This design comes from an exercise in tuning for small area, a short achievable clock period and few clock cycles per item on the open sky130 flow, not from production work. At most, simulation tests tie the RTL to the original design; equivalence was not proved. Not every run is shown, and edits may drop behaviour that the tests do not exercise. For runs 2 to 11, only the layout was checked, not whether the RTL still works.

==> flow/design.v <==
module divider(
    input logic [15:0]  dividend,
    output logic [15:0] quotient,
    output logic [15:0] remainder
);
    localparam logic[15:0] MAGIC = 16'h000047AF;
    logic [31:0]           temp;
    logic [31:0]           q;
    logic [15:0]           diff, t;
    assign temp = MAGIC * dividend[14:0];
    assign q = temp[31:16];
    assign diff = (dividend[14:0] - q) >> 1;
    assign t = diff + q;
    assign quotient = t >> 6;
    assign remainder[14:0] = dividend[14:0] - ((quotient << 6) + (quotient << 5) + (quotient << 2));
    assign remainder[15] = dividend[15];
endmodule
module input_circuit(
    input logic clk,
    input logic rst_n,
    input logic init_i,
    input logic stop_i,
    input logic [15:0] data_i,
    input logic valid_1,
    output logic ready_1,
    output logic [15:0] data_o,
    output logic valid_2,
    input  logic ready_2,
    output logic[15:0] total_num_turns_o
);
    logic[15:0] skid_buffer;
    logic       skid_buffer_empty;
    logic       r_init;
    logic       t1_done, t2_done;
    assign t1_done = ready_1 && valid_1;
    assign t2_done = ready_2 && valid_2;
    always_ff @(posedge clk) begin
        if(!rst_n) begin
            ready_1 <= 0;
        end
        else begin
            if(r_init)
              ready_1 <= !t1_done;
            else begin
                if(!stop_i) begin
                    if(skid_buffer_empty) begin
                        if((!valid_2) || t2_done)
                          ready_1 <= 1;
                        else ready_1 <= 0;
                    end else ready_1 <= 0;
                end
                else
                    ready_1 <= 0;
            end
        end
    end
    always_ff @(posedge clk) begin
        if(!rst_n) begin
            valid_2 <= 0;
        end
        else begin
            if(r_init)
              valid_2 <= 0;
            else begin
                if(t2_done) begin
                    if(skid_buffer_empty) begin
                        if(t1_done) begin
                            data_o <= data_i;
                            valid_2 <= 1;
                        end
                        else begin
                            valid_2 <= 0;
                        end
                    end
                    else begin
                        data_o <= skid_buffer;
                        valid_2 <= 1;
                    end
                end
                else if(!valid_2) begin
                    if(t1_done) begin
                        data_o <= data_i;
                        valid_2 <= 1;
                    end
                end
            end
        end
    end
    always_ff @(posedge clk) begin
        if(!rst_n) begin
            r_init <= 0;
            skid_buffer_empty <= 1;
        end
        else begin
            if(r_init) begin
                if(t1_done) begin
                    r_init <= 0;
                    total_num_turns_o <= data_i;
                end
            end
            else begin
                if(init_i)
                    r_init <= 1;
                if(t1_done && valid_2 && !t2_done) begin
                    skid_buffer <= data_i;
                    skid_buffer_empty <= 0;
                end
                else if(!t1_done && t2_done && !skid_buffer_empty) begin
                    skid_buffer_empty <= 1;
                end
            end
        end
    end
endmodule
module dial_solver(
        input logic [15:0] val,
        input logic        valid_i,
        input logic        clk,
        input logic        rst_n,
        input logic [15:0] full_turns,
        output logic       ready,
        output logic       valid,
        output logic [31:0] password
);
    logic signed[31:0] dial;
    logic signed[31:0] old_dial;
    logic [15:0] rval;
    typedef enum logic {
        LEFT = 0,
        RIGHT = 1
    } turn_t;
    typedef enum logic[2:0]{
        IDLE,
        READY,
        CHECK_TURN,
        R_END,
        L_END
    }state_t;
    logic turn;
    state_t state;
    assign turn = rval[15];
    always_ff @(posedge clk) begin
        if(!rst_n) begin
            ready <= 0;
            password <= 0;
            dial <= 50;
            state <= IDLE;
        end
        else begin
            unique case(state)
                IDLE: begin
                    ready <= 1;
                    state <= READY;
                end
                READY: begin
                    if(valid_i) begin
                      old_dial <= dial;
                      password <= password + full_turns;
                      rval <= val;
                      state <= CHECK_TURN;
                      ready <= 0;
                    end
                end
                CHECK_TURN: begin
                    if(turn == RIGHT) begin
                      dial <= dial + rval[14:0];
                      state <= R_END;
                    end
                    else begin
                      dial <= dial - rval[14:0];
                      state <= L_END;
                    end
                end
                R_END: begin
                    if(dial > 99) begin
                        dial <= dial - 100;
                        password <= password + 1;
                    end
                    state <= READY;
                    ready <= 1;
                end
                L_END: begin
                    if(dial < 0) begin
                      dial <= dial + 100;
                    end
                    if((dial < 0 || dial == 0) && old_dial != 0)
                        password <= password + 1;
                    state <= READY;
                    ready <= 1;
                end
            endcase
        end
    end
endmodule
module top(input logic [15:0]  data_i,
           input logic         valid_i,
           input logic         clk,
           input logic         rst_n,
           output logic        ready_o,
           output logic valid_o,
           output logic [31:0] password_o);
    logic [15:0] dividend;
    logic [15:0] quotient;
    logic [15:0] remainder;
    logic        init;
    logic        stop;
    logic [31:0] turns;
    logic        ready1;
    logic        valid2, ready2;
    logic        valid3;
    logic [15:0] cnt;
    logic [15:0] total_num_turns;
    typedef enum logic[2:0] {
        IDLE,
        CHECK_TOTAL_CNT,
        ACTIVE,
        WAIT1,
        WAIT2,
        DONE
    }state_t;
    state_t state;
    always_ff @(posedge clk) begin
        if(!rst_n) begin
            state <= IDLE;
            valid_o <= 0;
            init <= 1;
            stop <= 1;
            cnt <= 0;
        end
        else begin
            unique case(state)
                IDLE: begin
                    if(valid_i && ready_o) begin
                        init <= 0;
                        state <= CHECK_TOTAL_CNT;
                    end
                end
                CHECK_TOTAL_CNT: begin
                    if(cnt == total_num_turns) begin
                        state <= DONE;
                    end
                    else begin
                        state <= ACTIVE;
                        stop <= 0;
                        init <= 0;
                    end
                end
                ACTIVE:begin
                    if(ready_o && valid_i) begin
                        cnt <= cnt + 1;
                        if(cnt + 1 == total_num_turns) begin
                            state <= WAIT1;
                            stop <= 1;
                        end
                    end
                end
                WAIT1: begin
                    state <= WAIT2;
                end
                WAIT2: begin
                    if(ready2 && !valid2) begin
                        valid_o <= 1;
                        state <= DONE;
                    end
                end
                DONE:begin
                    valid_o <= 0;
                    stop <= 1;
                    init <= 1;
                    state <= IDLE;
                end
            endcase
        end
    end
    input_circuit ic (
        .clk (clk),
        .rst_n (rst_n),
        .data_i (data_i),
        .valid_1 (valid_i),
        .ready_1 (ready_o),
        .data_o (dividend),
        .valid_2 (valid2),
        .ready_2 (ready2),
        .total_num_turns_o (total_num_turns),
        .init_i (init),
        .stop_i (stop));
    divider d(.dividend (dividend),
              .quotient (quotient),
              .remainder (remainder));
    dial_solver ds(.val (remainder),
                  .valid_i (valid2),
                  .clk (clk),
                  .rst_n (rst_n),
                  .ready (ready2),
                  .valid (valid_3),
                  .password (password_o),
                  .full_turns (quotient));
endmodule
==> flow/run.sh <==
#!/bin/bash
# synth_recipe.tcl (not shown) runs the flow's synth.tcl, then flattens the netlist and writes it again
# the make line also repeats each setting of config.mk as NAME=value (left out here)
make -C /OpenROAD-flow-scripts/flow DESIGN_CONFIG=/design/flow/config.mk WORK_HOME=/design/flow/orfs CLKGATE_MAP_FILE= SYNTH_SCRIPT=/design/flow/synth_recipe.tcl finish
==> flow/config.mk <==
export PLATFORM = sky130hd
export DESIGN_NAME = top
export DESIGN_NICKNAME = top
export VERILOG_FILES = /design/flow/design.v
export SDC_FILE = /design/flow/constraint.sdc
export NUM_CORES = 4
export LEC_CHECK = 0
export CAP_MARGIN = 20
export CORE_MARGIN = 2
export CORE_UTILIZATION = 40
export PLACE_DENSITY = 0.6
export SLEW_MARGIN = 20
==> flow/constraint.sdc <==
create_clock -name core_clock -period 13.0 [get_ports {clk}]
set_input_delay 2.6000 -clock core_clock [delete_from_list [all_inputs] [get_ports {clk}]]
set_output_delay 2.6000 -clock core_clock [all_outputs]
set_load 0.01 [all_outputs]
Fig. 1: run 1, I/O nets highlighted
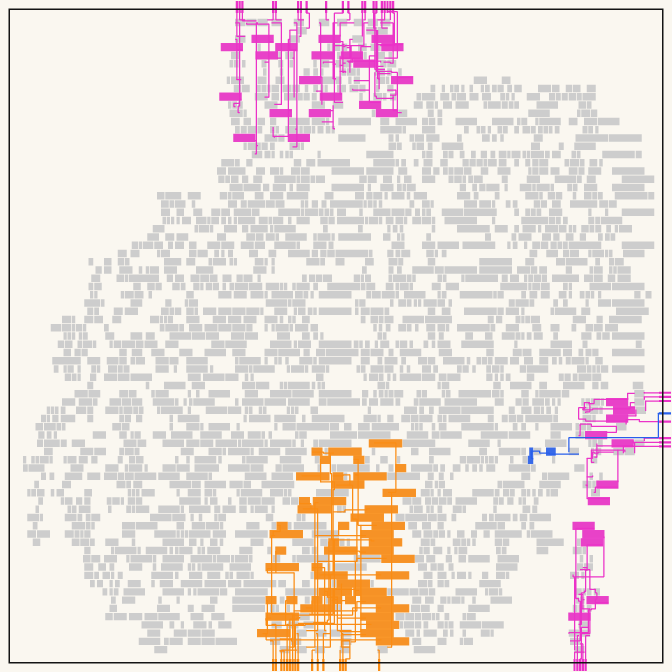
legend:
  valid_i:
    colour: blue
    bits: 1
    direction: input
    end_cells: 3
    buffers: 1
    wire: 63.2 um
  data_i:
    colour: orange
    bits: 16
    direction: input
    end_cells: 48
    buffers: 16
    wire: 1150 um
  password_o:
    colour: magenta
    bits: 32
    direction: output
    end_cells: 32
    buffers: 32
    wire: 1300 um
PortBufs: 52
Top Ports: 53

Fig. 2: run 1, worst path highlighted
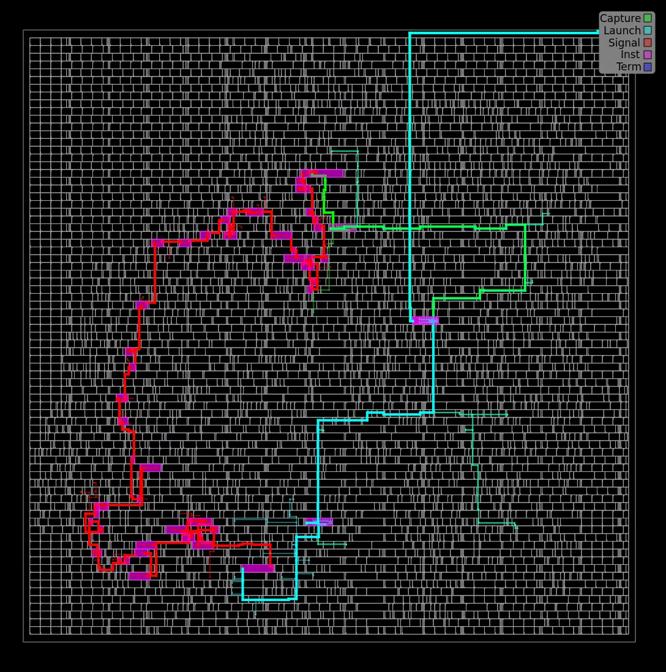
setup_tns: 0 ns
Finished Layout Cells: 2626
setup slack after layout: 0.697 ns
Tmin final: 12.30 ns

Fig. 3: run 1, M2 wires
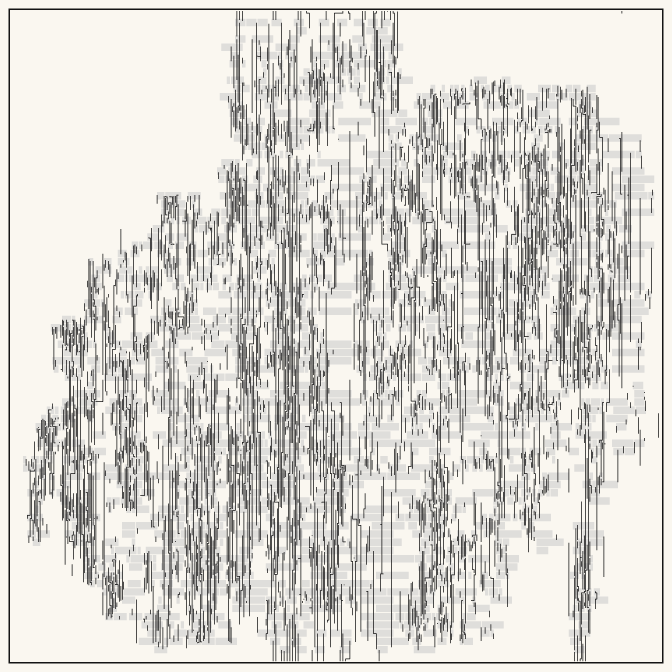
longest straight run: 62.9 um
wire length on this layer: 21.0 mm
GR met2 Demand/Resource: 0.335
drt total wl: 42.3 mm
via count: 13900

==> impl_results.md, run 1 <==
* Post-synthesis compound-gate area fraction at 0.161
* Placed Area at between 15000 and 20000 um^2
* Share of the yosys chip area belonging to registers at 0.268
* Commonest non-fill, non-tap cell in the layout: ha_1
* Max Cap Viol at 0
* Share of the synthesized area in the top cell type at 0.162
* Core area at approximately 44000 um^2
* Share of layout cells above drive strength 1 at 0.0688
* XOR/XNOR Fraction of Synth Area at 0.0942
* Final Hold Viols at 0
* Synthesized area per cell at 9.12 um^2
* Synth warnings at 4
* Multi-input logic area at 12200 um^2
* CP Launch Type: register
* GPL Wtd Cong at about 0.87
* Critical R2R Capture: ds.rval[14]
* Yosys cell types at 90
* Cell taking the most area after synthesis: edfxtp_1
* Post-Syn Instances at 1950
* First-pass DRT Iterations at 5
* Area Overhead vs Synth at 11.7%
* Main flop type after synthesis: edfxtp_1
* WS Path Type: reg2reg
* 1st-iter DRT viols at 694
* Postcts setup bufs at 0
* Adder-cell share of the synthesized area at 0.260
* Final ANT Viol Nets at 0
* Final Setup Violations at 0
* Clock Sinks at 190
* Headroom to the max-slew limit at 0.273
* CTS resizes at 0
* First-pass GRT wire length at between 70 and 80 mm
* Number of global-route vias before repair at ~14000
* Post-synth top cells: 221 x ha_1, 190 x inv_1, 185 x nor2_1
* CTS tree: done
* Outcome: no timing/DRC/antenna violations
* Worst Hold Path Cells at 0
* Tcrit/Tclk final at 0.946
* Reg2Reg Setup Slack at roughly 0.7 ns
* Root buffer cell: clkbuf_16
* DRC Markers at 0
* WP data required at between 10 and 15 ns
* Simple-gate share of the synthesized area at 0.151
* Gate family responsible for the most delay along the worst path: adder cells
* Die Width at roughly 210 um
* Worst Hold Margin at approximately 0.47 ns
* GRT Total Usage at 0.188
* CP Capture Type: register
* Largest family of logic cells by synthesized area: adder cells
* Hpwl dp at about 34 mm
* Clock transition at path regs at 0.08 ns
* Multiplexer area fraction after synthesis at 0.0151
Testbench counts for the RTL of run 1, summed over its fixed seeds: cycles 33,144, items 10,920.
[run 1: routing by layer]
layer | routed length [um] | global-route usage | up-vias
met2 | 21000 | 0.335 | 175
li1 | - | - | 7040
met3 | 994 | 0.0217 | 55
met4 | 876 | 0.0530 | 0
met1 | 19400 | 0.238 | 6661
met5 | 0 | 0 | -
[run 1: state kept, by name (all words and copies together), names as in the netlist]
| register | cells |
|---|---|
| ds.dial | 32 |
| ds.ready | 1 |
| ic.skid_buffer_empty | 1 |
| stop | 1 |
| ds.state | 3 |
| cnt | 16 |
| ds.old_dial | 32 |
| ic.r_init | 1 |
| state | 3 |
| ic.data_o | 16 |
| ds.password | 32 |
| init | 1 |
| valid_o | 1 |
| ic.valid_2 | 1 |
| ds.rval | 16 |
| ic.skid_buffer | 16 |
| ic.ready_1 | 1 |
| ic.total_num_turns_o | 16 |
[run 1: cell type report]
class                   instances  area share
clock buffers                  18      0.0216
well taps                     592      0.0373
repair buffers                 95      0.0424
clock inverters                14     0.00812
multi-input cells            1525       0.615
flip-flops and latches        190       0.240
inverters                     192      0.0363
--- run 2 (diff from run 1) ---
==> flow/design.v (replaced) <==
module top(input  logic [15:0] data_i,
           input  logic        valid_i,
           input  logic        clk,
           input  logic        rst_n,
           output logic        ready_o,
           output logic        valid_o,
           output logic [31:0] password_o);
    localparam int PW = 25;
    logic        got_n;    
    logic        pend;     
    logic [15:0] cnt;      
    logic        drain;    
    logic        mv;       
    logic        big;      
    assign ready_o = !pend;
    assign mv  = valid_i & got_n & !pend & rst_n;
    assign big = (data_i[14:12] != 3'd0) || (data_i[11:0] >= 12'd3200);
    logic [11:0] x;
    logic        xv;       
    logic        xdir;
    logic [4:0]  low;      
    logic [4:0]  q_h;
    logic [6:0]  r_h;
    always_comb begin
        logic [11:0] t;
        t = x;
        for (int i = 4; i >= 0; i--) begin
            q_h[i] = t >= (12'd100 << i);
            if (q_h[i]) t = t - (12'd100 << i);
        end
        r_h = t[6:0];
    end
    always_ff @(posedge clk) begin
        got_n <= rst_n & (got_n | valid_i);
        pend  <= mv & big;
        xv    <= (mv & !big) | (rst_n & pend);
        if (pend)     x <= {r_h, low};
        else if (big) x <= {2'd0, data_i[14:5]};
        else          x <= data_i[11:0];
        if (!pend) xdir <= data_i[15];
        low <= data_i[4:0];
    end
    logic [4:0] q1;
    logic [6:0] r1;
    logic       d1, v1, h1;
    always_ff @(posedge clk) begin
        q1 <= q_h;
        r1 <= r_h;
        d1 <= xdir;
        v1 <= rst_n & xv;
        h1 <= rst_n & pend;
    end
    logic [6:0] dial;
    logic [6:0] r;
    logic [7:0] sr, sl;
    logic       hit, hit1;
    logic [6:0] ndial;
    assign r  = v1 ? r1 : 7'd0;
    assign sr = {1'b0, dial} + {1'b0, r};
    assign sl = {1'b0, dial} - {1'b0, r};
    always_comb begin
        if (d1) begin
            hit   = sr >= 8'd100;
            ndial = hit ? 7'(sr - 8'd100) : sr[6:0];
        end else begin
            hit   = (sl[7] || sl == 8'd0) && dial != 7'd0;
            ndial = sl[7] ? 7'(sl + 8'd100) : sl[6:0];
        end
    end
    logic [PW-1:0] pw;
    logic [9:0]    addend;
    assign addend = v1 ? {5'd0, q1} : h1 ? {q1, 5'd0} : 10'd0;
    always_ff @(posedge clk) begin
        if (!got_n) begin
            dial <= 7'd50;
            hit1 <= 1'b0;
            pw   <= '0;
        end else begin
            dial <= ndial;
            hit1 <= hit;
            pw   <= pw + PW'(addend) + PW'(hit1);
        end
    end
    always_ff @(posedge clk) begin
        if (!got_n) cnt <= data_i;
        else        cnt <= cnt - {15'd0, mv | drain};
        drain   <= got_n & (drain | (cnt == 16'd0 && !pend));
        valid_o <= rst_n & got_n & drain & (cnt[1:0] == 2'd3);
    end
    assign password_o = {{(32 - PW){1'b0}}, pw};
endmodule
--- a/flow/config.mk
+++ b/flow/config.mk
@@ -5,6 +5,7 @@
 export SDC_FILE = /design/flow/constraint.sdc
 export NUM_CORES = 4
 export LEC_CHECK = 0
+export ABC_AREA = 1
 export CAP_MARGIN = 20
 export CORE_MARGIN = 2
 export CORE_UTILIZATION = 40
Fig. 4: run 2, worst path highlighted
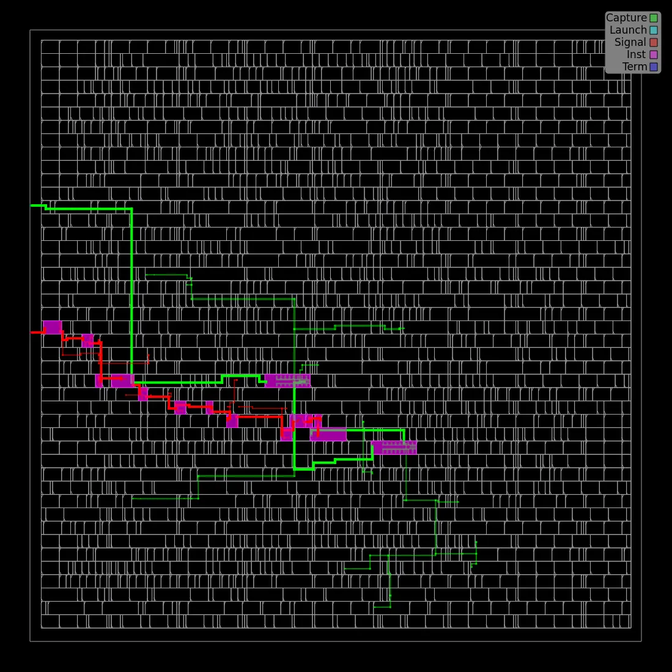
setup slack after layout: 8.12 ns
Tmin final: 4.88 ns
Final Util: 0.465

Fig. 5: run 2, clock nets
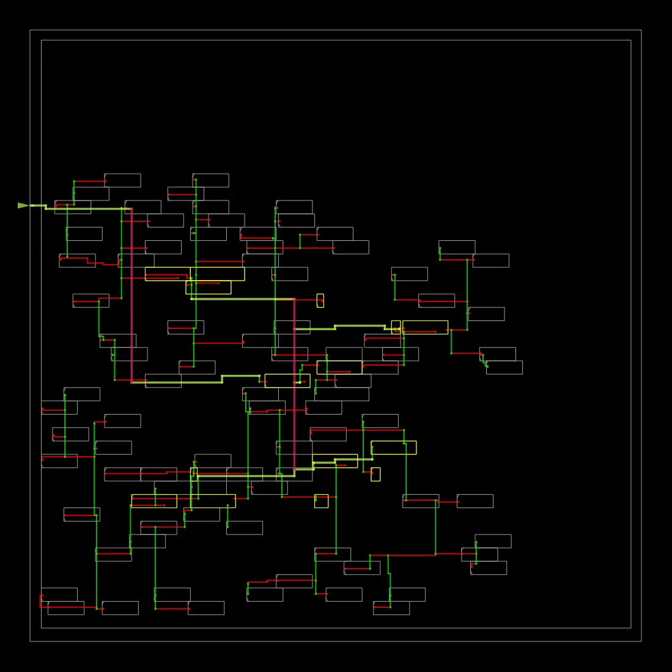
later-pin clock latency in the skew report: 0.33 ns
FFs & Latches: 87
Clock Sinks: 87

Fig. 6: run 2, I/O nets highlighted
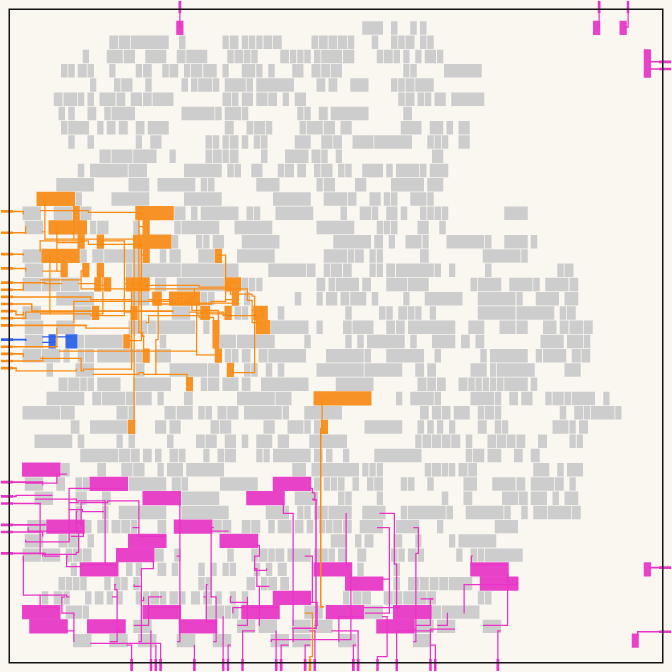
legend:
  data_i:
    colour: orange
    bits: 16
    direction: input
    end_cells: 42
    buffers: 16
    wire: 797 um
  password_o:
    colour: magenta
    bits: 32
    direction: output
    end_cells: 32
    buffers: 25
    wire: 803 um
  valid_i:
    colour: blue
    bits: 1
    direction: input
    end_cells: 2
    buffers: 1
    wire: 10.9 um
PortBufs: 45

Fig. 7: run 2, met1 routing
Bar = 20 um.
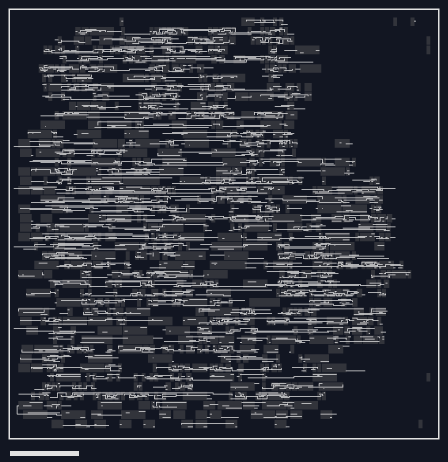
wire length on this layer: 6610 um
longest straight run: 40.9 um
main direction: horizontal
share of all routed wire: 51%
drt total wl: 12.9 mm
grt met1 use: 0.234
via count: 5094

==> run 2 against run 1 <==
  * Critical path depth is 37 lower
  * Die area is 66% lower
  * Sequential cell count down 103
  * Synthesized area is 67% lower
  * Highest routed layer unchanged
==> impl_results.md, run 2 <==
* Number of global-route vias before repair at 4551 (-68%)
* Area Overhead vs Synth at 15.1%
* Yosys cell types at 47 (-48%)
* Multi-input gates at 612 (-60%)
* Postcts setup bufs at 0 (unchanged)
* Non-clk buf share at 0.0685 (+0.0261)
* Multi-input logic area at 3550 um^2 (-71%)
* Most flop-heavy register: pw
* First-pass GRT wire length at 21.7 mm (-69%)
* Post-synth top cells: 191 x nand2_1, 106 x inv_1, 86 x dfxtp_1
* CP Capture Type: register
* Outcome: no timing/DRC/antenna violations
* Non-clock buffer count at 46 (-52%)
* DRC Markers at 0 (unchanged)
* Biggest regs: pw: 25 flops, cnt: 16 flops, x: 12 flops
* Synth warnings at 1 (-3)
* Critical R2R Capture: x[10]
* Metal3 WL at 356 um (-64%)
* Hpwl dp at 10.1 mm (-70%)
* Post-Syn Instances at 825 (-58%)
* WS Path Type: in2reg
* 1st-iter DRT viols at 181 (-74%)
* Share of the synthesized area in the top cell type at 0.297 (+0.135)
* Tapcells at 184 (-69%)
* Die Width at 124 um (-42%)
* First-pass DRT Iterations at 4 (-1)
* Non-clock inverters at 111 (-42%)
* Final Hold Viols at 0 (unchanged)
* Headroom to the max-slew limit at 0.323 (+0.0493)
* Share of layout cells above drive strength 1 at 0.0861 (+0.0173)
* Final Setup Violations at 0 (unchanged)
* Tcrit/Tclk final at 0.376 (-0.571)
* Max FFs per register at 25
* Synthesized area per cell at 7.04 um^2 (-23%)
* Clk cell area share at 0.0419 (+0.0122)
* Met2 WL post-DR at 5.84 mm (-72%)
* Multi-input combinational area share at 0.531 (-0.0839)
* GRT Total Usage at 0.166 (-0.0218)
* CP Launch Type: input port
* Clk_buf instances at 11 (-7)
## run 2: changes by cell type after synthesis, sizes merged, moves of 82 or more
cell,delta
a21oi,-103
edfxtp,-95
fa,-85
ha,-184
inv,-82
nand2,+119
nor2,-108
xnor2,-95
## run 2: per-stage QoR
stage          setup slack, ns  hold slack, ns  utilization
3_5_place_dp              7.81           0.334        0.446
5_1_grt                   7.73           0.369        0.465
6_report                  8.12           0.348        0.465
2_1_floorplan             8.60           0.323            -
3_3_place_gp              7.85           0.335        0.446
4_1_cts                   8.15           0.347        0.465
## run 2: cell families (layout without fill, tap and decap cells)
logic type | count (synthesis) | count (layout) | synth area share
AO/OA/AOI/OAI | 125 | 125 | 0.120
flip-flops | 87 | 87 | 0.302
buffers and inverters | 132 | 172 | 0.0914
XOR/XNOR | 28 | 28 | 0.0422
AND/OR/NAND/NOR | 411 | 411 | 0.351
adder cells (fa/ha/maj) | 41 | 41 | 0.0935
other | 1 | 7 | 0.000646
## run 2: per-layer routing
metal	track usage	up-vias
met1	0.234	2267
li1	-	2748
met4	0.0278	0
met2	0.267	69
met3	0.0326	10
met5	0	-
--- run 3 (diff from run 2) ---
==> flow/design.v (replaced) <==
module top(input  logic [15:0] data_i,
           input  logic        valid_i,
           input  logic        clk,
           input  logic        rst_n,
           output logic        ready_o,
           output logic        valid_o,
           output logic [31:0] password_o);
    localparam int PW = 25;
    localparam int LO = 6;
    logic        got_n;    
    logic        rdy;      
    logic        tk;       
    logic [15:0] cnt;      
    logic        drain;    
    logic [15:0] x;        
    logic        xv;       
    logic        mv;       
    logic        big;      
    logic        big_in;   
    logic        big_nx;   
    assign ready_o = rdy;
    assign mv      = valid_i & got_n & rdy & rst_n;
    assign big     = xv & ((x[14:12] != 3'd0) || (x[11:0] >= 12'd3200));
    assign big_in  = (data_i[14:12] != 3'd0) || (data_i[11:0] >= 12'd3200);
    assign big_nx  = x[14:0] >= 15'd6400;
    always_ff @(posedge clk) begin
        got_n <= rst_n & (got_n | valid_i);
        tk    <= mv;
        if (big) begin
            x[14:7] <= x[14:7] - 8'd25;
        end else begin
            x  <= data_i;
        end
        xv  <= rst_n & (big | mv);
        rdy <= !rst_n | (big ? !big_nx : !(mv & big_in));
    end
    logic [4:0]  q_h;
    logic [6:0]  r_h;
    always_comb begin
        logic [11:0] t;
        t = x[11:0];
        for (int i = 4; i >= 0; i--) begin
            q_h[i] = t >= (12'd100 << i);
            if (q_h[i]) t = t - (12'd100 << i);
        end
        r_h = t[6:0];
    end
    logic [4:0] q1;
    logic [6:0] r1;
    logic       d1, v1, i1;
    always_ff @(posedge clk) begin
        q1 <= q_h;
        r1 <= r_h;
        d1 <= x[15];
        v1 <= rst_n & xv & !big;
        i1 <= rst_n & big;
    end
    logic [6:0] dial;
    logic [6:0] r;
    logic [7:0] sr, sl;
    logic       hit, hit1;
    logic [6:0] ndial;
    assign r  = v1 ? r1 : 7'd0;
    assign sr = {1'b0, dial} + {1'b0, r};
    assign sl = {1'b0, dial} - {1'b0, r};
    always_comb begin
        if (d1) begin
            hit   = sr >= 8'd100;
            ndial = hit ? 7'(sr - 8'd100) : sr[6:0];
        end else begin
            hit   = (sl[7] || sl == 8'd0) && dial != 7'd0;
            ndial = sl[7] ? 7'(sl + 8'd100) : sl[6:0];
        end
    end
    logic [PW-1:0] pw;
    logic [LO:0]   lo;
    logic          cy;
    logic [PW-LO-1:0] hi_n;
    assign lo = {1'b0, pw[LO-1:0]} + (LO+1)'({i1, v1 ? q1 : 5'd0}) + (LO+1)'(hit1);
    always_comb
        for (int i = 0; i < PW - LO; i++)
            hi_n[i] = pw[LO + i] ^ (cy & &(pw[PW-1:LO] | ~((PW-LO)'((1 << i) - 1))));
    always_ff @(posedge clk) begin
        if (!got_n) begin
            dial <= 7'd50;
            hit1 <= 1'b0;
            cy   <= 1'b0;
            pw   <= '0;
        end else begin
            dial <= ndial;
            hit1 <= hit;
            cy   <= lo[LO];
            pw   <= {hi_n, lo[LO-1:0]};
        end
    end
    always_ff @(posedge clk) begin
        if (!got_n) cnt <= data_i;
        else        cnt <= cnt - {15'd0, tk | drain};
        drain   <= got_n & (drain | (cnt == 16'd0 && !xv));
        valid_o <= rst_n & got_n & drain & (cnt[1:0] == 2'd3);
    end
    assign password_o = {{(32 - PW){1'b0}}, pw};
endmodule
Fig. 8: run 3, I/O nets highlighted
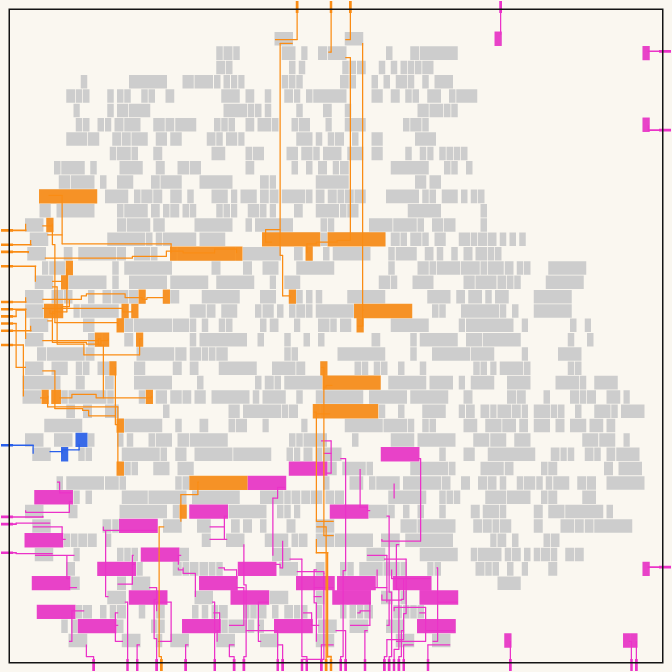
legend:
  data_i:
    colour: orange
    bits: 16
    direction: input
    end_cells: 34
    buffers: 16
    wire: 727 um
  valid_i:
    colour: blue
    bits: 1
    direction: input
    end_cells: 2
    buffers: 1
    wire: 12.7 um
  password_o:
    colour: magenta
    bits: 32
    direction: output
    end_cells: 32
    buffers: 25
    wire: 691 um

Fig. 9: run 3, clock nets
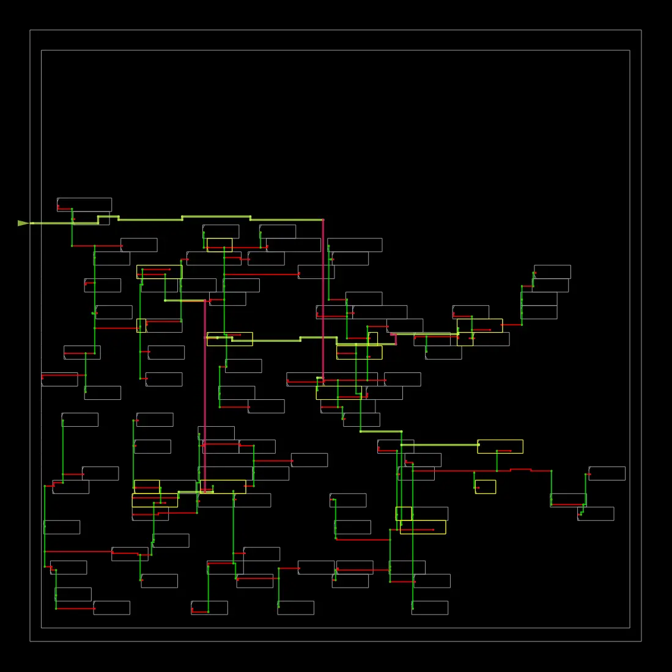
later-pin clock latency in the skew report: 0.34 ns
CTS buffer count: 9
Worst Skew: 0.00915 ns

Fig. 10: run 3, M2 wires
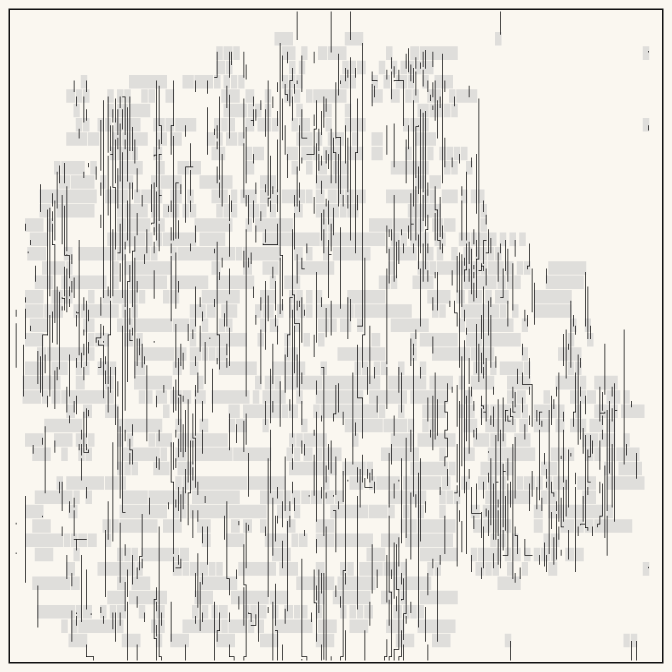
wire length on this layer: 5600 um
longest straight run: 53.7 um
main direction: vertical
share of all routed wire: 47%
drt total wl: 11.8 mm
via count: 4791
GR met2 Demand/Resource: 0.271

Fig. 11: run 3, gate families picked out
Bar = 20 um.
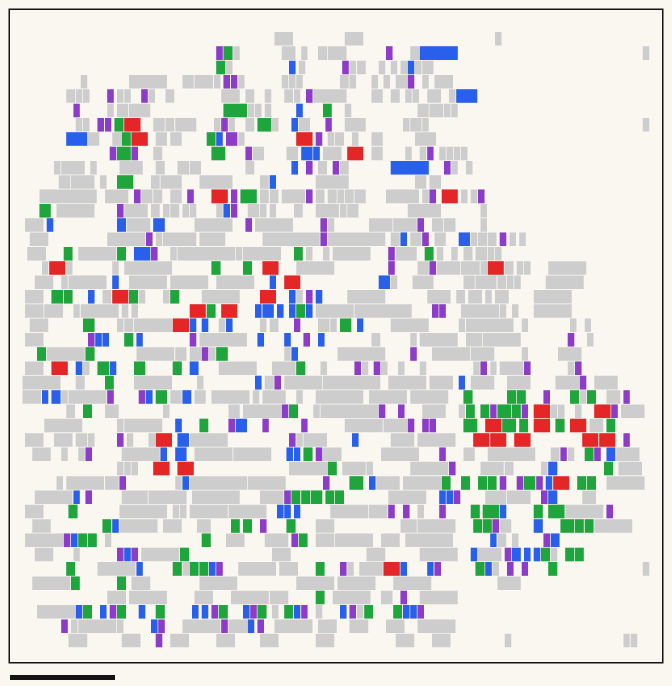
legend:
  NOR gates:
    colour: blue
    cells: 99
    where: widely spread
  XOR/XNOR gates:
    colour: red
    cells: 31
  inverters:
    colour: purple
    cells: 122
    where: widely spread
  inverting AOI/OAI gates:
    colour: green
    cells: 111
multi-input combinational area share: 0.508
Finished Layout Cells: 1024
commonest non-fill, non-tap cell in the layout: nand2_1

==> run 3 against run 2 <==
  * Still clean on timing, DRC and antenna
  * Hold slack improved by 0.018 ns
  * First-iteration DRC count rose by 6.6%
  * Non-clock buffer count rose by 1
  * Count of clock-buffer cells in the layout did not move
  * Final area fell by 0.69%
  * Clock skew rose by 0.0032 ns
  * Sequential share of layout area rose by 1.2 points
  * Via count fell by 5.9%
  * Register-to-register slack improved by 0.27 ns
  * Largest cell class unchanged
  * Highest routed layer unchanged
==> impl_results.md, run 3 <==
* Outcome: no timing/DRC/antenna violations
* Die Width at 124 um (-0.55%)
* Share of the yosys chip area belonging to registers at 0.317
* DRC Markers at 0 (unchanged)
* CTS Hold Bufs at 0
* Uppermost layer routed: met4
* Setup slack after layout at 8.56 ns (+0.448 ns)
* Class of the worst hold path: reg2reg
* Hpwl dp at 9.26 mm (-8.2%)
* Setup Slack @ Placement at 8.59 ns (+0.783 ns)
* Final Util at 0.476 (+0.0112)
* Least-Margin Pin Slew at around 0.73 ns
* Post-DR vias/cell at ~4.7
* WL per Instance at 11.6 um
* CP Max Fanout at 9
* Postcts setup bufs at 0 (unchanged)
* Post-synthesis compound-gate area fraction at 0.115 (-0.00494)
* CP Capture Type: register
* Adder-cell share of the synthesized area at 0.0968 (+0.00326)
* Tmin final at 4.44 ns (-0.448 ns)
* Simple-gate share of the synthesized area at 0.324 (-0.0267)
* Slowest CP cell: edfxtp_1
* CTS tree: done
* Final ANT Viol Nets at 0
* Grt met1 use at 0.224 (-0.00923)
* Main flop type after synthesis: dfxtp_1
* PortBufs at 45 (unchanged)
* Initial antenna violation count at 0
* Final Setup Violations at 0 (unchanged)
* Area Overhead vs Synth at 15.6%
* Gate family responsible for the most delay along the worst path: simple AND/OR/NAND/NOR gates
* GPL Wtd Cong at between 0.8 and 0.9
* Most frequent cells in the layout: 165 x nand2_1, 108 x inv_1, 79 x dfxtp_1
* Core area at roughly 14000 um^2
* Grt total ovfl at 0
* Most frequent cell after synthesis: nand2_1
* Number of global-route vias before repair at 4433 (-2.6%)
* CP Launch Type: register
* XOR/XNOR Fraction of Synth Area at 0.0473 (+0.00507)
* Max Cap Viol at 0
* DP Cell Count at 1008
* Yosys cell types at 47 (unchanged)
* Top Ports at 53
* CTS Buffer Depth at 2
* Site row count at 43
* Yosys reg bits at 87
* Tcrit/Tclk final at 0.341 (-0.0344)
* Final Hold Viols at 0 (unchanged)
* Synth warnings at 1 (unchanged)
* WS Path Type: reg2reg
* Share of the synthesized area in the top cell type at 0.276 (-0.0210)
* Most flop-heavy register: pw
* WP data required at 13.23 ns
* EDFF count, synth at 8
* # diodes at 0
* 1st-iter DRT viols at 193 (+6.6%)
* GRT busiest layer: met2
* Share of layout cells above drive strength 1 at 0.102 (+0.0158)
* H-tree depth at 3
* Met3 usage at 0.0321 (-0.000595)
* Multiplexer area fraction after synthesis at 0 (unchanged)
* Biggest regs: pw: 25 flops, cnt: 16 flops, x: 16 flops
* Setup_tns at 0 ns
* Post-synth top cells: 165 x nand2_1, 108 x inv_1, 79 x dfxtp_1
* Synthesized area per cell at 7.22 um^2 (+2.6%)
* Design Area, Final at roughly 6600 um^2
* Largest net degree at the start of global routing at 43
* Metal3 WL at 273 um (-23%)
* Post-Syn Instances at 795 (-3.6%)
* Largest family of logic cells by synthesized area: simple AND/OR/NAND/NOR gates
* Fin. max-slew vios at 0
* First-pass GRT wire length at 20.4 mm (-6.3%)
* Clock Sinks at 87 (unchanged)
* First-pass DRT Iterations at 5 (+1)
* GRT Total Usage at 0.165 (-0.000746)
* Headroom to the max-slew limit at 0.509 (+0.186)
* Starting Density at 0.412
* Most Frequent Cell on Critical Path: nand2_1
* Max FFs per register at 25 (unchanged)
* Mapped Area at ~5700 um^2
* Met2 WL post-DR at 5.60 mm (-4.1%)
-- run 3: area by class of cell --
type                       count  area [um^2]
tap                          180          225
multi-input combinational    572         3370
clock inverter                 5         38.8
clock buffer                  11          253
timing repair buffer          47          465
sequential                    87         1820
fill                        1425         7300
inverter                     122          460
-- run 3: stage by stage --
step                      hold slack (ns)
after global routing                0.388
after floorplan                     0.323
after global placement              0.354
after detailed placement            0.354
after CTS                           0.368
final                               0.366
-- run 3: worst paths after layout --
kind                            startpoint  slack (ns)  depth (start not counted)     to
worst min register to register        x[0]        0.37                          0  r1[0]
worst max register to register        x[6]        8.56                         36  r1[2]
worst min-delay path                  x[0]        0.37                          0  r1[0]
worst max-delay path                  x[6]        8.56                         36  r1[2]
--- run 4 (diff from run 3) ---
--- a/flow/design.v
+++ b/flow/design.v
@@ -6,7 +6,7 @@
            output logic        valid_o,
            output logic [31:0] password_o);
     localparam int PW = 25;
-    localparam int LO = 6;
+    localparam int LO = 5;
     logic        got_n;    
     logic        rdy;      
     logic        tk;       
@@ -20,32 +20,32 @@
     logic        big_nx;   
     assign ready_o = rdy;
     assign mv      = valid_i & got_n & rdy & rst_n;
-    assign big     = xv & ((x[14:12] != 3'd0) || (x[11:0] >= 12'd3200));
-    assign big_in  = (data_i[14:12] != 3'd0) || (data_i[11:0] >= 12'd3200);
-    assign big_nx  = x[14:0] >= 15'd6400;
+    assign big     = xv & ((x[14:11] != 4'd0) || (x[10:0] >= 11'd1600));
+    assign big_in  = (data_i[14:11] != 4'd0) || (data_i[10:0] >= 11'd1600);
+    assign big_nx  = x[14:0] >= 15'd3200;
     always_ff @(posedge clk) begin
         got_n <= rst_n & (got_n | valid_i);
         tk    <= mv;
         if (big) begin
-            x[14:7] <= x[14:7] - 8'd25;
+            x[14:6] <= x[14:6] - 9'd25;
         end else begin
             x  <= data_i;
         end
         xv  <= rst_n & (big | mv);
         rdy <= !rst_n | (big ? !big_nx : !(mv & big_in));
     end
-    logic [4:0]  q_h;
+    logic [3:0]  q_h;
     logic [6:0]  r_h;
     always_comb begin
-        logic [11:0] t;
-        t = x[11:0];
-        for (int i = 4; i >= 0; i--) begin
-            q_h[i] = t >= (12'd100 << i);
-            if (q_h[i]) t = t - (12'd100 << i);
+        logic [10:0] t;
+        t = x[10:0];
+        for (int i = 3; i >= 0; i--) begin
+            q_h[i] = t >= (11'd100 << i);
+            if (q_h[i]) t = t - (11'd100 << i);
         end
         r_h = t[6:0];
     end
-    logic [4:0] q1;
+    logic [3:0] q1;
     logic [6:0] r1;
     logic       d1, v1, i1;
     always_ff @(posedge clk) begin
@@ -76,7 +76,7 @@
     logic [LO:0]   lo;
     logic          cy;
     logic [PW-LO-1:0] hi_n;
-    assign lo = {1'b0, pw[LO-1:0]} + (LO+1)'({i1, v1 ? q1 : 5'd0}) + (LO+1)'(hit1);
+    assign lo = {1'b0, pw[LO-1:0]} + (LO+1)'({i1, v1 ? q1 : 4'd0}) + (LO+1)'(hit1);
     always_comb
         for (int i = 0; i < PW - LO; i++)
             hi_n[i] = pw[LO + i] ^ (cy & &(pw[PW-1:LO] | ~((PW-LO)'((1 << i) - 1))));
Fig. 12: run 4, met1 routing
Bar = 20 um.
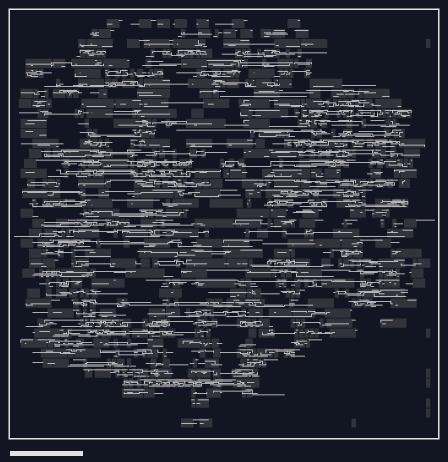
longest straight run: 31.7 um
main direction: horizontal
drt total wl: 10.8 mm
grt met1 use: 0.209
via count: 4255

Fig. 13: run 4, worst path highlighted
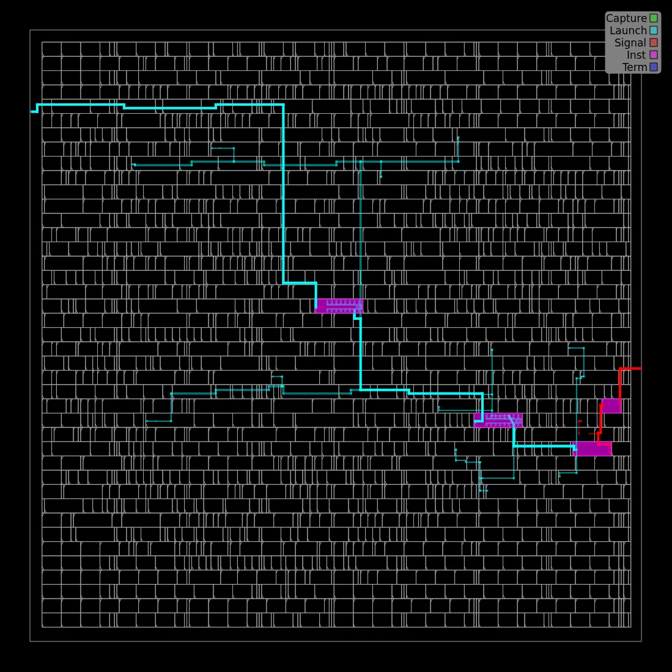
Final Util: 0.479
Tmin final: 3.88 ns
Finished Layout Cells: 906
setup slack after layout: 9.12 ns

Fig. 14: run 4, M2 wires
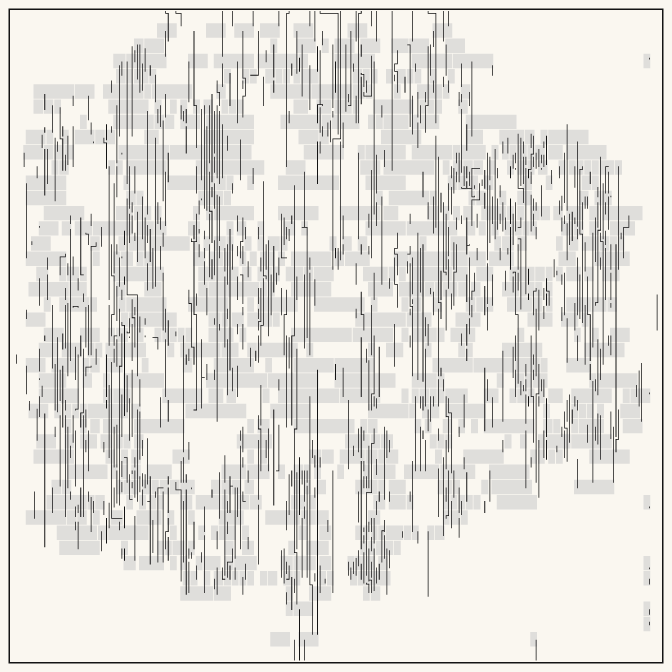
share of all routed wire: 48%
longest straight run: 47.3 um
nets with wire on the layer: 624
GR met2 Demand/Resource: 0.296

Fig. 15: run 4, gate families picked out
Bar = 20 um.
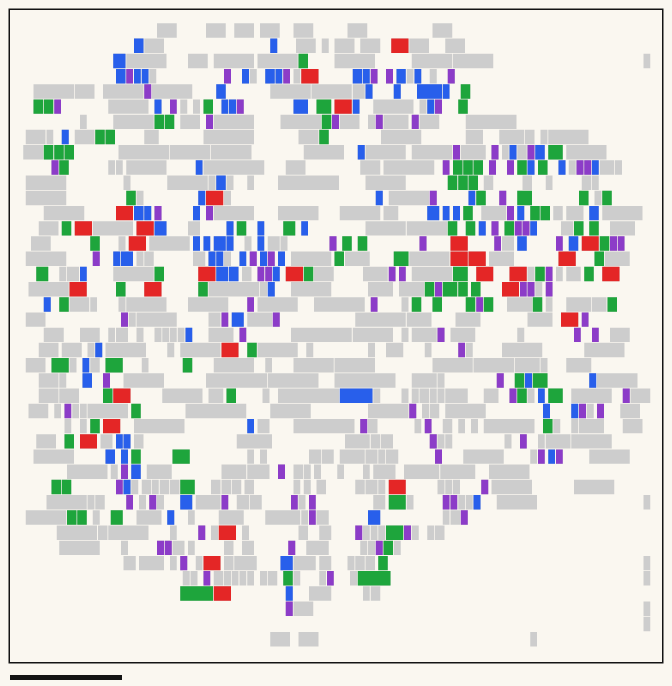
legend:
  inverters:
    colour: purple
    cells: 101
    where: widely spread
  inverting AOI/OAI gates:
    colour: green
    cells: 97
  NOR gates:
    colour: blue
    cells: 95
  XOR/XNOR gates:
    colour: red
    cells: 30
multi-input combinational area share: 0.471

==> run 4 against run 3 <==
  * Still clean on timing, DRC and antenna
  * First-iteration DRC count fell by 1.6%
  * Synthesized area fell by 12%
  * Maximum frequency rose by 14%
  * Final area fell by 9.7%
  * Sequential cell count fell by 1
  * Critical path depth fell by 35
  * Utilization rose by 0.23 points
  * Highest routed layer unchanged
==> impl_results.md, run 4 <==
* Most frequent cells in the layout: 139 x nand2_1, 93 x inv_1, 79 x dfxtp_1
* DRC Markers at 0 (unchanged)
* Multiplexer area fraction after synthesis at 0 (unchanged)
* CP Max Fanout at 3 (-6)
* WP data required at 10.40 ns (-2.83 ns)
* Max Cap Viol at 0 (unchanged)
* EDFF count, synth at 7 (-1)
* Commonest non-fill, non-tap cell in the layout: nand2_1
* First-pass GRT wire length at 18.2 mm (-11%)
* Clock Sinks at 86 (-1.1%)
* Final ANT Viol Nets at 0 (unchanged)
* Fin. max-slew vios at 0 (unchanged)
* FF-to-FF path depth at 23 (-36%)
* Core area at 12500 um^2 (-10%)
* Postcts setup bufs at 0 (unchanged)
* Later-pin clock latency in the skew report at 0.34 ns (about the same)
* Die Width at 117 um (-5.8%)
* Final Setup Violations at 0 (unchanged)
* CTS Buffer Depth at 2 (unchanged)
* CTS buffer count at 9 (unchanged)
* Grt total ovfl at 0 (unchanged)
* Main flop type after synthesis: dfxtp_1
* CTS tree: done
* Most frequent cell after synthesis: nand2_1
* Largest family of logic cells by synthesized area: simple AND/OR/NAND/NOR gates
* GPL Wtd Cong at 0.865 (+8.0%)
* PortBufs at 45 (unchanged)
* Gate family responsible for the most delay along the worst path: buffers and inverters
* Largest net degree at the start of global routing at 31 (-28%)
* Outcome: no timing/DRC/antenna violations
* Worst Skew at 0.00968 ns (+0.000529 ns)
* Yosys cell types at 43 (-8.5%)
* WS Path Type: reg2out
* CP startpoint: pw[1]
* Worst Hold Path Cells at 0 (unchanged)
-- run 4: through the flow --
stage	setup WS (ns)	utilization	instance area, um^2	instances
after floorplan	9.85	-	5090	690
after global placement	9.32	0.453	5670	890
after detailed placement	9.30	0.453	5670	890
after CTS	9.09	0.479	5990	906
after global routing	9.05	0.479	5990	906
final	9.12	0.479	5990	906
-- run 4: cell type report --
class / count / area [um^2] / share of cell area
Inverter: 101 / 379 / 0.0633
Multi-Input combinational cell: 484 / 2820 / 0.471
Tap cell: 172 / 215 / 0.0359
Sequential cell: 86 / 1790 / 0.299
Timing Repair Buffer: 47 / 465 / 0.0777
Clock inverter: 5 / 62.6 / 0.0104
Clock buffer: 11 / 254 / 0.0424
-- run 4: layer usage --
metal  routed length [um]  GRT usage  vias up  share of wire
met5                    0          0        -              0
met3                  396     0.0441        9          0.037
li1                     -          -     2269              -
met2                 5220      0.296       66           0.48
met4                  109     0.0345        0          0.010
met1                 5040      0.209     1911           0.47
-- run 4: worst paths after layout --
check | end | slack, ns
max | password_o[1] | 9.12
min reg2reg | d1 | 0.35
max reg2reg | r1[4] | 9.71
min | d1 | 0.35
--- run 5 (diff from run 4) ---
--- a/flow/config.mk
+++ b/flow/config.mk
@@ -9,5 +9,7 @@
 export CAP_MARGIN = 20
 export CORE_MARGIN = 2
 export CORE_UTILIZATION = 40
+export CTS_CLUSTER_DIAMETER = 100
+export CTS_CLUSTER_SIZE = 30
 export PLACE_DENSITY = 0.6
 export SLEW_MARGIN = 20
Fig. 16: run 5, clock nets
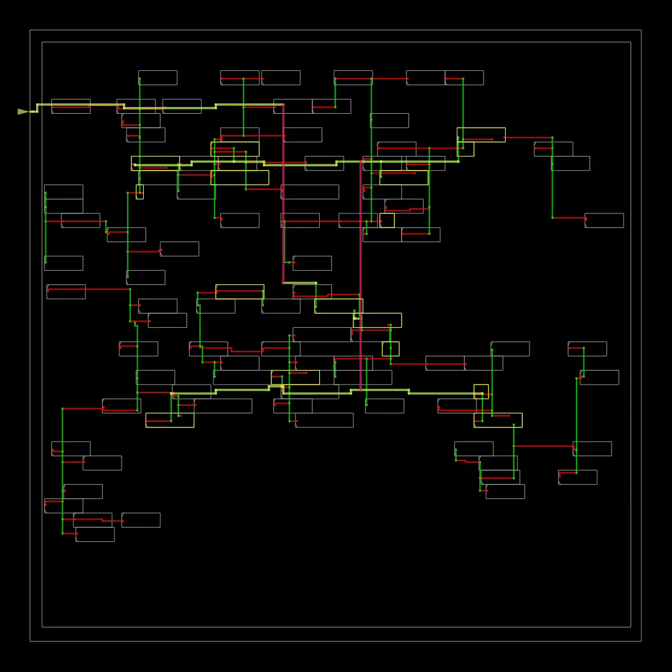
clk_buf instances: 11
Clock Sinks: 86
Worst Skew: 0.00968 ns

Fig. 17: run 5, I/O nets highlighted
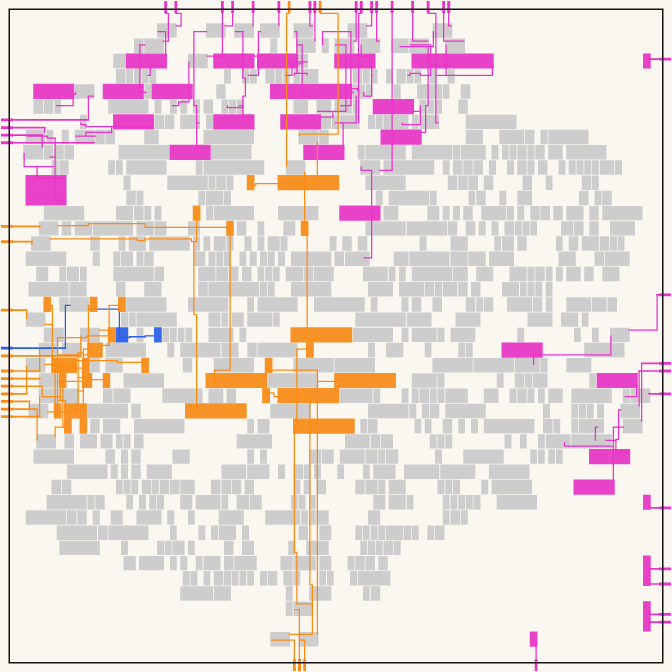
legend:
  valid_i:
    colour: blue
    bits: 1
    direction: input
    end_cells: 2
    buffers: 1
    wire: 35.4 um
  data_i:
    colour: orange
    bits: 16
    direction: input
    end_cells: 33
    buffers: 16
    wire: 684 um
  password_o:
    colour: magenta
    bits: 32
    direction: output
    end_cells: 32
    buffers: 25
    wire: 664 um

==> run 5 against run 4 <==
  * Sequential cell count unchanged
  * Sequential share of layout area stayed put
  * Clock skew unchanged
  * First-iteration DRC count stayed put
  * Die area did not move
  * Hold slack did not move
  * Critical path depth did not move
  * Cell count did not move
  * Critical path type unchanged
  * Largest cell class unchanged
==> impl_results.md, run 5 <==
* Largest net degree at the start of global routing at 31 (unchanged)
* WS Path Type: reg2out
* Design Area, Final at 5990 um^2 (unchanged)
* Final Util at 0.479 (unchanged)
* Drt total wl at 10.8 mm (unchanged)
* EDFF count, synth at 7 (unchanged)
* Die Width at 117 um (unchanged)
* CP Max Fanout at 3 (unchanged)
* Headroom to the max-slew limit at 0.580
* Fin. max-slew vios at 0 (unchanged)
* Postcts setup bufs at 0 (unchanged)
* CTS buffer count at 9 (unchanged)
* Largest cells by area after synthesis: dfxtp_1 31%, nand2_1 10%, ha_1 8.1%
* Met2 WL post-DR at 5.22 mm (unchanged)
* Die area at between 10000 and 15000 um^2
* Gate family responsible for the most delay along the worst path: buffers and inverters
* CTS resizes at 0
* Final ANT Viol Nets at 0 (unchanged)
* CTS tree: done
* DP Cell Count at 890 (unchanged)
* First-pass GRT wire length at 18.2 mm (unchanged)
* Most frequent cells in the layout: 139 x nand2_1, 93 x inv_1, 79 x dfxtp_1
* Uppermost layer routed: met4
* M1 WL at 5.04 mm (unchanged)
* PortBufs at 45 (unchanged)
* Yosys reg bits at 86
* Starting Density at 0.405
* Metal3 WL at 396 um (unchanged)
* Later-pin clock latency in the skew report at 0.34 ns (about the same)
* Finished Layout Cells at 906 (unchanged)
* Main flop type after synthesis: dfxtp_1
* WP data required at 10.40 ns (about the same)
* Share of layout cells above drive strength 1 at 0.0886
* Site row count at 41
* Synth async-reset ratio at 0
* Outcome: no timing/DRC/antenna violations
* Placed Area at 5670 um^2 (unchanged)
* Commonest non-fill, non-tap cell in the layout: nand2_1
* Tmin final at 3.88 ns (unchanged)
* GPL Wtd Cong at 0.865 (unchanged)
* Grt total ovfl at 0 (unchanged)
* Most frequent cell after synthesis: nand2_1
* Max Cap Viol at 0 (unchanged)
* Core area at 12500 um^2 (unchanged)
* Setup Slack @ Placement at 9.30 ns (unchanged)
* Yosys cell types at 43 (unchanged)
* 1st-iter DRT viols at 190
* Via count at 4255 (unchanged)
* Setup slack after layout at 9.12 ns (unchanged)
* DRC Markers at 0 (unchanged)
* Fmax at approximately 0.26 GHz
* Final Setup Violations at 0 (unchanged)
* CP Launch Type: register
* CTS Buffer Depth at 2 (unchanged)
## run 5: cell counts in the layout (fill, tap and decap cells not counted)
No cell type changed its count.
## run 5: area by class of cell
class	instances	area [um^2]
Tap cell	172	215
Fill cell	1261	6530
Sequential cell	86	1790
Clock buffer	11	254
Multi-Input combinational cell	484	2820
Timing Repair Buffer	47	465
Clock inverter	5	62.6
Inverter	101	379
## run 5: final timing paths
check / startpoint / end / slack (ns) / cells past startpoint
worst max-delay path: pw[1] / password_o[1] / 9.12 / 1
worst min-delay path: x[15] / d1 / 0.35 / 0
worst max register to register: x[5] / r1[4] / 9.71 / 23
worst min register to register: x[15] / d1 / 0.35 / 0
## run 5: cell families after synthesis
kind of cell	synth area share
AO/OA/AOI/OAI	0.116
adder cells (fa/ha/maj)	0.0973
XOR/XNOR	0.0519
AND/OR/NAND/NOR	0.287
flip-flops	0.354
other	0.000740
buffers and inverters	0.0941
## run 5: metal layers
metal,GRT usage,up-vias
met5,0,-
met3,0.0441,9
li1,-,2269
met4,0.0345,0
met2,0.296,66
met1,0.209,1911
--- run 6 (diff from run 5) ---
--- a/flow/design.v
+++ b/flow/design.v
@@ -46,37 +46,40 @@
         r_h = t[6:0];
     end
     logic [3:0] q1;
-    logic [6:0] r1;
-    logic       d1, v1, i1;
+    logic [6:0] a1;
+    logic       d1, i1;
+    logic       xm;        
+    assign xm = rst_n & xv & !big;
     always_ff @(posedge clk) begin
-        q1 <= q_h;
-        r1 <= r_h;
-        d1 <= x[15];
-        v1 <= rst_n & xv & !big;
+        q1 <= xm ? q_h : 4'd0;
+        a1 <= !xm ? 7'd0 : x[15] ? r_h : 7'(7'd100 - r_h);
+        d1 <= x[15] | !xm;
         i1 <= rst_n & big;
     end
     logic [6:0] dial;
-    logic [6:0] r;
-    logic [7:0] sr, sl;
-    logic       hit, hit1;
+    logic [7:0] a;
+    logic       ge, le, hit, hit1;
     logic [6:0] ndial;
-    assign r  = v1 ? r1 : 7'd0;
-    assign sr = {1'b0, dial} + {1'b0, r};
-    assign sl = {1'b0, dial} - {1'b0, r};
     always_comb begin
-        if (d1) begin
-            hit   = sr >= 8'd100;
-            ndial = hit ? 7'(sr - 8'd100) : sr[6:0];
-        end else begin
-            hit   = (sl[7] || sl == 8'd0) && dial != 7'd0;
-            ndial = sl[7] ? 7'(sl + 8'd100) : sl[6:0];
+        logic       c;
+        logic [6:0] b;
+        b = a1;
+        c = 1'b0;
+        for (int i = 0; i < 7; i++) begin
+            a[i] = dial[i] ^ b[i] ^ c;
+            c = (dial[i] & b[i]) | (c & (dial[i] ^ b[i]));
         end
+        a[7] = c;
     end
+    assign ge    = a[7] | (a[6] & a[5] & (a[4] | a[3] | a[2]));
+    assign le    = !ge | (a == 8'd100);
+    assign hit   = d1 ? ge : (le && dial != 7'd0);
+    assign ndial = ge ? 7'(a - 8'd100) : a[6:0];
     logic [PW-1:0] pw;
     logic [LO:0]   lo;
     logic          cy;
     logic [PW-LO-1:0] hi_n;
-    assign lo = {1'b0, pw[LO-1:0]} + (LO+1)'({i1, v1 ? q1 : 4'd0}) + (LO+1)'(hit1);
+    assign lo = {1'b0, pw[LO-1:0]} + (LO+1)'({i1, q1}) + (LO+1)'(hit1);
     always_comb
         for (int i = 0; i < PW - LO; i++)
             hi_n[i] = pw[LO + i] ^ (cy & &(pw[PW-1:LO] | ~((PW-LO)'((1 << i) - 1))));
--- a/flow/config.mk
+++ b/flow/config.mk
@@ -9,7 +9,5 @@
 export CAP_MARGIN = 20
 export CORE_MARGIN = 2
 export CORE_UTILIZATION = 40
-export CTS_CLUSTER_DIAMETER = 100
-export CTS_CLUSTER_SIZE = 30
 export PLACE_DENSITY = 0.6
 export SLEW_MARGIN = 20
Fig. 18: run 6, met1 routing
Bar = 20 um.
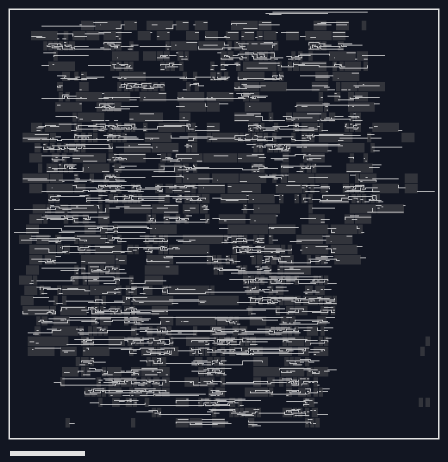
longest straight run: 34.5 um
nets with wire on the layer: 705
main direction: horizontal
via count: 4221
grt met1 use: 0.218
drt total wl: 10.6 mm

Fig. 19: run 6, clock nets
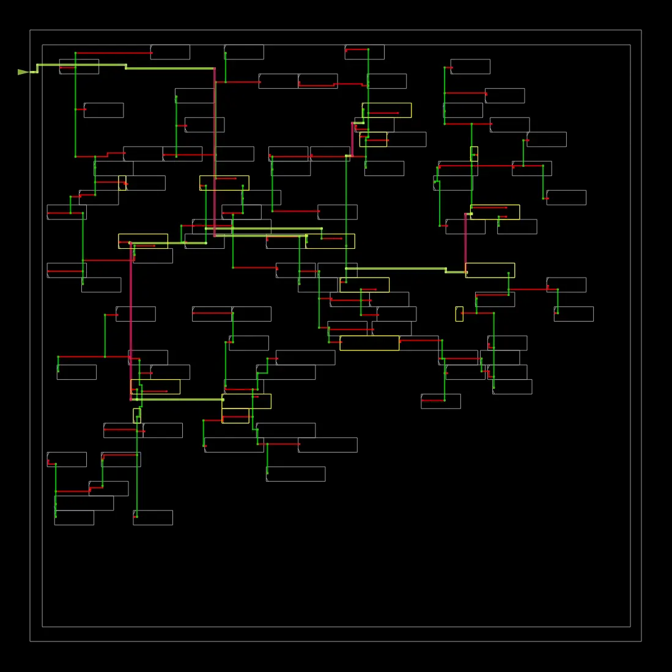
clk_buf instances: 15
FFs & Latches: 85

Fig. 20: run 6, gate families picked out
Bar = 20 um.
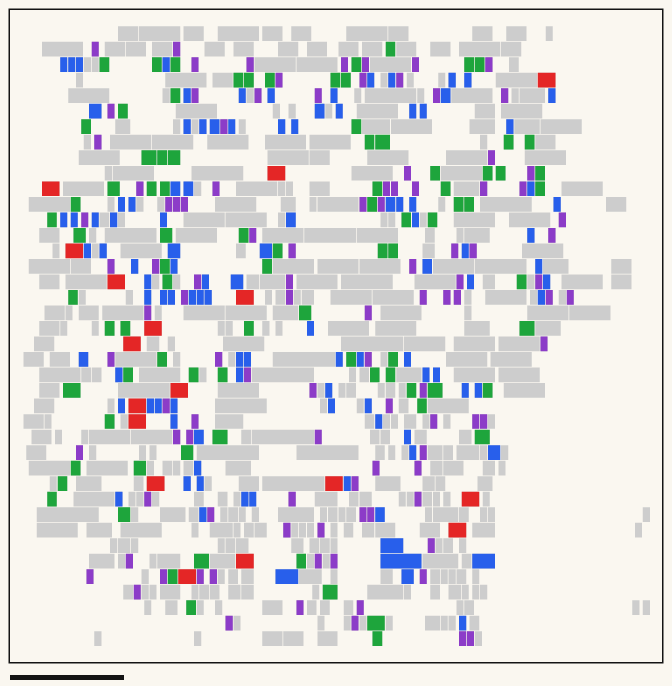
legend:
  NOR gates:
    colour: blue
    cells: 105
  XOR/XNOR gates:
    colour: red
    cells: 17
  inverting AOI/OAI gates:
    colour: green
    cells: 85
    where: widely spread
  inverters:
    colour: purple
    cells: 102
multi-input combinational area share: 0.460
Finished Layout Cells: 873

Fig. 21: run 6, worst path highlighted
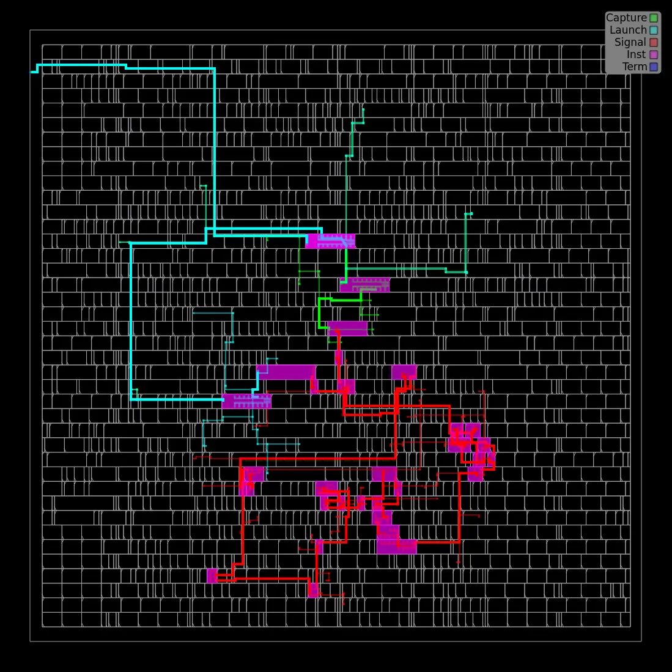
Tmin final: 4.00 ns
setup slack after layout: 9.00 ns
Final Util: 0.479

==> run 6 against run 5 <==
  * Still clean
  * Maximum frequency shrank 3.0%
  * Clock skew is essentially flat
  * Die area decreased by 3.8%
  * Synthesized cell count is 1.2% lower
  * First-iteration DRC count fell by 17%
  * Cell count shrank 3.6%
  * Final area down 4.3%
  * Global-route usage rose by 0.24 points
  * Critical endpoint is now a1[6]
==> impl_results.md, run 6 <==
* 1st-iter DRT viols at 158 (-17%)
* CTS tree: done
* CTS buffer count at 9 (unchanged)
* CTS resizes at 0 (unchanged)
* Fmax at 0.250 GHz (-3.0%)
* Placed Area at 5430 um^2 (-4.3%)
* Worst Hold Path Cells at 2 (+2)
* FF-to-FF path depth at 28 (+22%)
* Share of layout cells above drive strength 1 at 0.0882 (-0.000402)
* Design Area, Final at 5730 um^2 (-4.3%)
* Final Setup Violations at 0 (unchanged)
* Grt total ovfl at 0 (unchanged)
* Headroom to the max-slew limit at 0.355 (-0.225)
* Hold Path End: pw[15]
* DP Cell Count at 857 (-3.7%)
* Largest cells by area after synthesis: dfxtp_1 32%, nand2_1 11%, inv_1 7.0%
* Clock Sinks at 85 (-1.2%)
* Synth async-reset ratio at 0 (unchanged)
* Site row count at 40 (-2.4%)
* Worst hold start: pw[15]
* Fill count at 1187 (-5.9%)
* Multi-input logic area at 2640 um^2 (-6.6%)
* Postcts setup bufs at 0 (unchanged)
* Reg2Reg Setup Slack at 9.00 ns (-0.71 ns)
* Final ANT Viol Nets at 0 (unchanged)
* EDFF count, synth at 7 (unchanged)
* Multiplexer area fraction after synthesis at 0 (unchanged)
* First-pass GRT wire length at 18.0 mm (-0.87%)
* Most frequent cells in the layout: 146 x nand2_1, 91 x inv_1, 84 x nor2_1
* Setup Slack @ Placement at 8.87 ns (-0.429 ns)
* Critical R2R Launch: x[1]
* WP data required at 13.22 ns (+2.82 ns)
* Fin. max-slew vios at 0 (unchanged)
* Die area at 13100 um^2 (-3.8%)
* PortBufs at 45 (unchanged)
* Outcome: no timing/DRC/antenna violations
* Yosys cell types at 38 (-12%)
* Commonest non-fill, non-tap cell in the layout: nand2_1
* Main flop type after synthesis: dfxtp_1
* Yosys reg bits at 85 (-1.2%)
* Largest family of logic cells by synthesized area: simple AND/OR/NAND/NOR gates
* CP Launch Type: register
* Sequential cell area at 1770 um^2 (-1.1%)
* Largest net degree at the start of global routing at 40 (+29%)
* CTS Buffer Depth at 2 (unchanged)
* WS Path Type: reg2reg
* Worst Skew at 0.00975 ns (+0.0000716 ns)
* Die Width at 114 um (-1.9%)
* Critical R2R Capture: a1[6]
==> run 6: how the worst max path moves through the flow <==
stage / cells past startpoint / slack, ns / startpoint / to
2_1_floorplan: 33 / 9.53 / x[5] / a1[6]
4_1_cts: 28 / 9.02 / x[1] / a1[6]
3_3_place_gp: 5 / 8.92 / rst_n / a1[1]
5_1_grt: 31 / 8.57 / x[1] / a1[6]
6_report: 28 / 9.00 / x[1] / a1[6]
3_5_place_dp: 5 / 8.87 / rst_n / a1[1]
==> run 6: final cells by class <==
cell class                 instances  area share
clock buffer                      15      0.0467
clock inverter                     1     0.00524
inverter                         102      0.0668
multi-input combinational        477       0.460
sequential                        85       0.309
tap                              147      0.0321
timing repair buffer              46      0.0799
==> run 6: critical path: cells and delay by family, from the launching register on <==
kind	cells	cell delay, ns
adder cells (fa/ha/maj)	2	0.47
AND/OR/NAND/NOR	22	2.39
buffers and inverters	3	0.41
AO/OA/AOI/OAI	1	0.26
flip-flops	1	0.35
==> run 6: layer usage <==
metal | GRT usage | up-vias | routed length (um)
met5 | 0 | - | 0
met4 | 0.0472 | 0 | 95
met3 | 0.0344 | 10 | 316
met2 | 0.294 | 58 | 5140
met1 | 0.218 | 1921 | 5000
li1 | - | 2232 | -
--- run 7 (diff from run 6) ---
--- a/flow/design.v
+++ b/flow/design.v
@@ -20,7 +20,7 @@
     logic        big_nx;   
     assign ready_o = rdy;
     assign mv      = valid_i & got_n & rdy & rst_n;
-    assign big     = xv & ((x[14:11] != 4'd0) || (x[10:0] >= 11'd1600));
+    assign big     = xv & !rdy;
     assign big_in  = (data_i[14:11] != 4'd0) || (data_i[10:0] >= 11'd1600);
     assign big_nx  = x[14:0] >= 15'd3200;
     always_ff @(posedge clk) begin
@@ -49,7 +49,7 @@
     logic [6:0] a1;
     logic       d1, i1;
     logic       xm;        
-    assign xm = rst_n & xv & !big;
+    assign xm = rst_n & xv & rdy;
     always_ff @(posedge clk) begin
         q1 <= xm ? q_h : 4'd0;
         a1 <= !xm ? 7'd0 : x[15] ? r_h : 7'(7'd100 - r_h);
Fig. 22: run 7, I/O nets highlighted
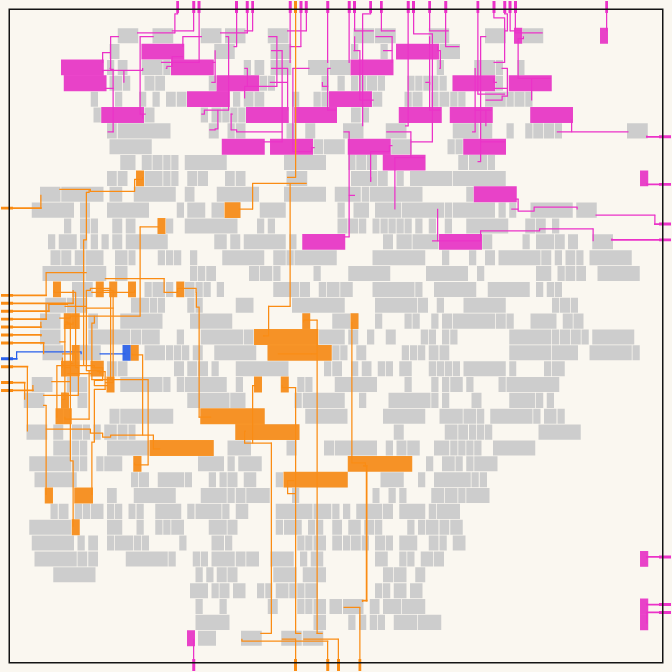
legend:
  valid_i:
    colour: blue
    bits: 1
    direction: input
    end_cells: 1
    buffers: 1
    wire: 17.6 um
  password_o:
    colour: magenta
    bits: 32
    direction: output
    end_cells: 32
    buffers: 25
    wire: 707 um
  data_i:
    colour: orange
    bits: 16
    direction: input
    end_cells: 33
    buffers: 16
    wire: 879 um

Fig. 23: run 7, M2 wires
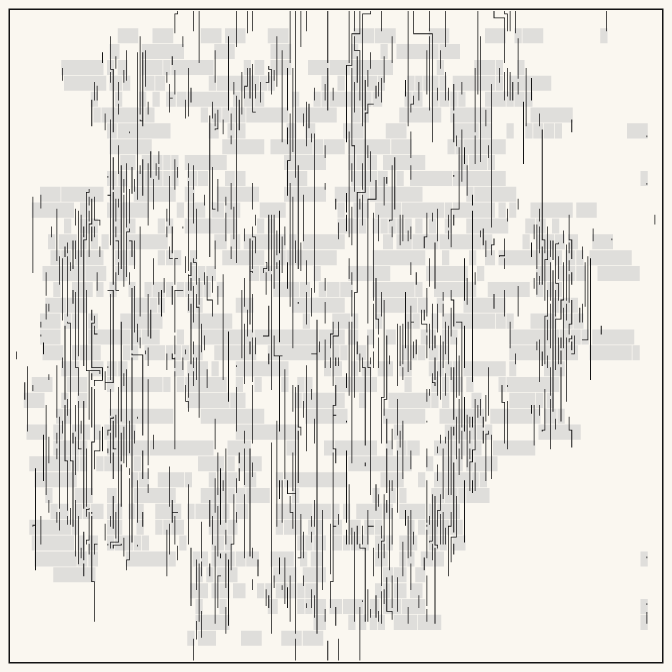
nets with wire on the layer: 577
longest straight run: 53.7 um
GR met2 Demand/Resource: 0.287
via count: 3906

Fig. 24: run 7, worst path highlighted
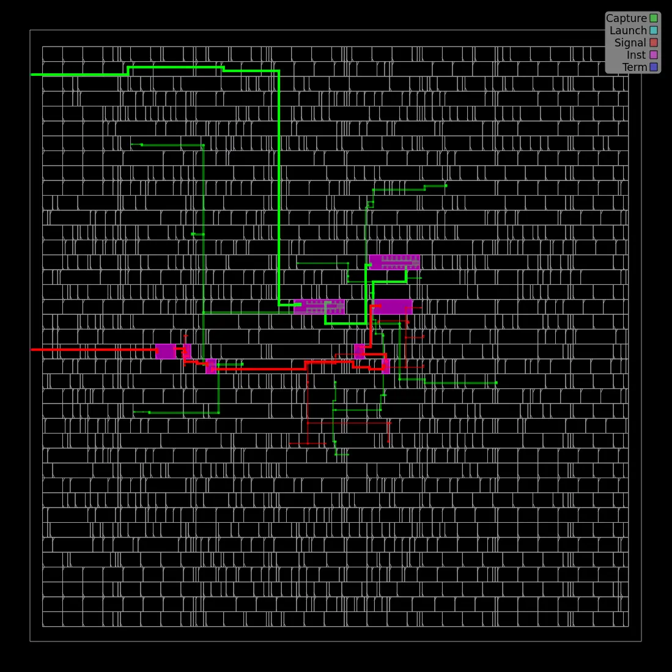
Tmin final: 3.99 ns
Final Util: 0.483
setup slack after layout: 9.01 ns
Finished Layout Cells: 817

Fig. 25: run 7, gate families picked out
Bar = 20 um.
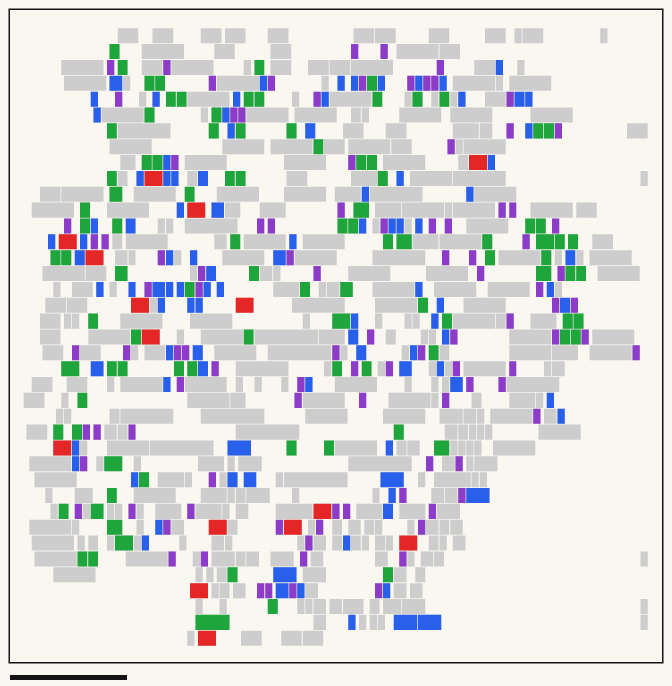
legend:
  inverters:
    colour: purple
    cells: 100
    where: widely spread
  NOR gates:
    colour: blue
    cells: 98
  inverting AOI/OAI gates:
    colour: green
    cells: 97
    where: widely spread
  XOR/XNOR gates:
    colour: red
    cells: 15
multi-input combinational area share: 0.446

==> run 7 against run 6 <==
  * Still clean
  * Final area decreased by 4.2%
  * Synthesized area down 4.4%
  * Clock skew is 0.0047 ns lower
  * Utilization increased by 0.38 points
  * Routed wire length decreased by 8.5%
  * First-iteration DRC count decreased by 33%
  * Largest cell class unchanged
  * Highest routed layer unchanged
==> impl_results.md, run 7 <==
* Uppermost layer routed: met4
* Grt total ovfl at 0 (unchanged)
* Headroom to the max-slew limit at 0.364 (+0.00838)
* CP startpoint: rst_n
* CTS resizes at 0 (unchanged)
* Sequential cell area at 1770 um^2 (unchanged)
* Grt met1 use at 0.196 (-0.0213)
* Commonest non-fill, non-tap cell in the layout: nand2_1
* Fill count at 1124 (-5.3%)
* Share of layout cells above drive strength 1 at 0.119 (+0.0305)
* WL per Instance at between 10 and 15 um
* Die Width at 112 um (-2.1%)
* Outcome: no timing/DRC/antenna violations
* Clock Sinks at 85 (unchanged)
* Placed Area at 5230 um^2 (-3.7%)
* FF-to-FF path depth at 28 (unchanged)
* Critical R2R Launch: x[5]
* Metal3 WL at 301 um (-4.7%)
* Least-Margin Pin Slew at 0.953 ns
* Worst Hold Path Cells at 2 (unchanged)
* CTS Buffer Depth at 2 (unchanged)
* M1 WL at 4.30 mm (-14%)
* Most frequent cell after synthesis: nand2_1
* Postcts setup bufs at 0 (unchanged)
* EDFF count, synth at 7 (unchanged)
* CP Launch Type: input port
* CTS tree: done
* Setup Slack @ Placement at 8.68 ns (-0.191 ns)
* Final ANT Viol Nets at 0 (unchanged)
* Reg2Reg Setup Slack at 9.12 ns (+0.12 ns)
* GRT busiest layer: met2
* Site row count at 39 (-2.5%)
* Drt total wl at 9.66 mm (-8.5%)
* Hold Path End: hit1
* WS Path Type: in2reg
* Critical R2R Capture: a1[6]
* Largest cells by area after synthesis: dfxtp_1 34%, nand2_1 9.0%, inv_1 7.2%
* Main flop type after synthesis: dfxtp_1
* Yosys reg bits at 85 (unchanged)
* Multi-input logic area at 2450 um^2 (-7.2%)
* Worst hold start: d1
* First-pass GRT wire length at 17.0 mm (-5.9%)
* Setup_tns at 0 ns
* Yosys cell types at 42 (+11%)
* CTS buffer count at 9 (unchanged)
* DP Cell Count at 801 (-6.5%)
* Worst Skew at 0.00503 ns (-0.00472 ns)
* Met2 WL post-DR at 4.85 mm (-5.7%)
* PortBufs at 45 (unchanged)
* Final Setup Violations at 0 (unchanged)
* Fin. max-slew vios at 0 (unchanged)
* CP Buf/Inv Count at 3 (unchanged)
* Die area at 12500 um^2 (-4.2%)
* Clock transition at path regs at about 0.060 ns
## run 7: cell count changes after synthesis, moves of 3 or more
cell | before | now
a21oi_1 | 30 | 33
a31oi_1 | 8 | 4
nand2_1 | 146 | 112
nand2_2 | 14 | 25
nand2_4 | 6 | 9
nand3_1 | 49 | 23
nand3_2 | 5 | 0
nor2_1 | 84 | 69
nor2_4 | 3 | 6
nor3_1 | 11 | 14
o21ai_0 | 36 | 46
## run 7: layout make-up
cell class / instances / share of cell area
multi-input combinational: 427 / 0.446
inverter: 100 / 0.0684
clock inverter: 6 / 0.00547
clock buffer: 10 / 0.0417
tap: 143 / 0.0326
timing repair buffer: 46 / 0.0834
sequential: 85 / 0.323
## run 7: logic make-up (layout without fill, tap and decap cells)
| family | Yosys count | count (layout) | share of synthesized area |
|---|---|---|---|
| AOI/OAI and AO/OA | 100 | 100 | 0.120 |
| xor gates and xnor gates | 15 | 15 | 0.0282 |
| adders and majority gates | 26 | 26 | 0.0828 |
| buffers and inverters | 115 | 162 | 0.0984 |
| DFF | 85 | 85 | 0.381 |
| other | 1 | 7 | 0.000806 |
| and+or+nand+nor | 279 | 279 | 0.289 |
--- run 8 (diff from run 7) ---
--- a/flow/design.v
+++ b/flow/design.v
@@ -34,17 +34,46 @@
         xv  <= rst_n & (big | mv);
         rdy <= !rst_n | (big ? !big_nx : !(mv & big_in));
     end
+    logic [3:0]  qh;
+    logic [6:0]  rh;
+    always_comb begin
+        case (x[10:6])
+            5'd0: begin qh = 4'd0; rh = 7'd0; end
+            5'd1: begin qh = 4'd0; rh = 7'd64; end
+            5'd2: begin qh = 4'd1; rh = 7'd28; end
+            5'd3: begin qh = 4'd1; rh = 7'd92; end
+            5'd4: begin qh = 4'd2; rh = 7'd56; end
+            5'd5: begin qh = 4'd3; rh = 7'd20; end
+            5'd6: begin qh = 4'd3; rh = 7'd84; end
+            5'd7: begin qh = 4'd4; rh = 7'd48; end
+            5'd8: begin qh = 4'd5; rh = 7'd12; end
+            5'd9: begin qh = 4'd5; rh = 7'd76; end
+            5'd10: begin qh = 4'd6; rh = 7'd40; end
+            5'd11: begin qh = 4'd7; rh = 7'd4; end
+            5'd12: begin qh = 4'd7; rh = 7'd68; end
+            5'd13: begin qh = 4'd8; rh = 7'd32; end
+            5'd14: begin qh = 4'd8; rh = 7'd96; end
+            5'd15: begin qh = 4'd9; rh = 7'd60; end
+            5'd16: begin qh = 4'd10; rh = 7'd24; end
+            5'd17: begin qh = 4'd10; rh = 7'd88; end
+            5'd18: begin qh = 4'd11; rh = 7'd52; end
+            5'd19: begin qh = 4'd12; rh = 7'd16; end
+            5'd20: begin qh = 4'd12; rh = 7'd80; end
+            5'd21: begin qh = 4'd13; rh = 7'd44; end
+            5'd22: begin qh = 4'd14; rh = 7'd8; end
+            5'd23: begin qh = 4'd14; rh = 7'd72; end
+            5'd24: begin qh = 4'd15; rh = 7'd36; end
+            default: begin qh = 4'd0; rh = 7'd0; end
+        endcase
+    end
+    logic [7:0]  hs;
+    logic        hge;
     logic [3:0]  q_h;
     logic [6:0]  r_h;
-    always_comb begin
-        logic [10:0] t;
-        t = x[10:0];
-        for (int i = 3; i >= 0; i--) begin
-            q_h[i] = t >= (11'd100 << i);
-            if (q_h[i]) t = t - (11'd100 << i);
-        end
-        r_h = t[6:0];
-    end
+    assign hs  = {1'b0, rh} + {2'b0, x[5:0]};
+    assign hge = hs >= 8'd100;
+    assign r_h = hge ? 7'(hs - 8'd100) : hs[6:0];
+    assign q_h = qh + {3'd0, hge};
     logic [3:0] q1;
     logic [6:0] a1;
     logic       d1, i1;
Fig. 26: run 8, I/O nets highlighted
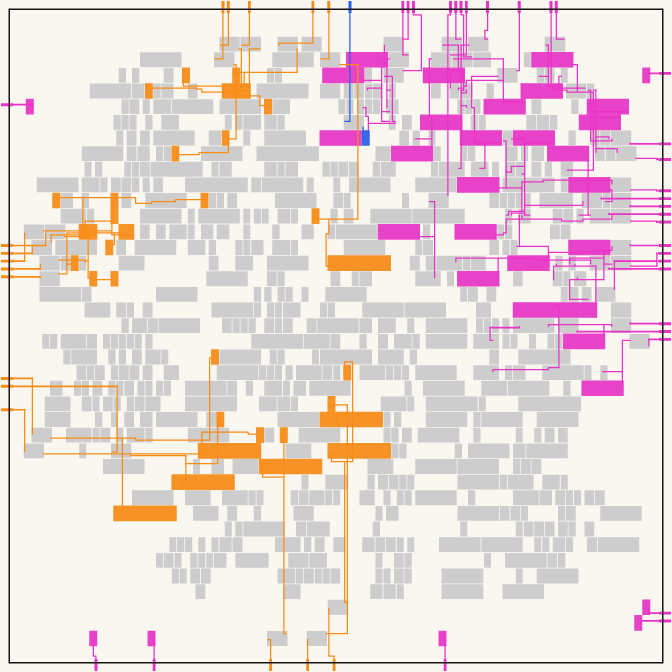
legend:
  valid_i:
    colour: blue
    bits: 1
    direction: input
    end_cells: 1
    buffers: 1
    wire: 22.3 um
  password_o:
    colour: magenta
    bits: 32
    direction: output
    end_cells: 32
    buffers: 25
    wire: 803 um
  data_i:
    colour: orange
    bits: 16
    direction: input
    end_cells: 34
    buffers: 16
    wire: 687 um

Fig. 27: run 8, gate families picked out
Bar = 20 um.
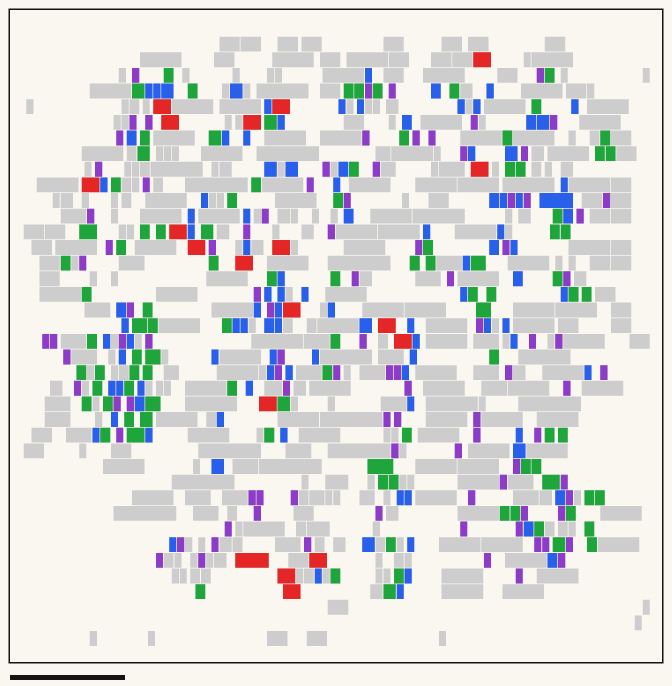
legend:
  NOR gates:
    colour: blue
    cells: 102
  XOR/XNOR gates:
    colour: red
    cells: 19
  inverters:
    colour: purple
    cells: 95
    where: widely spread
  inverting AOI/OAI gates:
    colour: green
    cells: 97
multi-input combinational area share: 0.426
Finished Layout Cells: 821

Fig. 28: run 8, met1 routing
Bar = 20 um.
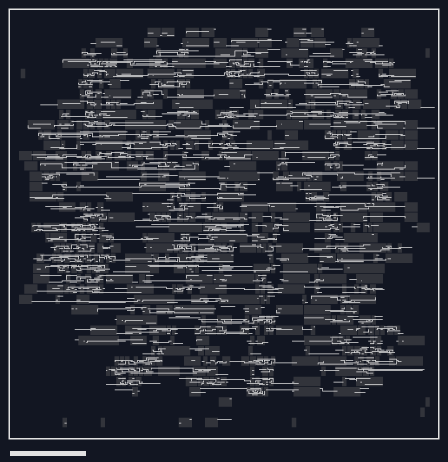
nets with wire on the layer: 676
main direction: horizontal
longest straight run: 28.1 um
share of all routed wire: 46%
wire length on this layer: 4530 um
grt met1 use: 0.200
drt total wl: 9.81 mm
via count: 3913

Fig. 29: run 8, worst path highlighted
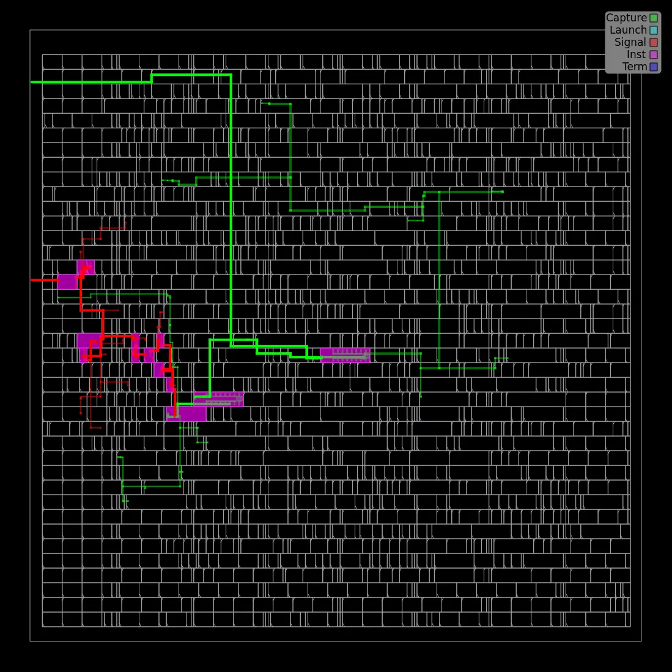
setup slack after layout: 8.59 ns
Tmin final: 4.41 ns
Final Util: 0.493

==> run 8 against run 7 <==
  * Routed wire length up 1.6%
  * Hold slack worse by 0.0089 ns
  * Still clean
  * Critical endpoint is now rh[5]
  * Critical path type unchanged
  * Die area up 2.7%
  * Via count up 0.18%
  * Maximum frequency down 9.4%
  * First-iteration DRC count up 130%
  * Final area up 3.9%
==> impl_results.md, run 8 <==
* Fin. max-slew vios at 0 (unchanged)
* CTS Buffer Depth at 2 (unchanged)
* Most frequent cell after synthesis: nand2_1
* Fill count at 1169 (+4.0%)
* Die Width at 113 um (+1.4%)
* Placed Area at 5370 um^2 (+2.6%)
* First-pass GRT wire length at 17.2 mm (+1.6%)
* Worst Skew at 0.00674 ns (+0.00171 ns)
* Multi-input logic area at 2430 um^2 (-0.56%)
* CP Buf/Inv Count at 4 (+1)
* Critical R2R Capture: dial[6]
* Critical R2R Launch: dial[0]
* Uppermost layer routed: met4
* Main flop type after synthesis: dfxtp_1
* Postcts setup bufs at 0 (unchanged)
* Headroom to the max-slew limit at 0.419 (+0.0548)
* DP Cell Count at 805 (+0.50%)
* Metal3 WL at 360 um (+20%)
* Yosys cell types at 38 (-9.5%)
* Commonest non-fill, non-tap cell in the layout: nand2_1
* Site row count at 39 (unchanged)
* Sequential cell area at 1930 um^2 (+9.0%)
* Largest cells by area after synthesis: dfxtp_1 36%, nand2_1 8.8%, inv_1 7.3%
* Final Setup Violations at 0 (unchanged)
* Setup Slack @ Placement at 8.00 ns (-0.676 ns)
* Final ANT Viol Nets at 0 (unchanged)
* WS Path Type: in2reg
* FF-to-FF path depth at 16 (-43%)
* M1 WL at 4.53 mm (+5.3%)
* WL per Instance at 12.0 um (+1.1%)
* CTS tree: done
* PortBufs at 45 (unchanged)
* Grt total ovfl at 0 (unchanged)
* Outcome: no timing/DRC/antenna violations
* Clock transition at path regs at 0.06 ns (about the same)
* Share of layout cells above drive strength 1 at 0.0560 (-0.0626)
* CP startpoint: data_i[7]
* Die area at 12900 um^2 (+2.7%)
* CTS buffer count at 9 (unchanged)
run 8: cell types whose count changed after synthesis, moves of 5 or more:
cell / delta
dfxtp_1: +8
ha_1: +9
inv_2: -10
nand2_2: -21
nand2_4: -7
nor2_1: +6
nor2_4: -6
or2_2: +5
xnor2_1: +6
run 8: kinds of logic after synthesis:
group           Yosys count  share of synthesized area
compound gates           97                      0.110
buf+inv                 111                     0.0926
other cells               1                   0.000784
xor+xnor                 19                     0.0364
flops                    93                      0.404
fa+ha+maj                36                      0.108
simple gates            268                      0.248
run 8: final cells by class:
cell class              instances  share of cell area
flip-flops and latches         93               0.339
clock inverters                 6              0.0193
repair buffers                 47              0.0816
well taps                     143              0.0314
clock buffers                  10              0.0401
inverters                      95              0.0625
multi-input cells             427               0.426
run 8: worst min path at each step:
stage | from | end | slack, ns | cells after the start
global placement | drain | valid_o | 0.46 | 2
detailed placement | d1 | hit1 | 0.45 | 2
global route | d1 | hit1 | 0.49 | 2
floorplan | d1 | hit1 | 0.43 | 2
finish | d1 | hit1 | 0.46 | 2
CTS | d1 | hit1 | 0.46 | 2
--- run 9 (changed files replaced; the others as in run 8) ---
removed: flow/run.sh
==> flow/design.v <==
module top(input  logic [15:0] data_i,
           input  logic        valid_i,
           input  logic        clk,
           input  logic        rst_n,
           output logic        ready_o,
           output logic        valid_o,
           output logic [31:0] password_o);
    localparam int PW = 25;
    localparam int LO = 5;
    logic        got_n;    
    logic        rdy;      
    logic        tk;       
    logic [15:0] cnt;      
    logic        drain;    
    logic [15:0] x;        
    logic        xv;       
    logic        mv;       
    logic        big;      
    logic        big_in;   
    logic        big_nx;   
    assign ready_o = rdy;
    assign mv      = valid_i & got_n & rdy & rst_n;
    assign big     = xv & !rdy;
    assign big_in  = (data_i[14:11] != 4'd0) || (data_i[10:0] >= 11'd1600);
    assign big_nx  = x[14:0] >= 15'd3200;
    always_ff @(posedge clk) begin
        got_n <= rst_n & (got_n | valid_i);
        tk    <= mv;
        if (big) begin
            x[14:6] <= x[14:6] - 9'd25;
        end else begin
            x  <= data_i;
        end
        xv  <= rst_n & (big | mv);
        rdy <= !rst_n | (big ? !big_nx : !(mv & big_in));
    end
    logic [3:0]  qh;
    logic [6:0]  rh;
    assign qh[0] = (x[10:6] == 5'd2) | (x[10:6] == 5'd3) | (x[10:6] == 5'd5) | (x[10:6] == 5'd6) | (x[10:6] == 5'd8) | (x[10:6] == 5'd9) | (x[10:6] == 5'd11) | (x[10:6] == 5'd12) | (x[10:6] == 5'd15) | (x[10:6] == 5'd18) | (x[10:6] == 5'd21) | (x[10:6] == 5'd24);
    assign qh[1] = (x[10:6] == 5'd4) | (x[10:6] == 5'd5) | (x[10:6] == 5'd6) | (x[10:6] == 5'd10) | (x[10:6] == 5'd11) | (x[10:6] == 5'd12) | (x[10:6] == 5'd16) | (x[10:6] == 5'd17) | (x[10:6] == 5'd18) | (x[10:6] == 5'd22) | (x[10:6] == 5'd23) | (x[10:6] == 5'd24);
    assign qh[2] = (x[10:6] == 5'd7) | (x[10:6] == 5'd8) | (x[10:6] == 5'd9) | (x[10:6] == 5'd10) | (x[10:6] == 5'd11) | (x[10:6] == 5'd12) | (x[10:6] == 5'd19) | (x[10:6] == 5'd20) | (x[10:6] == 5'd21) | (x[10:6] == 5'd22) | (x[10:6] == 5'd23) | (x[10:6] == 5'd24);
    assign qh[3] = (x[10:6] == 5'd13) | (x[10:6] == 5'd14) | (x[10:6] == 5'd15) | (x[10:6] == 5'd16) | (x[10:6] == 5'd17) | (x[10:6] == 5'd18) | (x[10:6] == 5'd19) | (x[10:6] == 5'd20) | (x[10:6] == 5'd21) | (x[10:6] == 5'd22) | (x[10:6] == 5'd23) | (x[10:6] == 5'd24);
    assign rh[0] = 1'b0;
    assign rh[1] = 1'b0;
    assign rh[2] = (x[10:6] == 5'd2) | (x[10:6] == 5'd3) | (x[10:6] == 5'd5) | (x[10:6] == 5'd6) | (x[10:6] == 5'd8) | (x[10:6] == 5'd9) | (x[10:6] == 5'd11) | (x[10:6] == 5'd12) | (x[10:6] == 5'd15) | (x[10:6] == 5'd18) | (x[10:6] == 5'd21) | (x[10:6] == 5'd24);
    assign rh[3] = (x[10:6] == 5'd2) | (x[10:6] == 5'd3) | (x[10:6] == 5'd4) | (x[10:6] == 5'd8) | (x[10:6] == 5'd9) | (x[10:6] == 5'd10) | (x[10:6] == 5'd15) | (x[10:6] == 5'd16) | (x[10:6] == 5'd17) | (x[10:6] == 5'd21) | (x[10:6] == 5'd22) | (x[10:6] == 5'd23);
    assign rh[4] = (x[10:6] == 5'd2) | (x[10:6] == 5'd3) | (x[10:6] == 5'd4) | (x[10:6] == 5'd5) | (x[10:6] == 5'd6) | (x[10:6] == 5'd7) | (x[10:6] == 5'd15) | (x[10:6] == 5'd16) | (x[10:6] == 5'd17) | (x[10:6] == 5'd18) | (x[10:6] == 5'd19) | (x[10:6] == 5'd20);
    assign rh[5] = (x[10:6] == 5'd4) | (x[10:6] == 5'd7) | (x[10:6] == 5'd10) | (x[10:6] == 5'd13) | (x[10:6] == 5'd14) | (x[10:6] == 5'd15) | (x[10:6] == 5'd18) | (x[10:6] == 5'd21) | (x[10:6] == 5'd24);
    assign rh[6] = (x[10:6] == 5'd1) | (x[10:6] == 5'd3) | (x[10:6] == 5'd6) | (x[10:6] == 5'd9) | (x[10:6] == 5'd12) | (x[10:6] == 5'd14) | (x[10:6] == 5'd17) | (x[10:6] == 5'd20) | (x[10:6] == 5'd23);
    logic [7:0]  hs;
    logic        hge;
    logic [3:0]  q_h;
    logic [6:0]  r_h;
    logic [6:0]  a_h;      
    assign hs  = {1'b0, rh} + {2'b0, x[5:0]};
    assign hge = hs >= 8'd100;
    assign r_h = hge ? 7'(hs - 8'd100) : hs[6:0];
    assign q_h = qh + {3'd0, hge};
    assign a_h = x[15] ? r_h : 7'(7'd100 - r_h);
    logic [3:0] q1;
    logic [6:0] a1;
    logic       d1, i1;
    logic       xm;        
    assign xm = xv & rdy;
    always_ff @(posedge clk) begin
        q1 <= xm ? q_h : 4'd0;
        a1 <= xm ? a_h : 7'd0;
        d1 <= x[15] | !xm;
        i1 <= big;
    end
    logic [6:0] dial;
    logic [7:0] a;
    logic       ge, le, hit, hit1;
    logic [6:0] ndial;
    assign a = {1'b0, dial} + {1'b0, a1};
    assign ge    = a[7] | (a[6] & a[5] & (a[4] | a[3] | a[2]));
    assign le    = !ge | (a == 8'd100);
    assign hit   = d1 ? ge : (le && dial != 7'd0);
    assign ndial = ge ? 7'(a - 8'd100) : a[6:0];
    logic [PW-1:0] pw;
    logic [LO:0]   lo;
    logic          cy;
    logic [PW-LO-1:0] hi_n;
    assign lo = {1'b0, pw[LO-1:0]} + (LO+1)'({i1, q1}) + (LO+1)'(hit1);
    always_comb
        for (int i = 0; i < PW - LO; i++)
            hi_n[i] = pw[LO + i] ^ (cy & &(pw[PW-1:LO] | ~((PW-LO)'((1 << i) - 1))));
    always_ff @(posedge clk) begin
        if (!got_n) begin
            dial <= 7'd50;
            hit1 <= 1'b0;
            cy   <= 1'b0;
            pw   <= '0;
        end else begin
            dial <= ndial;
            hit1 <= hit;
            cy   <= lo[LO];
            pw   <= {hi_n, lo[LO-1:0]};
        end
    end
    always_ff @(posedge clk) begin
        if (!got_n) cnt <= data_i;
        else        cnt <= cnt - {15'd0, tk | drain};
        drain   <= got_n & (drain | (cnt == 16'd0 && !xv));
        valid_o <= rst_n & got_n & drain & (cnt[1:0] == 2'd3);
    end
    assign password_o = {{(32 - PW){1'b0}}, pw};
endmodule
==> flow/flow/run.sh <==
#!/bin/bash
# The standard layout (standard.sh: ORFS synthesis to final layout),
# with: port buffers of sky130_fd_sc_hd__buf_2 cells instead of the slower
# delay buffers buffer_ports picks on its own; a clock tree of clkbuf_8 cells
# without dummy loads; and ORFS's timing repair aiming for 9.25 ns of setup
# slack (a 3.75 ns cycle) instead of 0.
set -euo pipefail
bash standard.sh BUFFER_PORTS_ARGS="-buffer_cell sky130_fd_sc_hd__buf_2" \
    CTS_ARGS="-sink_clustering_enable -repair_clock_nets -dont_use_dummy_load -buf_list sky130_fd_sc_hd__clkbuf_8 -sink_clustering_size 30 -sink_clustering_max_diameter 100" \
    SETUP_SLACK_MARGIN=9.25 \
    finish > standard.log 2>&1
==> flow/standard.sh <==
#!/bin/bash
# synth_recipe.tcl (not shown) runs the flow's synth.tcl, then flattens the netlist and writes it again
# the make line also repeats each setting of config.mk as NAME=value (left out here)
make -C /OpenROAD-flow-scripts/flow DESIGN_CONFIG=/design/flow/config.mk WORK_HOME=/design/flow/orfs CLKGATE_MAP_FILE= SYNTH_SCRIPT=/design/flow/synth_recipe.tcl "${@:-finish}"
Fig. 30: run 9, clock nets
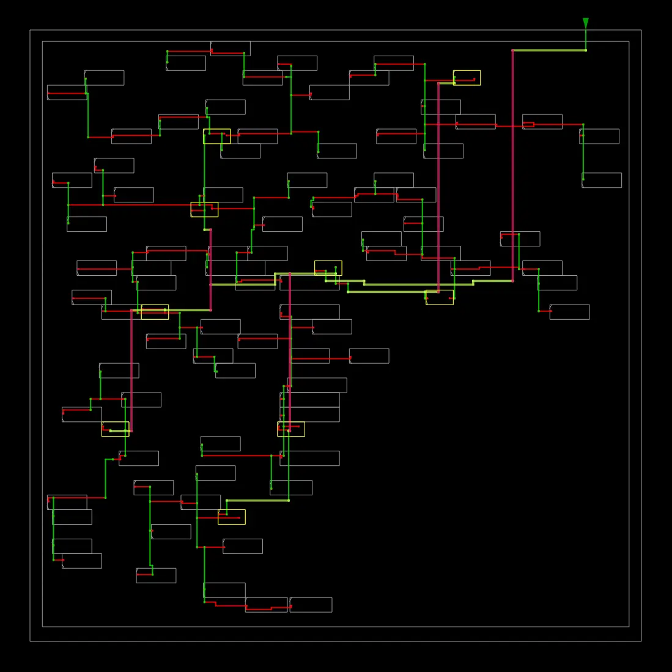
clk_buf instances: 9
Clock Sinks: 85
later-pin clock latency in the skew report: 0.37 ns

Fig. 31: run 9, met1 routing
Bar = 20 um.
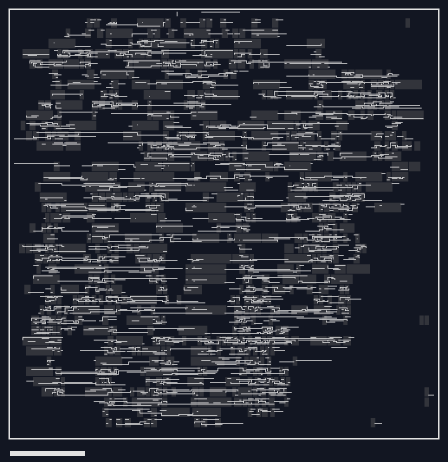
main direction: horizontal
share of all routed wire: 46%
wire length on this layer: 4980 um
nets with wire on the layer: 714
grt met1 use: 0.219
via count: 4234
drt total wl: 10.9 mm

Fig. 32: run 9, gate families picked out
Bar = 20 um.
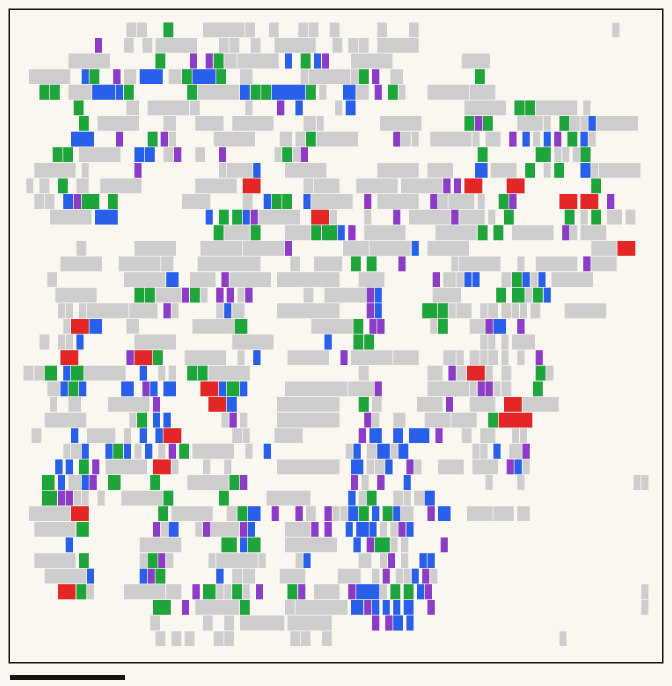
legend:
  XOR/XNOR gates:
    colour: red
    cells: 19
  inverters:
    colour: purple
    cells: 98
  inverting AOI/OAI gates:
    colour: green
    cells: 111
    where: widely spread
  NOR gates:
    colour: blue
    cells: 111
    where: widely spread
multi-input combinational area share: 0.496
Finished Layout Cells: 849

Fig. 33: run 9, M2 wires
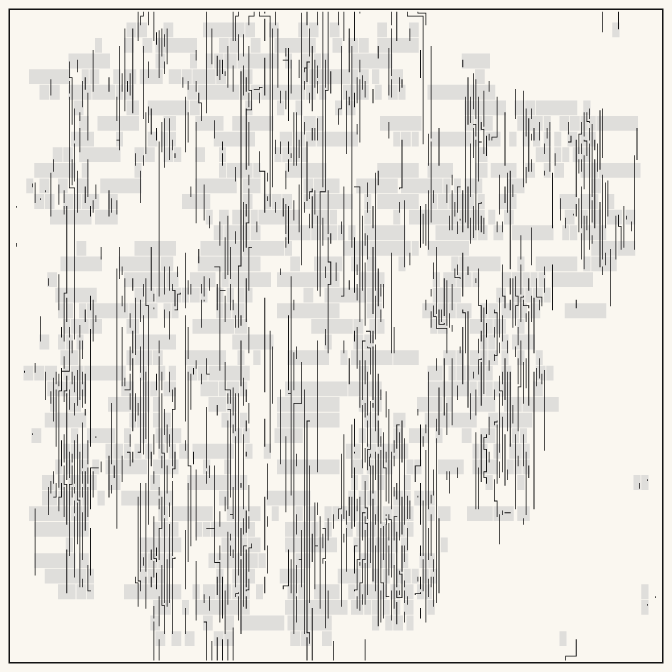
main direction: vertical
nets with wire on the layer: 635
share of all routed wire: 51%
longest straight run: 45.2 um
wire length on this layer: 5490 um
GR met2 Demand/Resource: 0.317

==> run 9 against run 8 <==
  * Clock skew grew 0.0097 ns
  * Count of clock-buffer cells in the layout shrank 1
  * Global-route usage grew 1.4 points
  * Critical path depth shrank 10
  * Highest routed layer unchanged
==> impl_results.md, run 9 <==
* Reg2Reg Setup Slack at 9.51 ns
* CTS Buffer Depth at 2 (unchanged)
* Critical R2R Launch: x[6]
* Clock transition at path regs at 0.09 ns (+0.03 ns)
* WL per Instance at 12.8 um (+7.0%)
* Setup_tns at 0 ns
* First-pass DRT Iterations at 4
* EDFF count, synth at 7
* Multi-input logic area at 2650 um^2 (+8.9%)
* CTS tree: done
* PortBufs at 45 (unchanged)
* Worst Skew at 0.0165 ns (+0.00975 ns)
* Max FFs per register at 25
* Area Overhead vs Synth at 11.1%
* CP Buf/Inv Count at 1 (-3)
* CP startpoint: pw[15]
* Yosys reg bits at 85
* Metal3 WL at 243 um (-33%)
* Uppermost layer routed: met4
* WP data arrival at approximately 1 ns
* Class of the worst hold path: reg2reg
* Hpwl dp at roughly 8.6 mm
* M1 WL at 4.98 mm (+10%)
* Largest cells by area after synthesis: dfxtp_1 32%, nand2_1 9.3%, ha_1 8.1%
* Die area at 12900 um^2 (+0.42%)
* WP data required at 10.40 ns
* Fin. max-slew vios at 0 (unchanged)
* Final Hold Viols at 0
* CP Depth at 1
* Hold Path End: pw[20]
* Sequential cell area at 1780 um^2 (-8.0%)
* Site row count at 40 (+2.6%)
* Number of global-route vias before repair at between 4000 and 5000
* Tcrit/Tclk final at 0.276
* Core area at 11900 um^2
* Met2 WL post-DR at 5.49 mm
* Commonest non-fill, non-tap cell in the layout: nand2_1
* Biggest regs: pw: 25 flops, cnt: 16 flops, x: 16 flops
* First-pass GRT wire length at 18.6 mm (+7.7%)
* Die Span Y at 114 um
* CP Launch Type: register
* Main flop type after synthesis: dfxtp_1
* Grt total ovfl at 0 (unchanged)
* GRT Total Usage at 0.179
* H-tree depth at 3
* DRC Markers at 0
* Root buffer cell: clkbuf_8
* Share of the yosys chip area belonging to registers at 0.369
* Final Util at 0.450 (-0.0429)
* Post-synth top cells: 119 x nand2_1, 95 x inv_1, 78 x dfxtp_1, 78 x nor2_1, 46 x a21oi_1
* Worst hold start: pw[20]
* CP endpoint: password_o[15]
* Final Setup Violations at 0 (unchanged)
* Synth async-reset ratio at 0
* Fill count at 1218 (+4.2%)
* Worst Hold Path Cells at 2 (unchanged)
* GRT busiest layer: met2
* Critical R2R Capture: a1[3]
* Yosys cell types at 40 (+5.3%)
* CTS resizes at 0
* Slowest CP cell: dfxtp_1
* Starting Density at 0.405
* Tmin final at 3.59 ns (-0.821 ns)
* Headroom to the max-slew limit at 0.314 (-0.104)
* Share of the synthesized area in the top cell type at 0.325
* CTS buffer count at 9 (unchanged)
* Outcome: no timing/DRC/antenna violations
* Most frequent cell after synthesis: nand2_1
* CTS Hold Bufs at 0
* FF-to-FF path depth at 22 (+6)
* Share of layout cells above drive strength 1 at 0.140 (+0.0836)
* RSZ-0062 raised after global routing: no
* 1st-iter DRT viols at 214
* Crit path largest cell delay at ~0.44 ns
* Postcts setup bufs at 0 (unchanged)
* Post-DR vias/cell at 4.99
* Final ANT Viol Nets at 0 (unchanged)
* Largest net degree at the start of global routing at 39
* Most flop-heavy register: pw
* WS Path Type: reg2out
* Max Cap Viol at 0
* Die Width at 114 um (+0.21%)
* CP Capture Type: primary output
* GPL Wtd Cong at 0.815
-- run 9: cell count changes in the layout (fill, tap and decap cells not counted), moves of 9 or more --
cell	previous run	this run
clkdlybuf4s50_1	45	0
clkbuf_16	9	0
dfxtp_1	86	74
clkbuf_8	0	9
a21oi_1	31	46
buf_2	0	45
-- run 9: logic make-up (layout without fill, tap and decap cells) --
kind of cell	count (synthesis)	after routing	synth area share
xor gates and xnor gates	19	19	0.0346
AOI/OAI and AO/OA	112	112	0.124
other	1	7	0.000780
DFF	85	85	0.369
adders and majority gates	35	35	0.0974
buffers and inverters	115	154	0.0968
and+or+nand+nor	290	290	0.277
-- run 9: area by class of cell --
cell class                 instances  area share
multi-input combinational        463       0.496
sequential                        85       0.333
inverter                          98      0.0689
timing repair buffer              47      0.0450
tap                              147      0.0344
clock buffer                       9      0.0232
-- run 9: stage by stage --
step                      hold WS, ns  setup WS [ns]  cells  instance area, um^2
final                           0.482           9.41    849                 5340
after global routing            0.503           9.23    849                 5340
after CTS                       0.484           9.37    848                 5270
after detailed placement        0.469           9.37    839                 5150
after global placement          0.458           9.42    839                 5150
after floorplan                 0.430           9.80    663                 4830
--- run 10 (diff from run 9) ---
--- a/flow/design.v
+++ b/flow/design.v
@@ -9,9 +9,9 @@
     localparam int LO = 5;
     logic        got_n;    
     logic        rdy;      
-    logic        tk;       
     logic [15:0] cnt;      
-    logic        drain;    
+    logic        z;        
+    logic        z1;       
     logic [15:0] x;        
     logic        xv;       
     logic        mv;       
@@ -25,7 +25,6 @@
     assign big_nx  = x[14:0] >= 15'd3200;
     always_ff @(posedge clk) begin
         got_n <= rst_n & (got_n | valid_i);
-        tk    <= mv;
         if (big) begin
             x[14:6] <= x[14:6] - 9'd25;
         end else begin
@@ -72,37 +71,43 @@
     logic [7:0] a;
     logic       ge, le, hit, hit1;
     logic [6:0] ndial;
-    assign a = {1'b0, dial} + {1'b0, a1};
+    always_comb begin
+        logic c;
+        c = 1'b0;
+        for (int i = 0; i < 7; i++) begin
+            a[i] = dial[i] ^ a1[i] ^ c;
+            c = (dial[i] & a1[i]) | (c & (dial[i] ^ a1[i]));
+        end
+        a[7] = c;
+    end
     assign ge    = a[7] | (a[6] & a[5] & (a[4] | a[3] | a[2]));
     assign le    = !ge | (a == 8'd100);
     assign hit   = d1 ? ge : (le && dial != 7'd0);
     assign ndial = ge ? 7'(a - 8'd100) : a[6:0];
     logic [PW-1:0] pw;
     logic [LO:0]   lo;
-    logic          cy;
     logic [PW-LO-1:0] hi_n;
     assign lo = {1'b0, pw[LO-1:0]} + (LO+1)'({i1, q1}) + (LO+1)'(hit1);
     always_comb
         for (int i = 0; i < PW - LO; i++)
-            hi_n[i] = pw[LO + i] ^ (cy & &(pw[PW-1:LO] | ~((PW-LO)'((1 << i) - 1))));
+            hi_n[i] = pw[LO + i] ^ (lo[LO] & &(pw[PW-1:LO] | ~((PW-LO)'((1 << i) - 1))));
     always_ff @(posedge clk) begin
         if (!got_n) begin
             dial <= 7'd50;
             hit1 <= 1'b0;
-            cy   <= 1'b0;
             pw   <= '0;
         end else begin
             dial <= ndial;
             hit1 <= hit;
-            cy   <= lo[LO];
             pw   <= {hi_n, lo[LO-1:0]};
         end
     end
+    assign z = got_n & (cnt == 16'd0) & !xv;
     always_ff @(posedge clk) begin
         if (!got_n) cnt <= data_i;
-        else        cnt <= cnt - {15'd0, tk | drain};
-        drain   <= got_n & (drain | (cnt == 16'd0 && !xv));
-        valid_o <= rst_n & got_n & drain & (cnt[1:0] == 2'd3);
+        else        cnt <= cnt - {15'd0, xv & !i1};
+        z1      <= z;
+        valid_o <= rst_n & z & z1;
     end
     assign password_o = {{(32 - PW){1'b0}}, pw};
 endmodule
Fig. 34: run 10, I/O nets highlighted
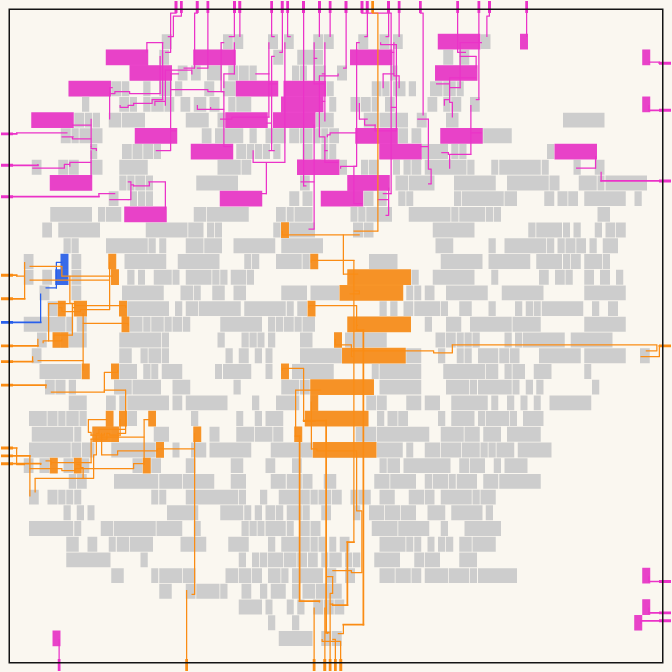
legend:
  valid_i:
    colour: blue
    bits: 1
    direction: input
    end_cells: 2
    buffers: 1
    wire: 16.9 um
  password_o:
    colour: magenta
    bits: 32
    direction: output
    end_cells: 32
    buffers: 25
    wire: 763 um
  data_i:
    colour: orange
    bits: 16
    direction: input
    end_cells: 34
    buffers: 16
    wire: 818 um

Fig. 35: run 10, worst path highlighted
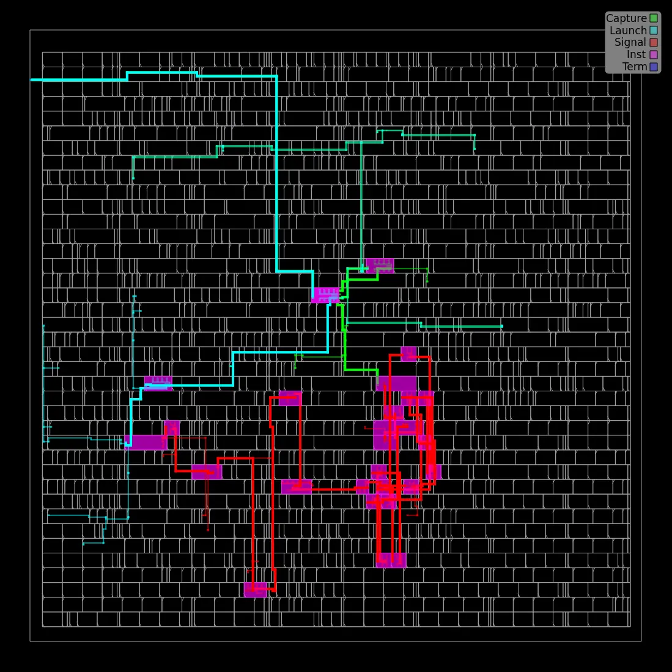
Final Util: 0.488
setup slack after layout: 9.38 ns
Finished Layout Cells: 831

Fig. 36: run 10, met1 routing
Bar = 20 um.
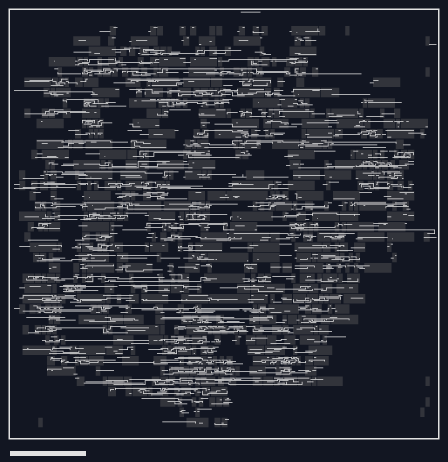
main direction: horizontal
longest straight run: 35.4 um
nets with wire on the layer: 683
grt met1 use: 0.205
via count: 4111

Fig. 37: run 10, clock nets
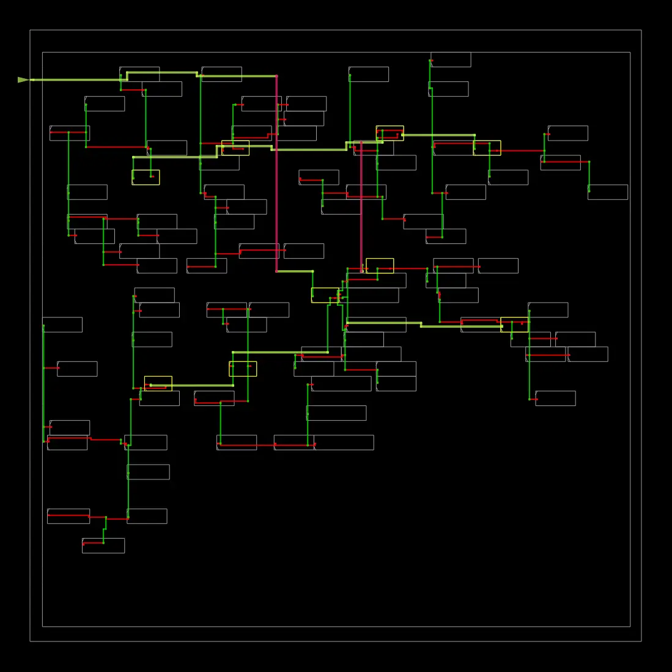
later-pin clock latency in the skew report: 0.35 ns
FFs & Latches: 83

==> run 10 against run 9 <==
  * Still clean on timing, DRC and antenna
  * Hold slack got worse by 0.015 ns
  * Count of clock-buffer cells in the layout did not move
  * First-iteration DRC count up 3.7%
  * Synthesized cell count is 5.8% lower
  * Critical path type is now reg2reg
==> impl_results.md, run 10 <==
* Outcome: no timing/DRC/antenna violations
* Fill count at 1151 (-5.5%)
* Max FFs per register at 25 (unchanged)
* Die area at 12700 um^2 (-1.2%)
* Share of the synthesized area in the top cell type at 0.321 (-0.00424)
* Largest cells by area after synthesis: dfxtp_1 32%, nand2_1 7.3%, inv_1 6.6%
* Placed Area at 5090 um^2 (-1.1%)
* Core area at 11500 um^2 (-2.9%)
* Commonest non-fill, non-tap cell in the layout: nand2_1
* Post-DR vias/cell at 4.95 (-0.80%)
* Yosys reg bits at 83 (-2.4%)
* Root buffer cell: clkbuf_8
* Critical R2R Launch: x[6]
* Fin. max-slew vios at 0 (unchanged)
* CP Capture Type: register
* Drt total wl at 10.9 mm (about the same)
* Slowest CP cell: a2111oi_2
* Max Cap Viol at 0 (unchanged)
* CP endpoint: q1[2]
* XOR/XNOR Fraction of Synth Area at 0.0314 (-0.00324)
* CTS resizes at 16 (+16)
* Largest net degree at the start of global routing at 33 (-15%)
* Reg2Reg Setup Slack at 9.38 ns (-0.13 ns)
* Worst Hold Path Cells at 2 (unchanged)
* Tcrit/Tclk final at 0.279 (+0.00262)
* CTS tree: done
* Worst Hold Margin at 0.467 ns (-0.0151 ns)
* Clock transition at path regs at 0.08 ns (about the same)
* Critical R2R Capture: q1[2]
* CTS buffer count at 9 (unchanged)
* Hold Path End: hit1
* Post-synth top cells: 92 x nand2_1, 84 x inv_1, 76 x dfxtp_1
* Number of global-route vias before repair at 4091 (+0.17%)
* Class of the worst hold path: reg2reg
* Synth async-reset ratio at 0 (unchanged)
* Die Span Y at 113 um (-0.62%)
* CP Launch Type: register
* CTS Hold Bufs at 0 (unchanged)
* Most flop-heavy register: pw
* Multiplexer area fraction after synthesis at 0 (unchanged)
* Largest family of logic cells by synthesized area: simple AND/OR/NAND/NOR gates
* Most frequent cell after synthesis: nand2_1
* Main flop type after synthesis: dfxtp_1
* CP Depth at 22 (+21)
* Share of the yosys chip area belonging to registers at 0.365 (-0.00368)
==> run 10: area by class of cell <==
| cell class | count | share of cell area |
|---|---|---|
| Clock buffer | 9 | 0.0221 |
| Inverter | 94 | 0.0644 |
| Multi-Input combinational cell | 432 | 0.498 |
| Sequential cell | 83 | 0.309 |
| Tap cell | 143 | 0.0319 |
| Timing Repair Buffer | 70 | 0.0742 |
==> run 10: kinds of logic (layout without fill, tap and decap cells) <==
group	after synthesis	after routing
AND/OR/NAND/NOR	275	275
buffers and inverters	110	173
AO/OA/AOI/OAI	99	99
flip-flops	83	83
adder cells (fa/ha/maj)	34	34
XOR/XNOR	17	17
other	1	7
==> run 10: worst min-delay path, cell delays in order, from the launching register on <==
cell,delay [ns]
dfxtp_1,0.30
inv_1,0.06
a21oi_1,0.06
==> run 10: layer usage <==
layer  global-route usage  share of wire  vias up
met5                    0              0        -
met1                0.205           0.43     1901
met3               0.0450          0.035       18
li1                     -              -     2120
met2                0.306           0.51       72
met4               0.0634          0.023        0
--- run 11 (diff from run 10) ---
--- a/flow/design.v
+++ b/flow/design.v
@@ -71,15 +71,7 @@
     logic [7:0] a;
     logic       ge, le, hit, hit1;
     logic [6:0] ndial;
-    always_comb begin
-        logic c;
-        c = 1'b0;
-        for (int i = 0; i < 7; i++) begin
-            a[i] = dial[i] ^ a1[i] ^ c;
-            c = (dial[i] & a1[i]) | (c & (dial[i] ^ a1[i]));
-        end
-        a[7] = c;
-    end
+    assign a = {1'b0, dial} + {1'b0, a1};
     assign ge    = a[7] | (a[6] & a[5] & (a[4] | a[3] | a[2]));
     assign le    = !ge | (a == 8'd100);
     assign hit   = d1 ? ge : (le && dial != 7'd0);
==> flow/flow/run.sh (replaced) <==
#!/bin/bash
# The standard layout (standard.sh: ORFS synthesis to final layout),
# with: port buffers of sky130_fd_sc_hd__buf_2 cells instead of the slower
# delay buffers buffer_ports picks on its own; a clock tree of clkbuf_4 and clkbuf_8 cells
# without dummy loads; and ORFS's timing repair aiming for 9.25 ns of setup
# slack (a 3.75 ns cycle) instead of 0.
set -euo pipefail
bash standard.sh BUFFER_PORTS_ARGS="-buffer_cell sky130_fd_sc_hd__buf_2" \
    CTS_ARGS="-sink_clustering_enable -repair_clock_nets -dont_use_dummy_load -buf_list \"sky130_fd_sc_hd__clkbuf_4 sky130_fd_sc_hd__clkbuf_8\" -sink_clustering_size 30 -sink_clustering_max_diameter 100" \
    SETUP_SLACK_MARGIN=9.25 \
    finish > standard.log 2>&1
==> run 11 against run 10 <==
  * The run now fails in 4_1_cts
  * Synthesized cell count increased by 4.7%
  * Synthesized area is 0.53% higher
==> impl_results.md, run 11 <==
* Post-synth top cells: 126 x nand2_1, 81 x inv_1, 76 x dfxtp_1
* Synthesized area per cell at 7.36 um^2
* Yosys reg bits at 83 (unchanged)
* Cell taking the most area after synthesis: dfxtp_1
* Post-Syn Instances at approximately 650
* Largest cells by area after synthesis: dfxtp_1 32%, nand2_1 9.9%, ha_1 8.1%
* Last stage: 4_1_cts
* Die Width at 113 um
* Share of the synthesized area in the top cell type at 0.319 (-0.00168)
* Yosys cell types at 44
* Die Span Y at 113 um (+0.25%)
* First error: [ERROR STA-0564] clock_tree_synthesis positional arguments not supported.
* Hpwl dp at roughly 8.2 mm
* Outcome: aborted with a tool error
* DP Cell Count at 828
* Site row count at 39
* Most frequent cell after synthesis: nand2_1
* Top Ports at 53
* Synth warnings at 1
* PortBufs at 45
* Mapped Area at 4770 um^2
* Share of the yosys chip area belonging to registers at 0.363 (-0.00191)
* Synth async-reset ratio at 0 (unchanged)
* GPL Wtd Cong at between 0.8 and 0.9
* EDFF count, synth at 7
* Main flop type after synthesis: dfxtp_1
* Starting Density at 0.414
[run 11: through the flow]
| step | setup slack [ns] | cell area, um^2 |
|---|---|---|
| detailed placement | 9.25 | 5120 |
| global placement | 9.42 | 5120 |
| floorplan | 9.67 | 4790 |
[run 11: kinds of logic after synthesis]
family          Yosys count  share of synthesized area
simple gates            298                      0.292
compound gates          108                      0.122
buf+inv                 103                     0.0874
flops                    83                      0.363
fa+ha+maj                35                     0.0981
xor+xnor                 20                     0.0367
other cells               1                   0.000786
[run 11: worst max-delay path by stage]
stage	start	endpoint	slack, ns	cells past startpoint
floorplan	x[6]	q1[2]	9.67	21
global placement	x[6]	q1[2]	9.42	21
detailed placement	x[6]	q1[2]	9.25	21

[port drivers added, routing unchanged]
The results above use ideal ports. As a check the final layouts listed here were re-extracted and re-timed, cells and wires unchanged.
Step 1, drivers: a clkbuf_16 drives clk and a buf_2 each remaining input, both assumed.
Step 2, shift: input delay + t, output delay - t, t = (earliest + latest rising clock arrival at the registers) / 2. This alone moves slack from input paths to output paths.
Slacks: ideal ports / drivers / drivers and shift; pairs: ideal ports / drivers.
run	t (ns)	slack for setup (ns)	hold WS [ns]	slew at the worst register clock pin (ns)	cell pins on the clock port's net
run 1	0.488	0.697 / 0.697 / 0.697	0.473 / 0.473 / 0.473	0.08 / 0.08	1
run 2	0.364	8.116 / 8.131 / 7.767	0.348 / 0.348 / 0.348	0.06 / 0.06	1
run 3	0.373	8.563 / 8.563 / 8.563	0.366 / 0.366 / 0.366	0.06 / 0.06	1
run 4	0.372	9.119 / 9.082 / 9.291	0.345 / 0.345 / 0.345	0.07 / 0.07	1
run 5	0.372	9.119 / 9.082 / 9.291	0.345 / 0.345 / 0.345	0.07 / 0.07	1
run 6	0.361	8.998 / 8.998 / 8.840	0.461 / 0.461 / 0.461	0.06 / 0.06	1
run 7	0.371	9.007 / 9.008 / 8.637	0.464 / 0.464 / 0.464	0.06 / 0.06	1
run 8	0.377	8.591 / 8.608 / 8.231	0.455 / 0.455 / 0.455	0.07 / 0.07	1
run 9	0.392	9.412 / 9.379 / 9.423	0.482 / 0.482 / 0.482	0.09 / 0.09	1
run 10	0.378	9.378 / 9.378 / 9.378	0.467 / 0.467 / 0.467	0.08 / 0.08	1
After both steps setup and hold are still met in every run listed. The setup slack of run 7, which loses most, moves by +0.001 ns with the drivers and by -0.370 ns with both steps.
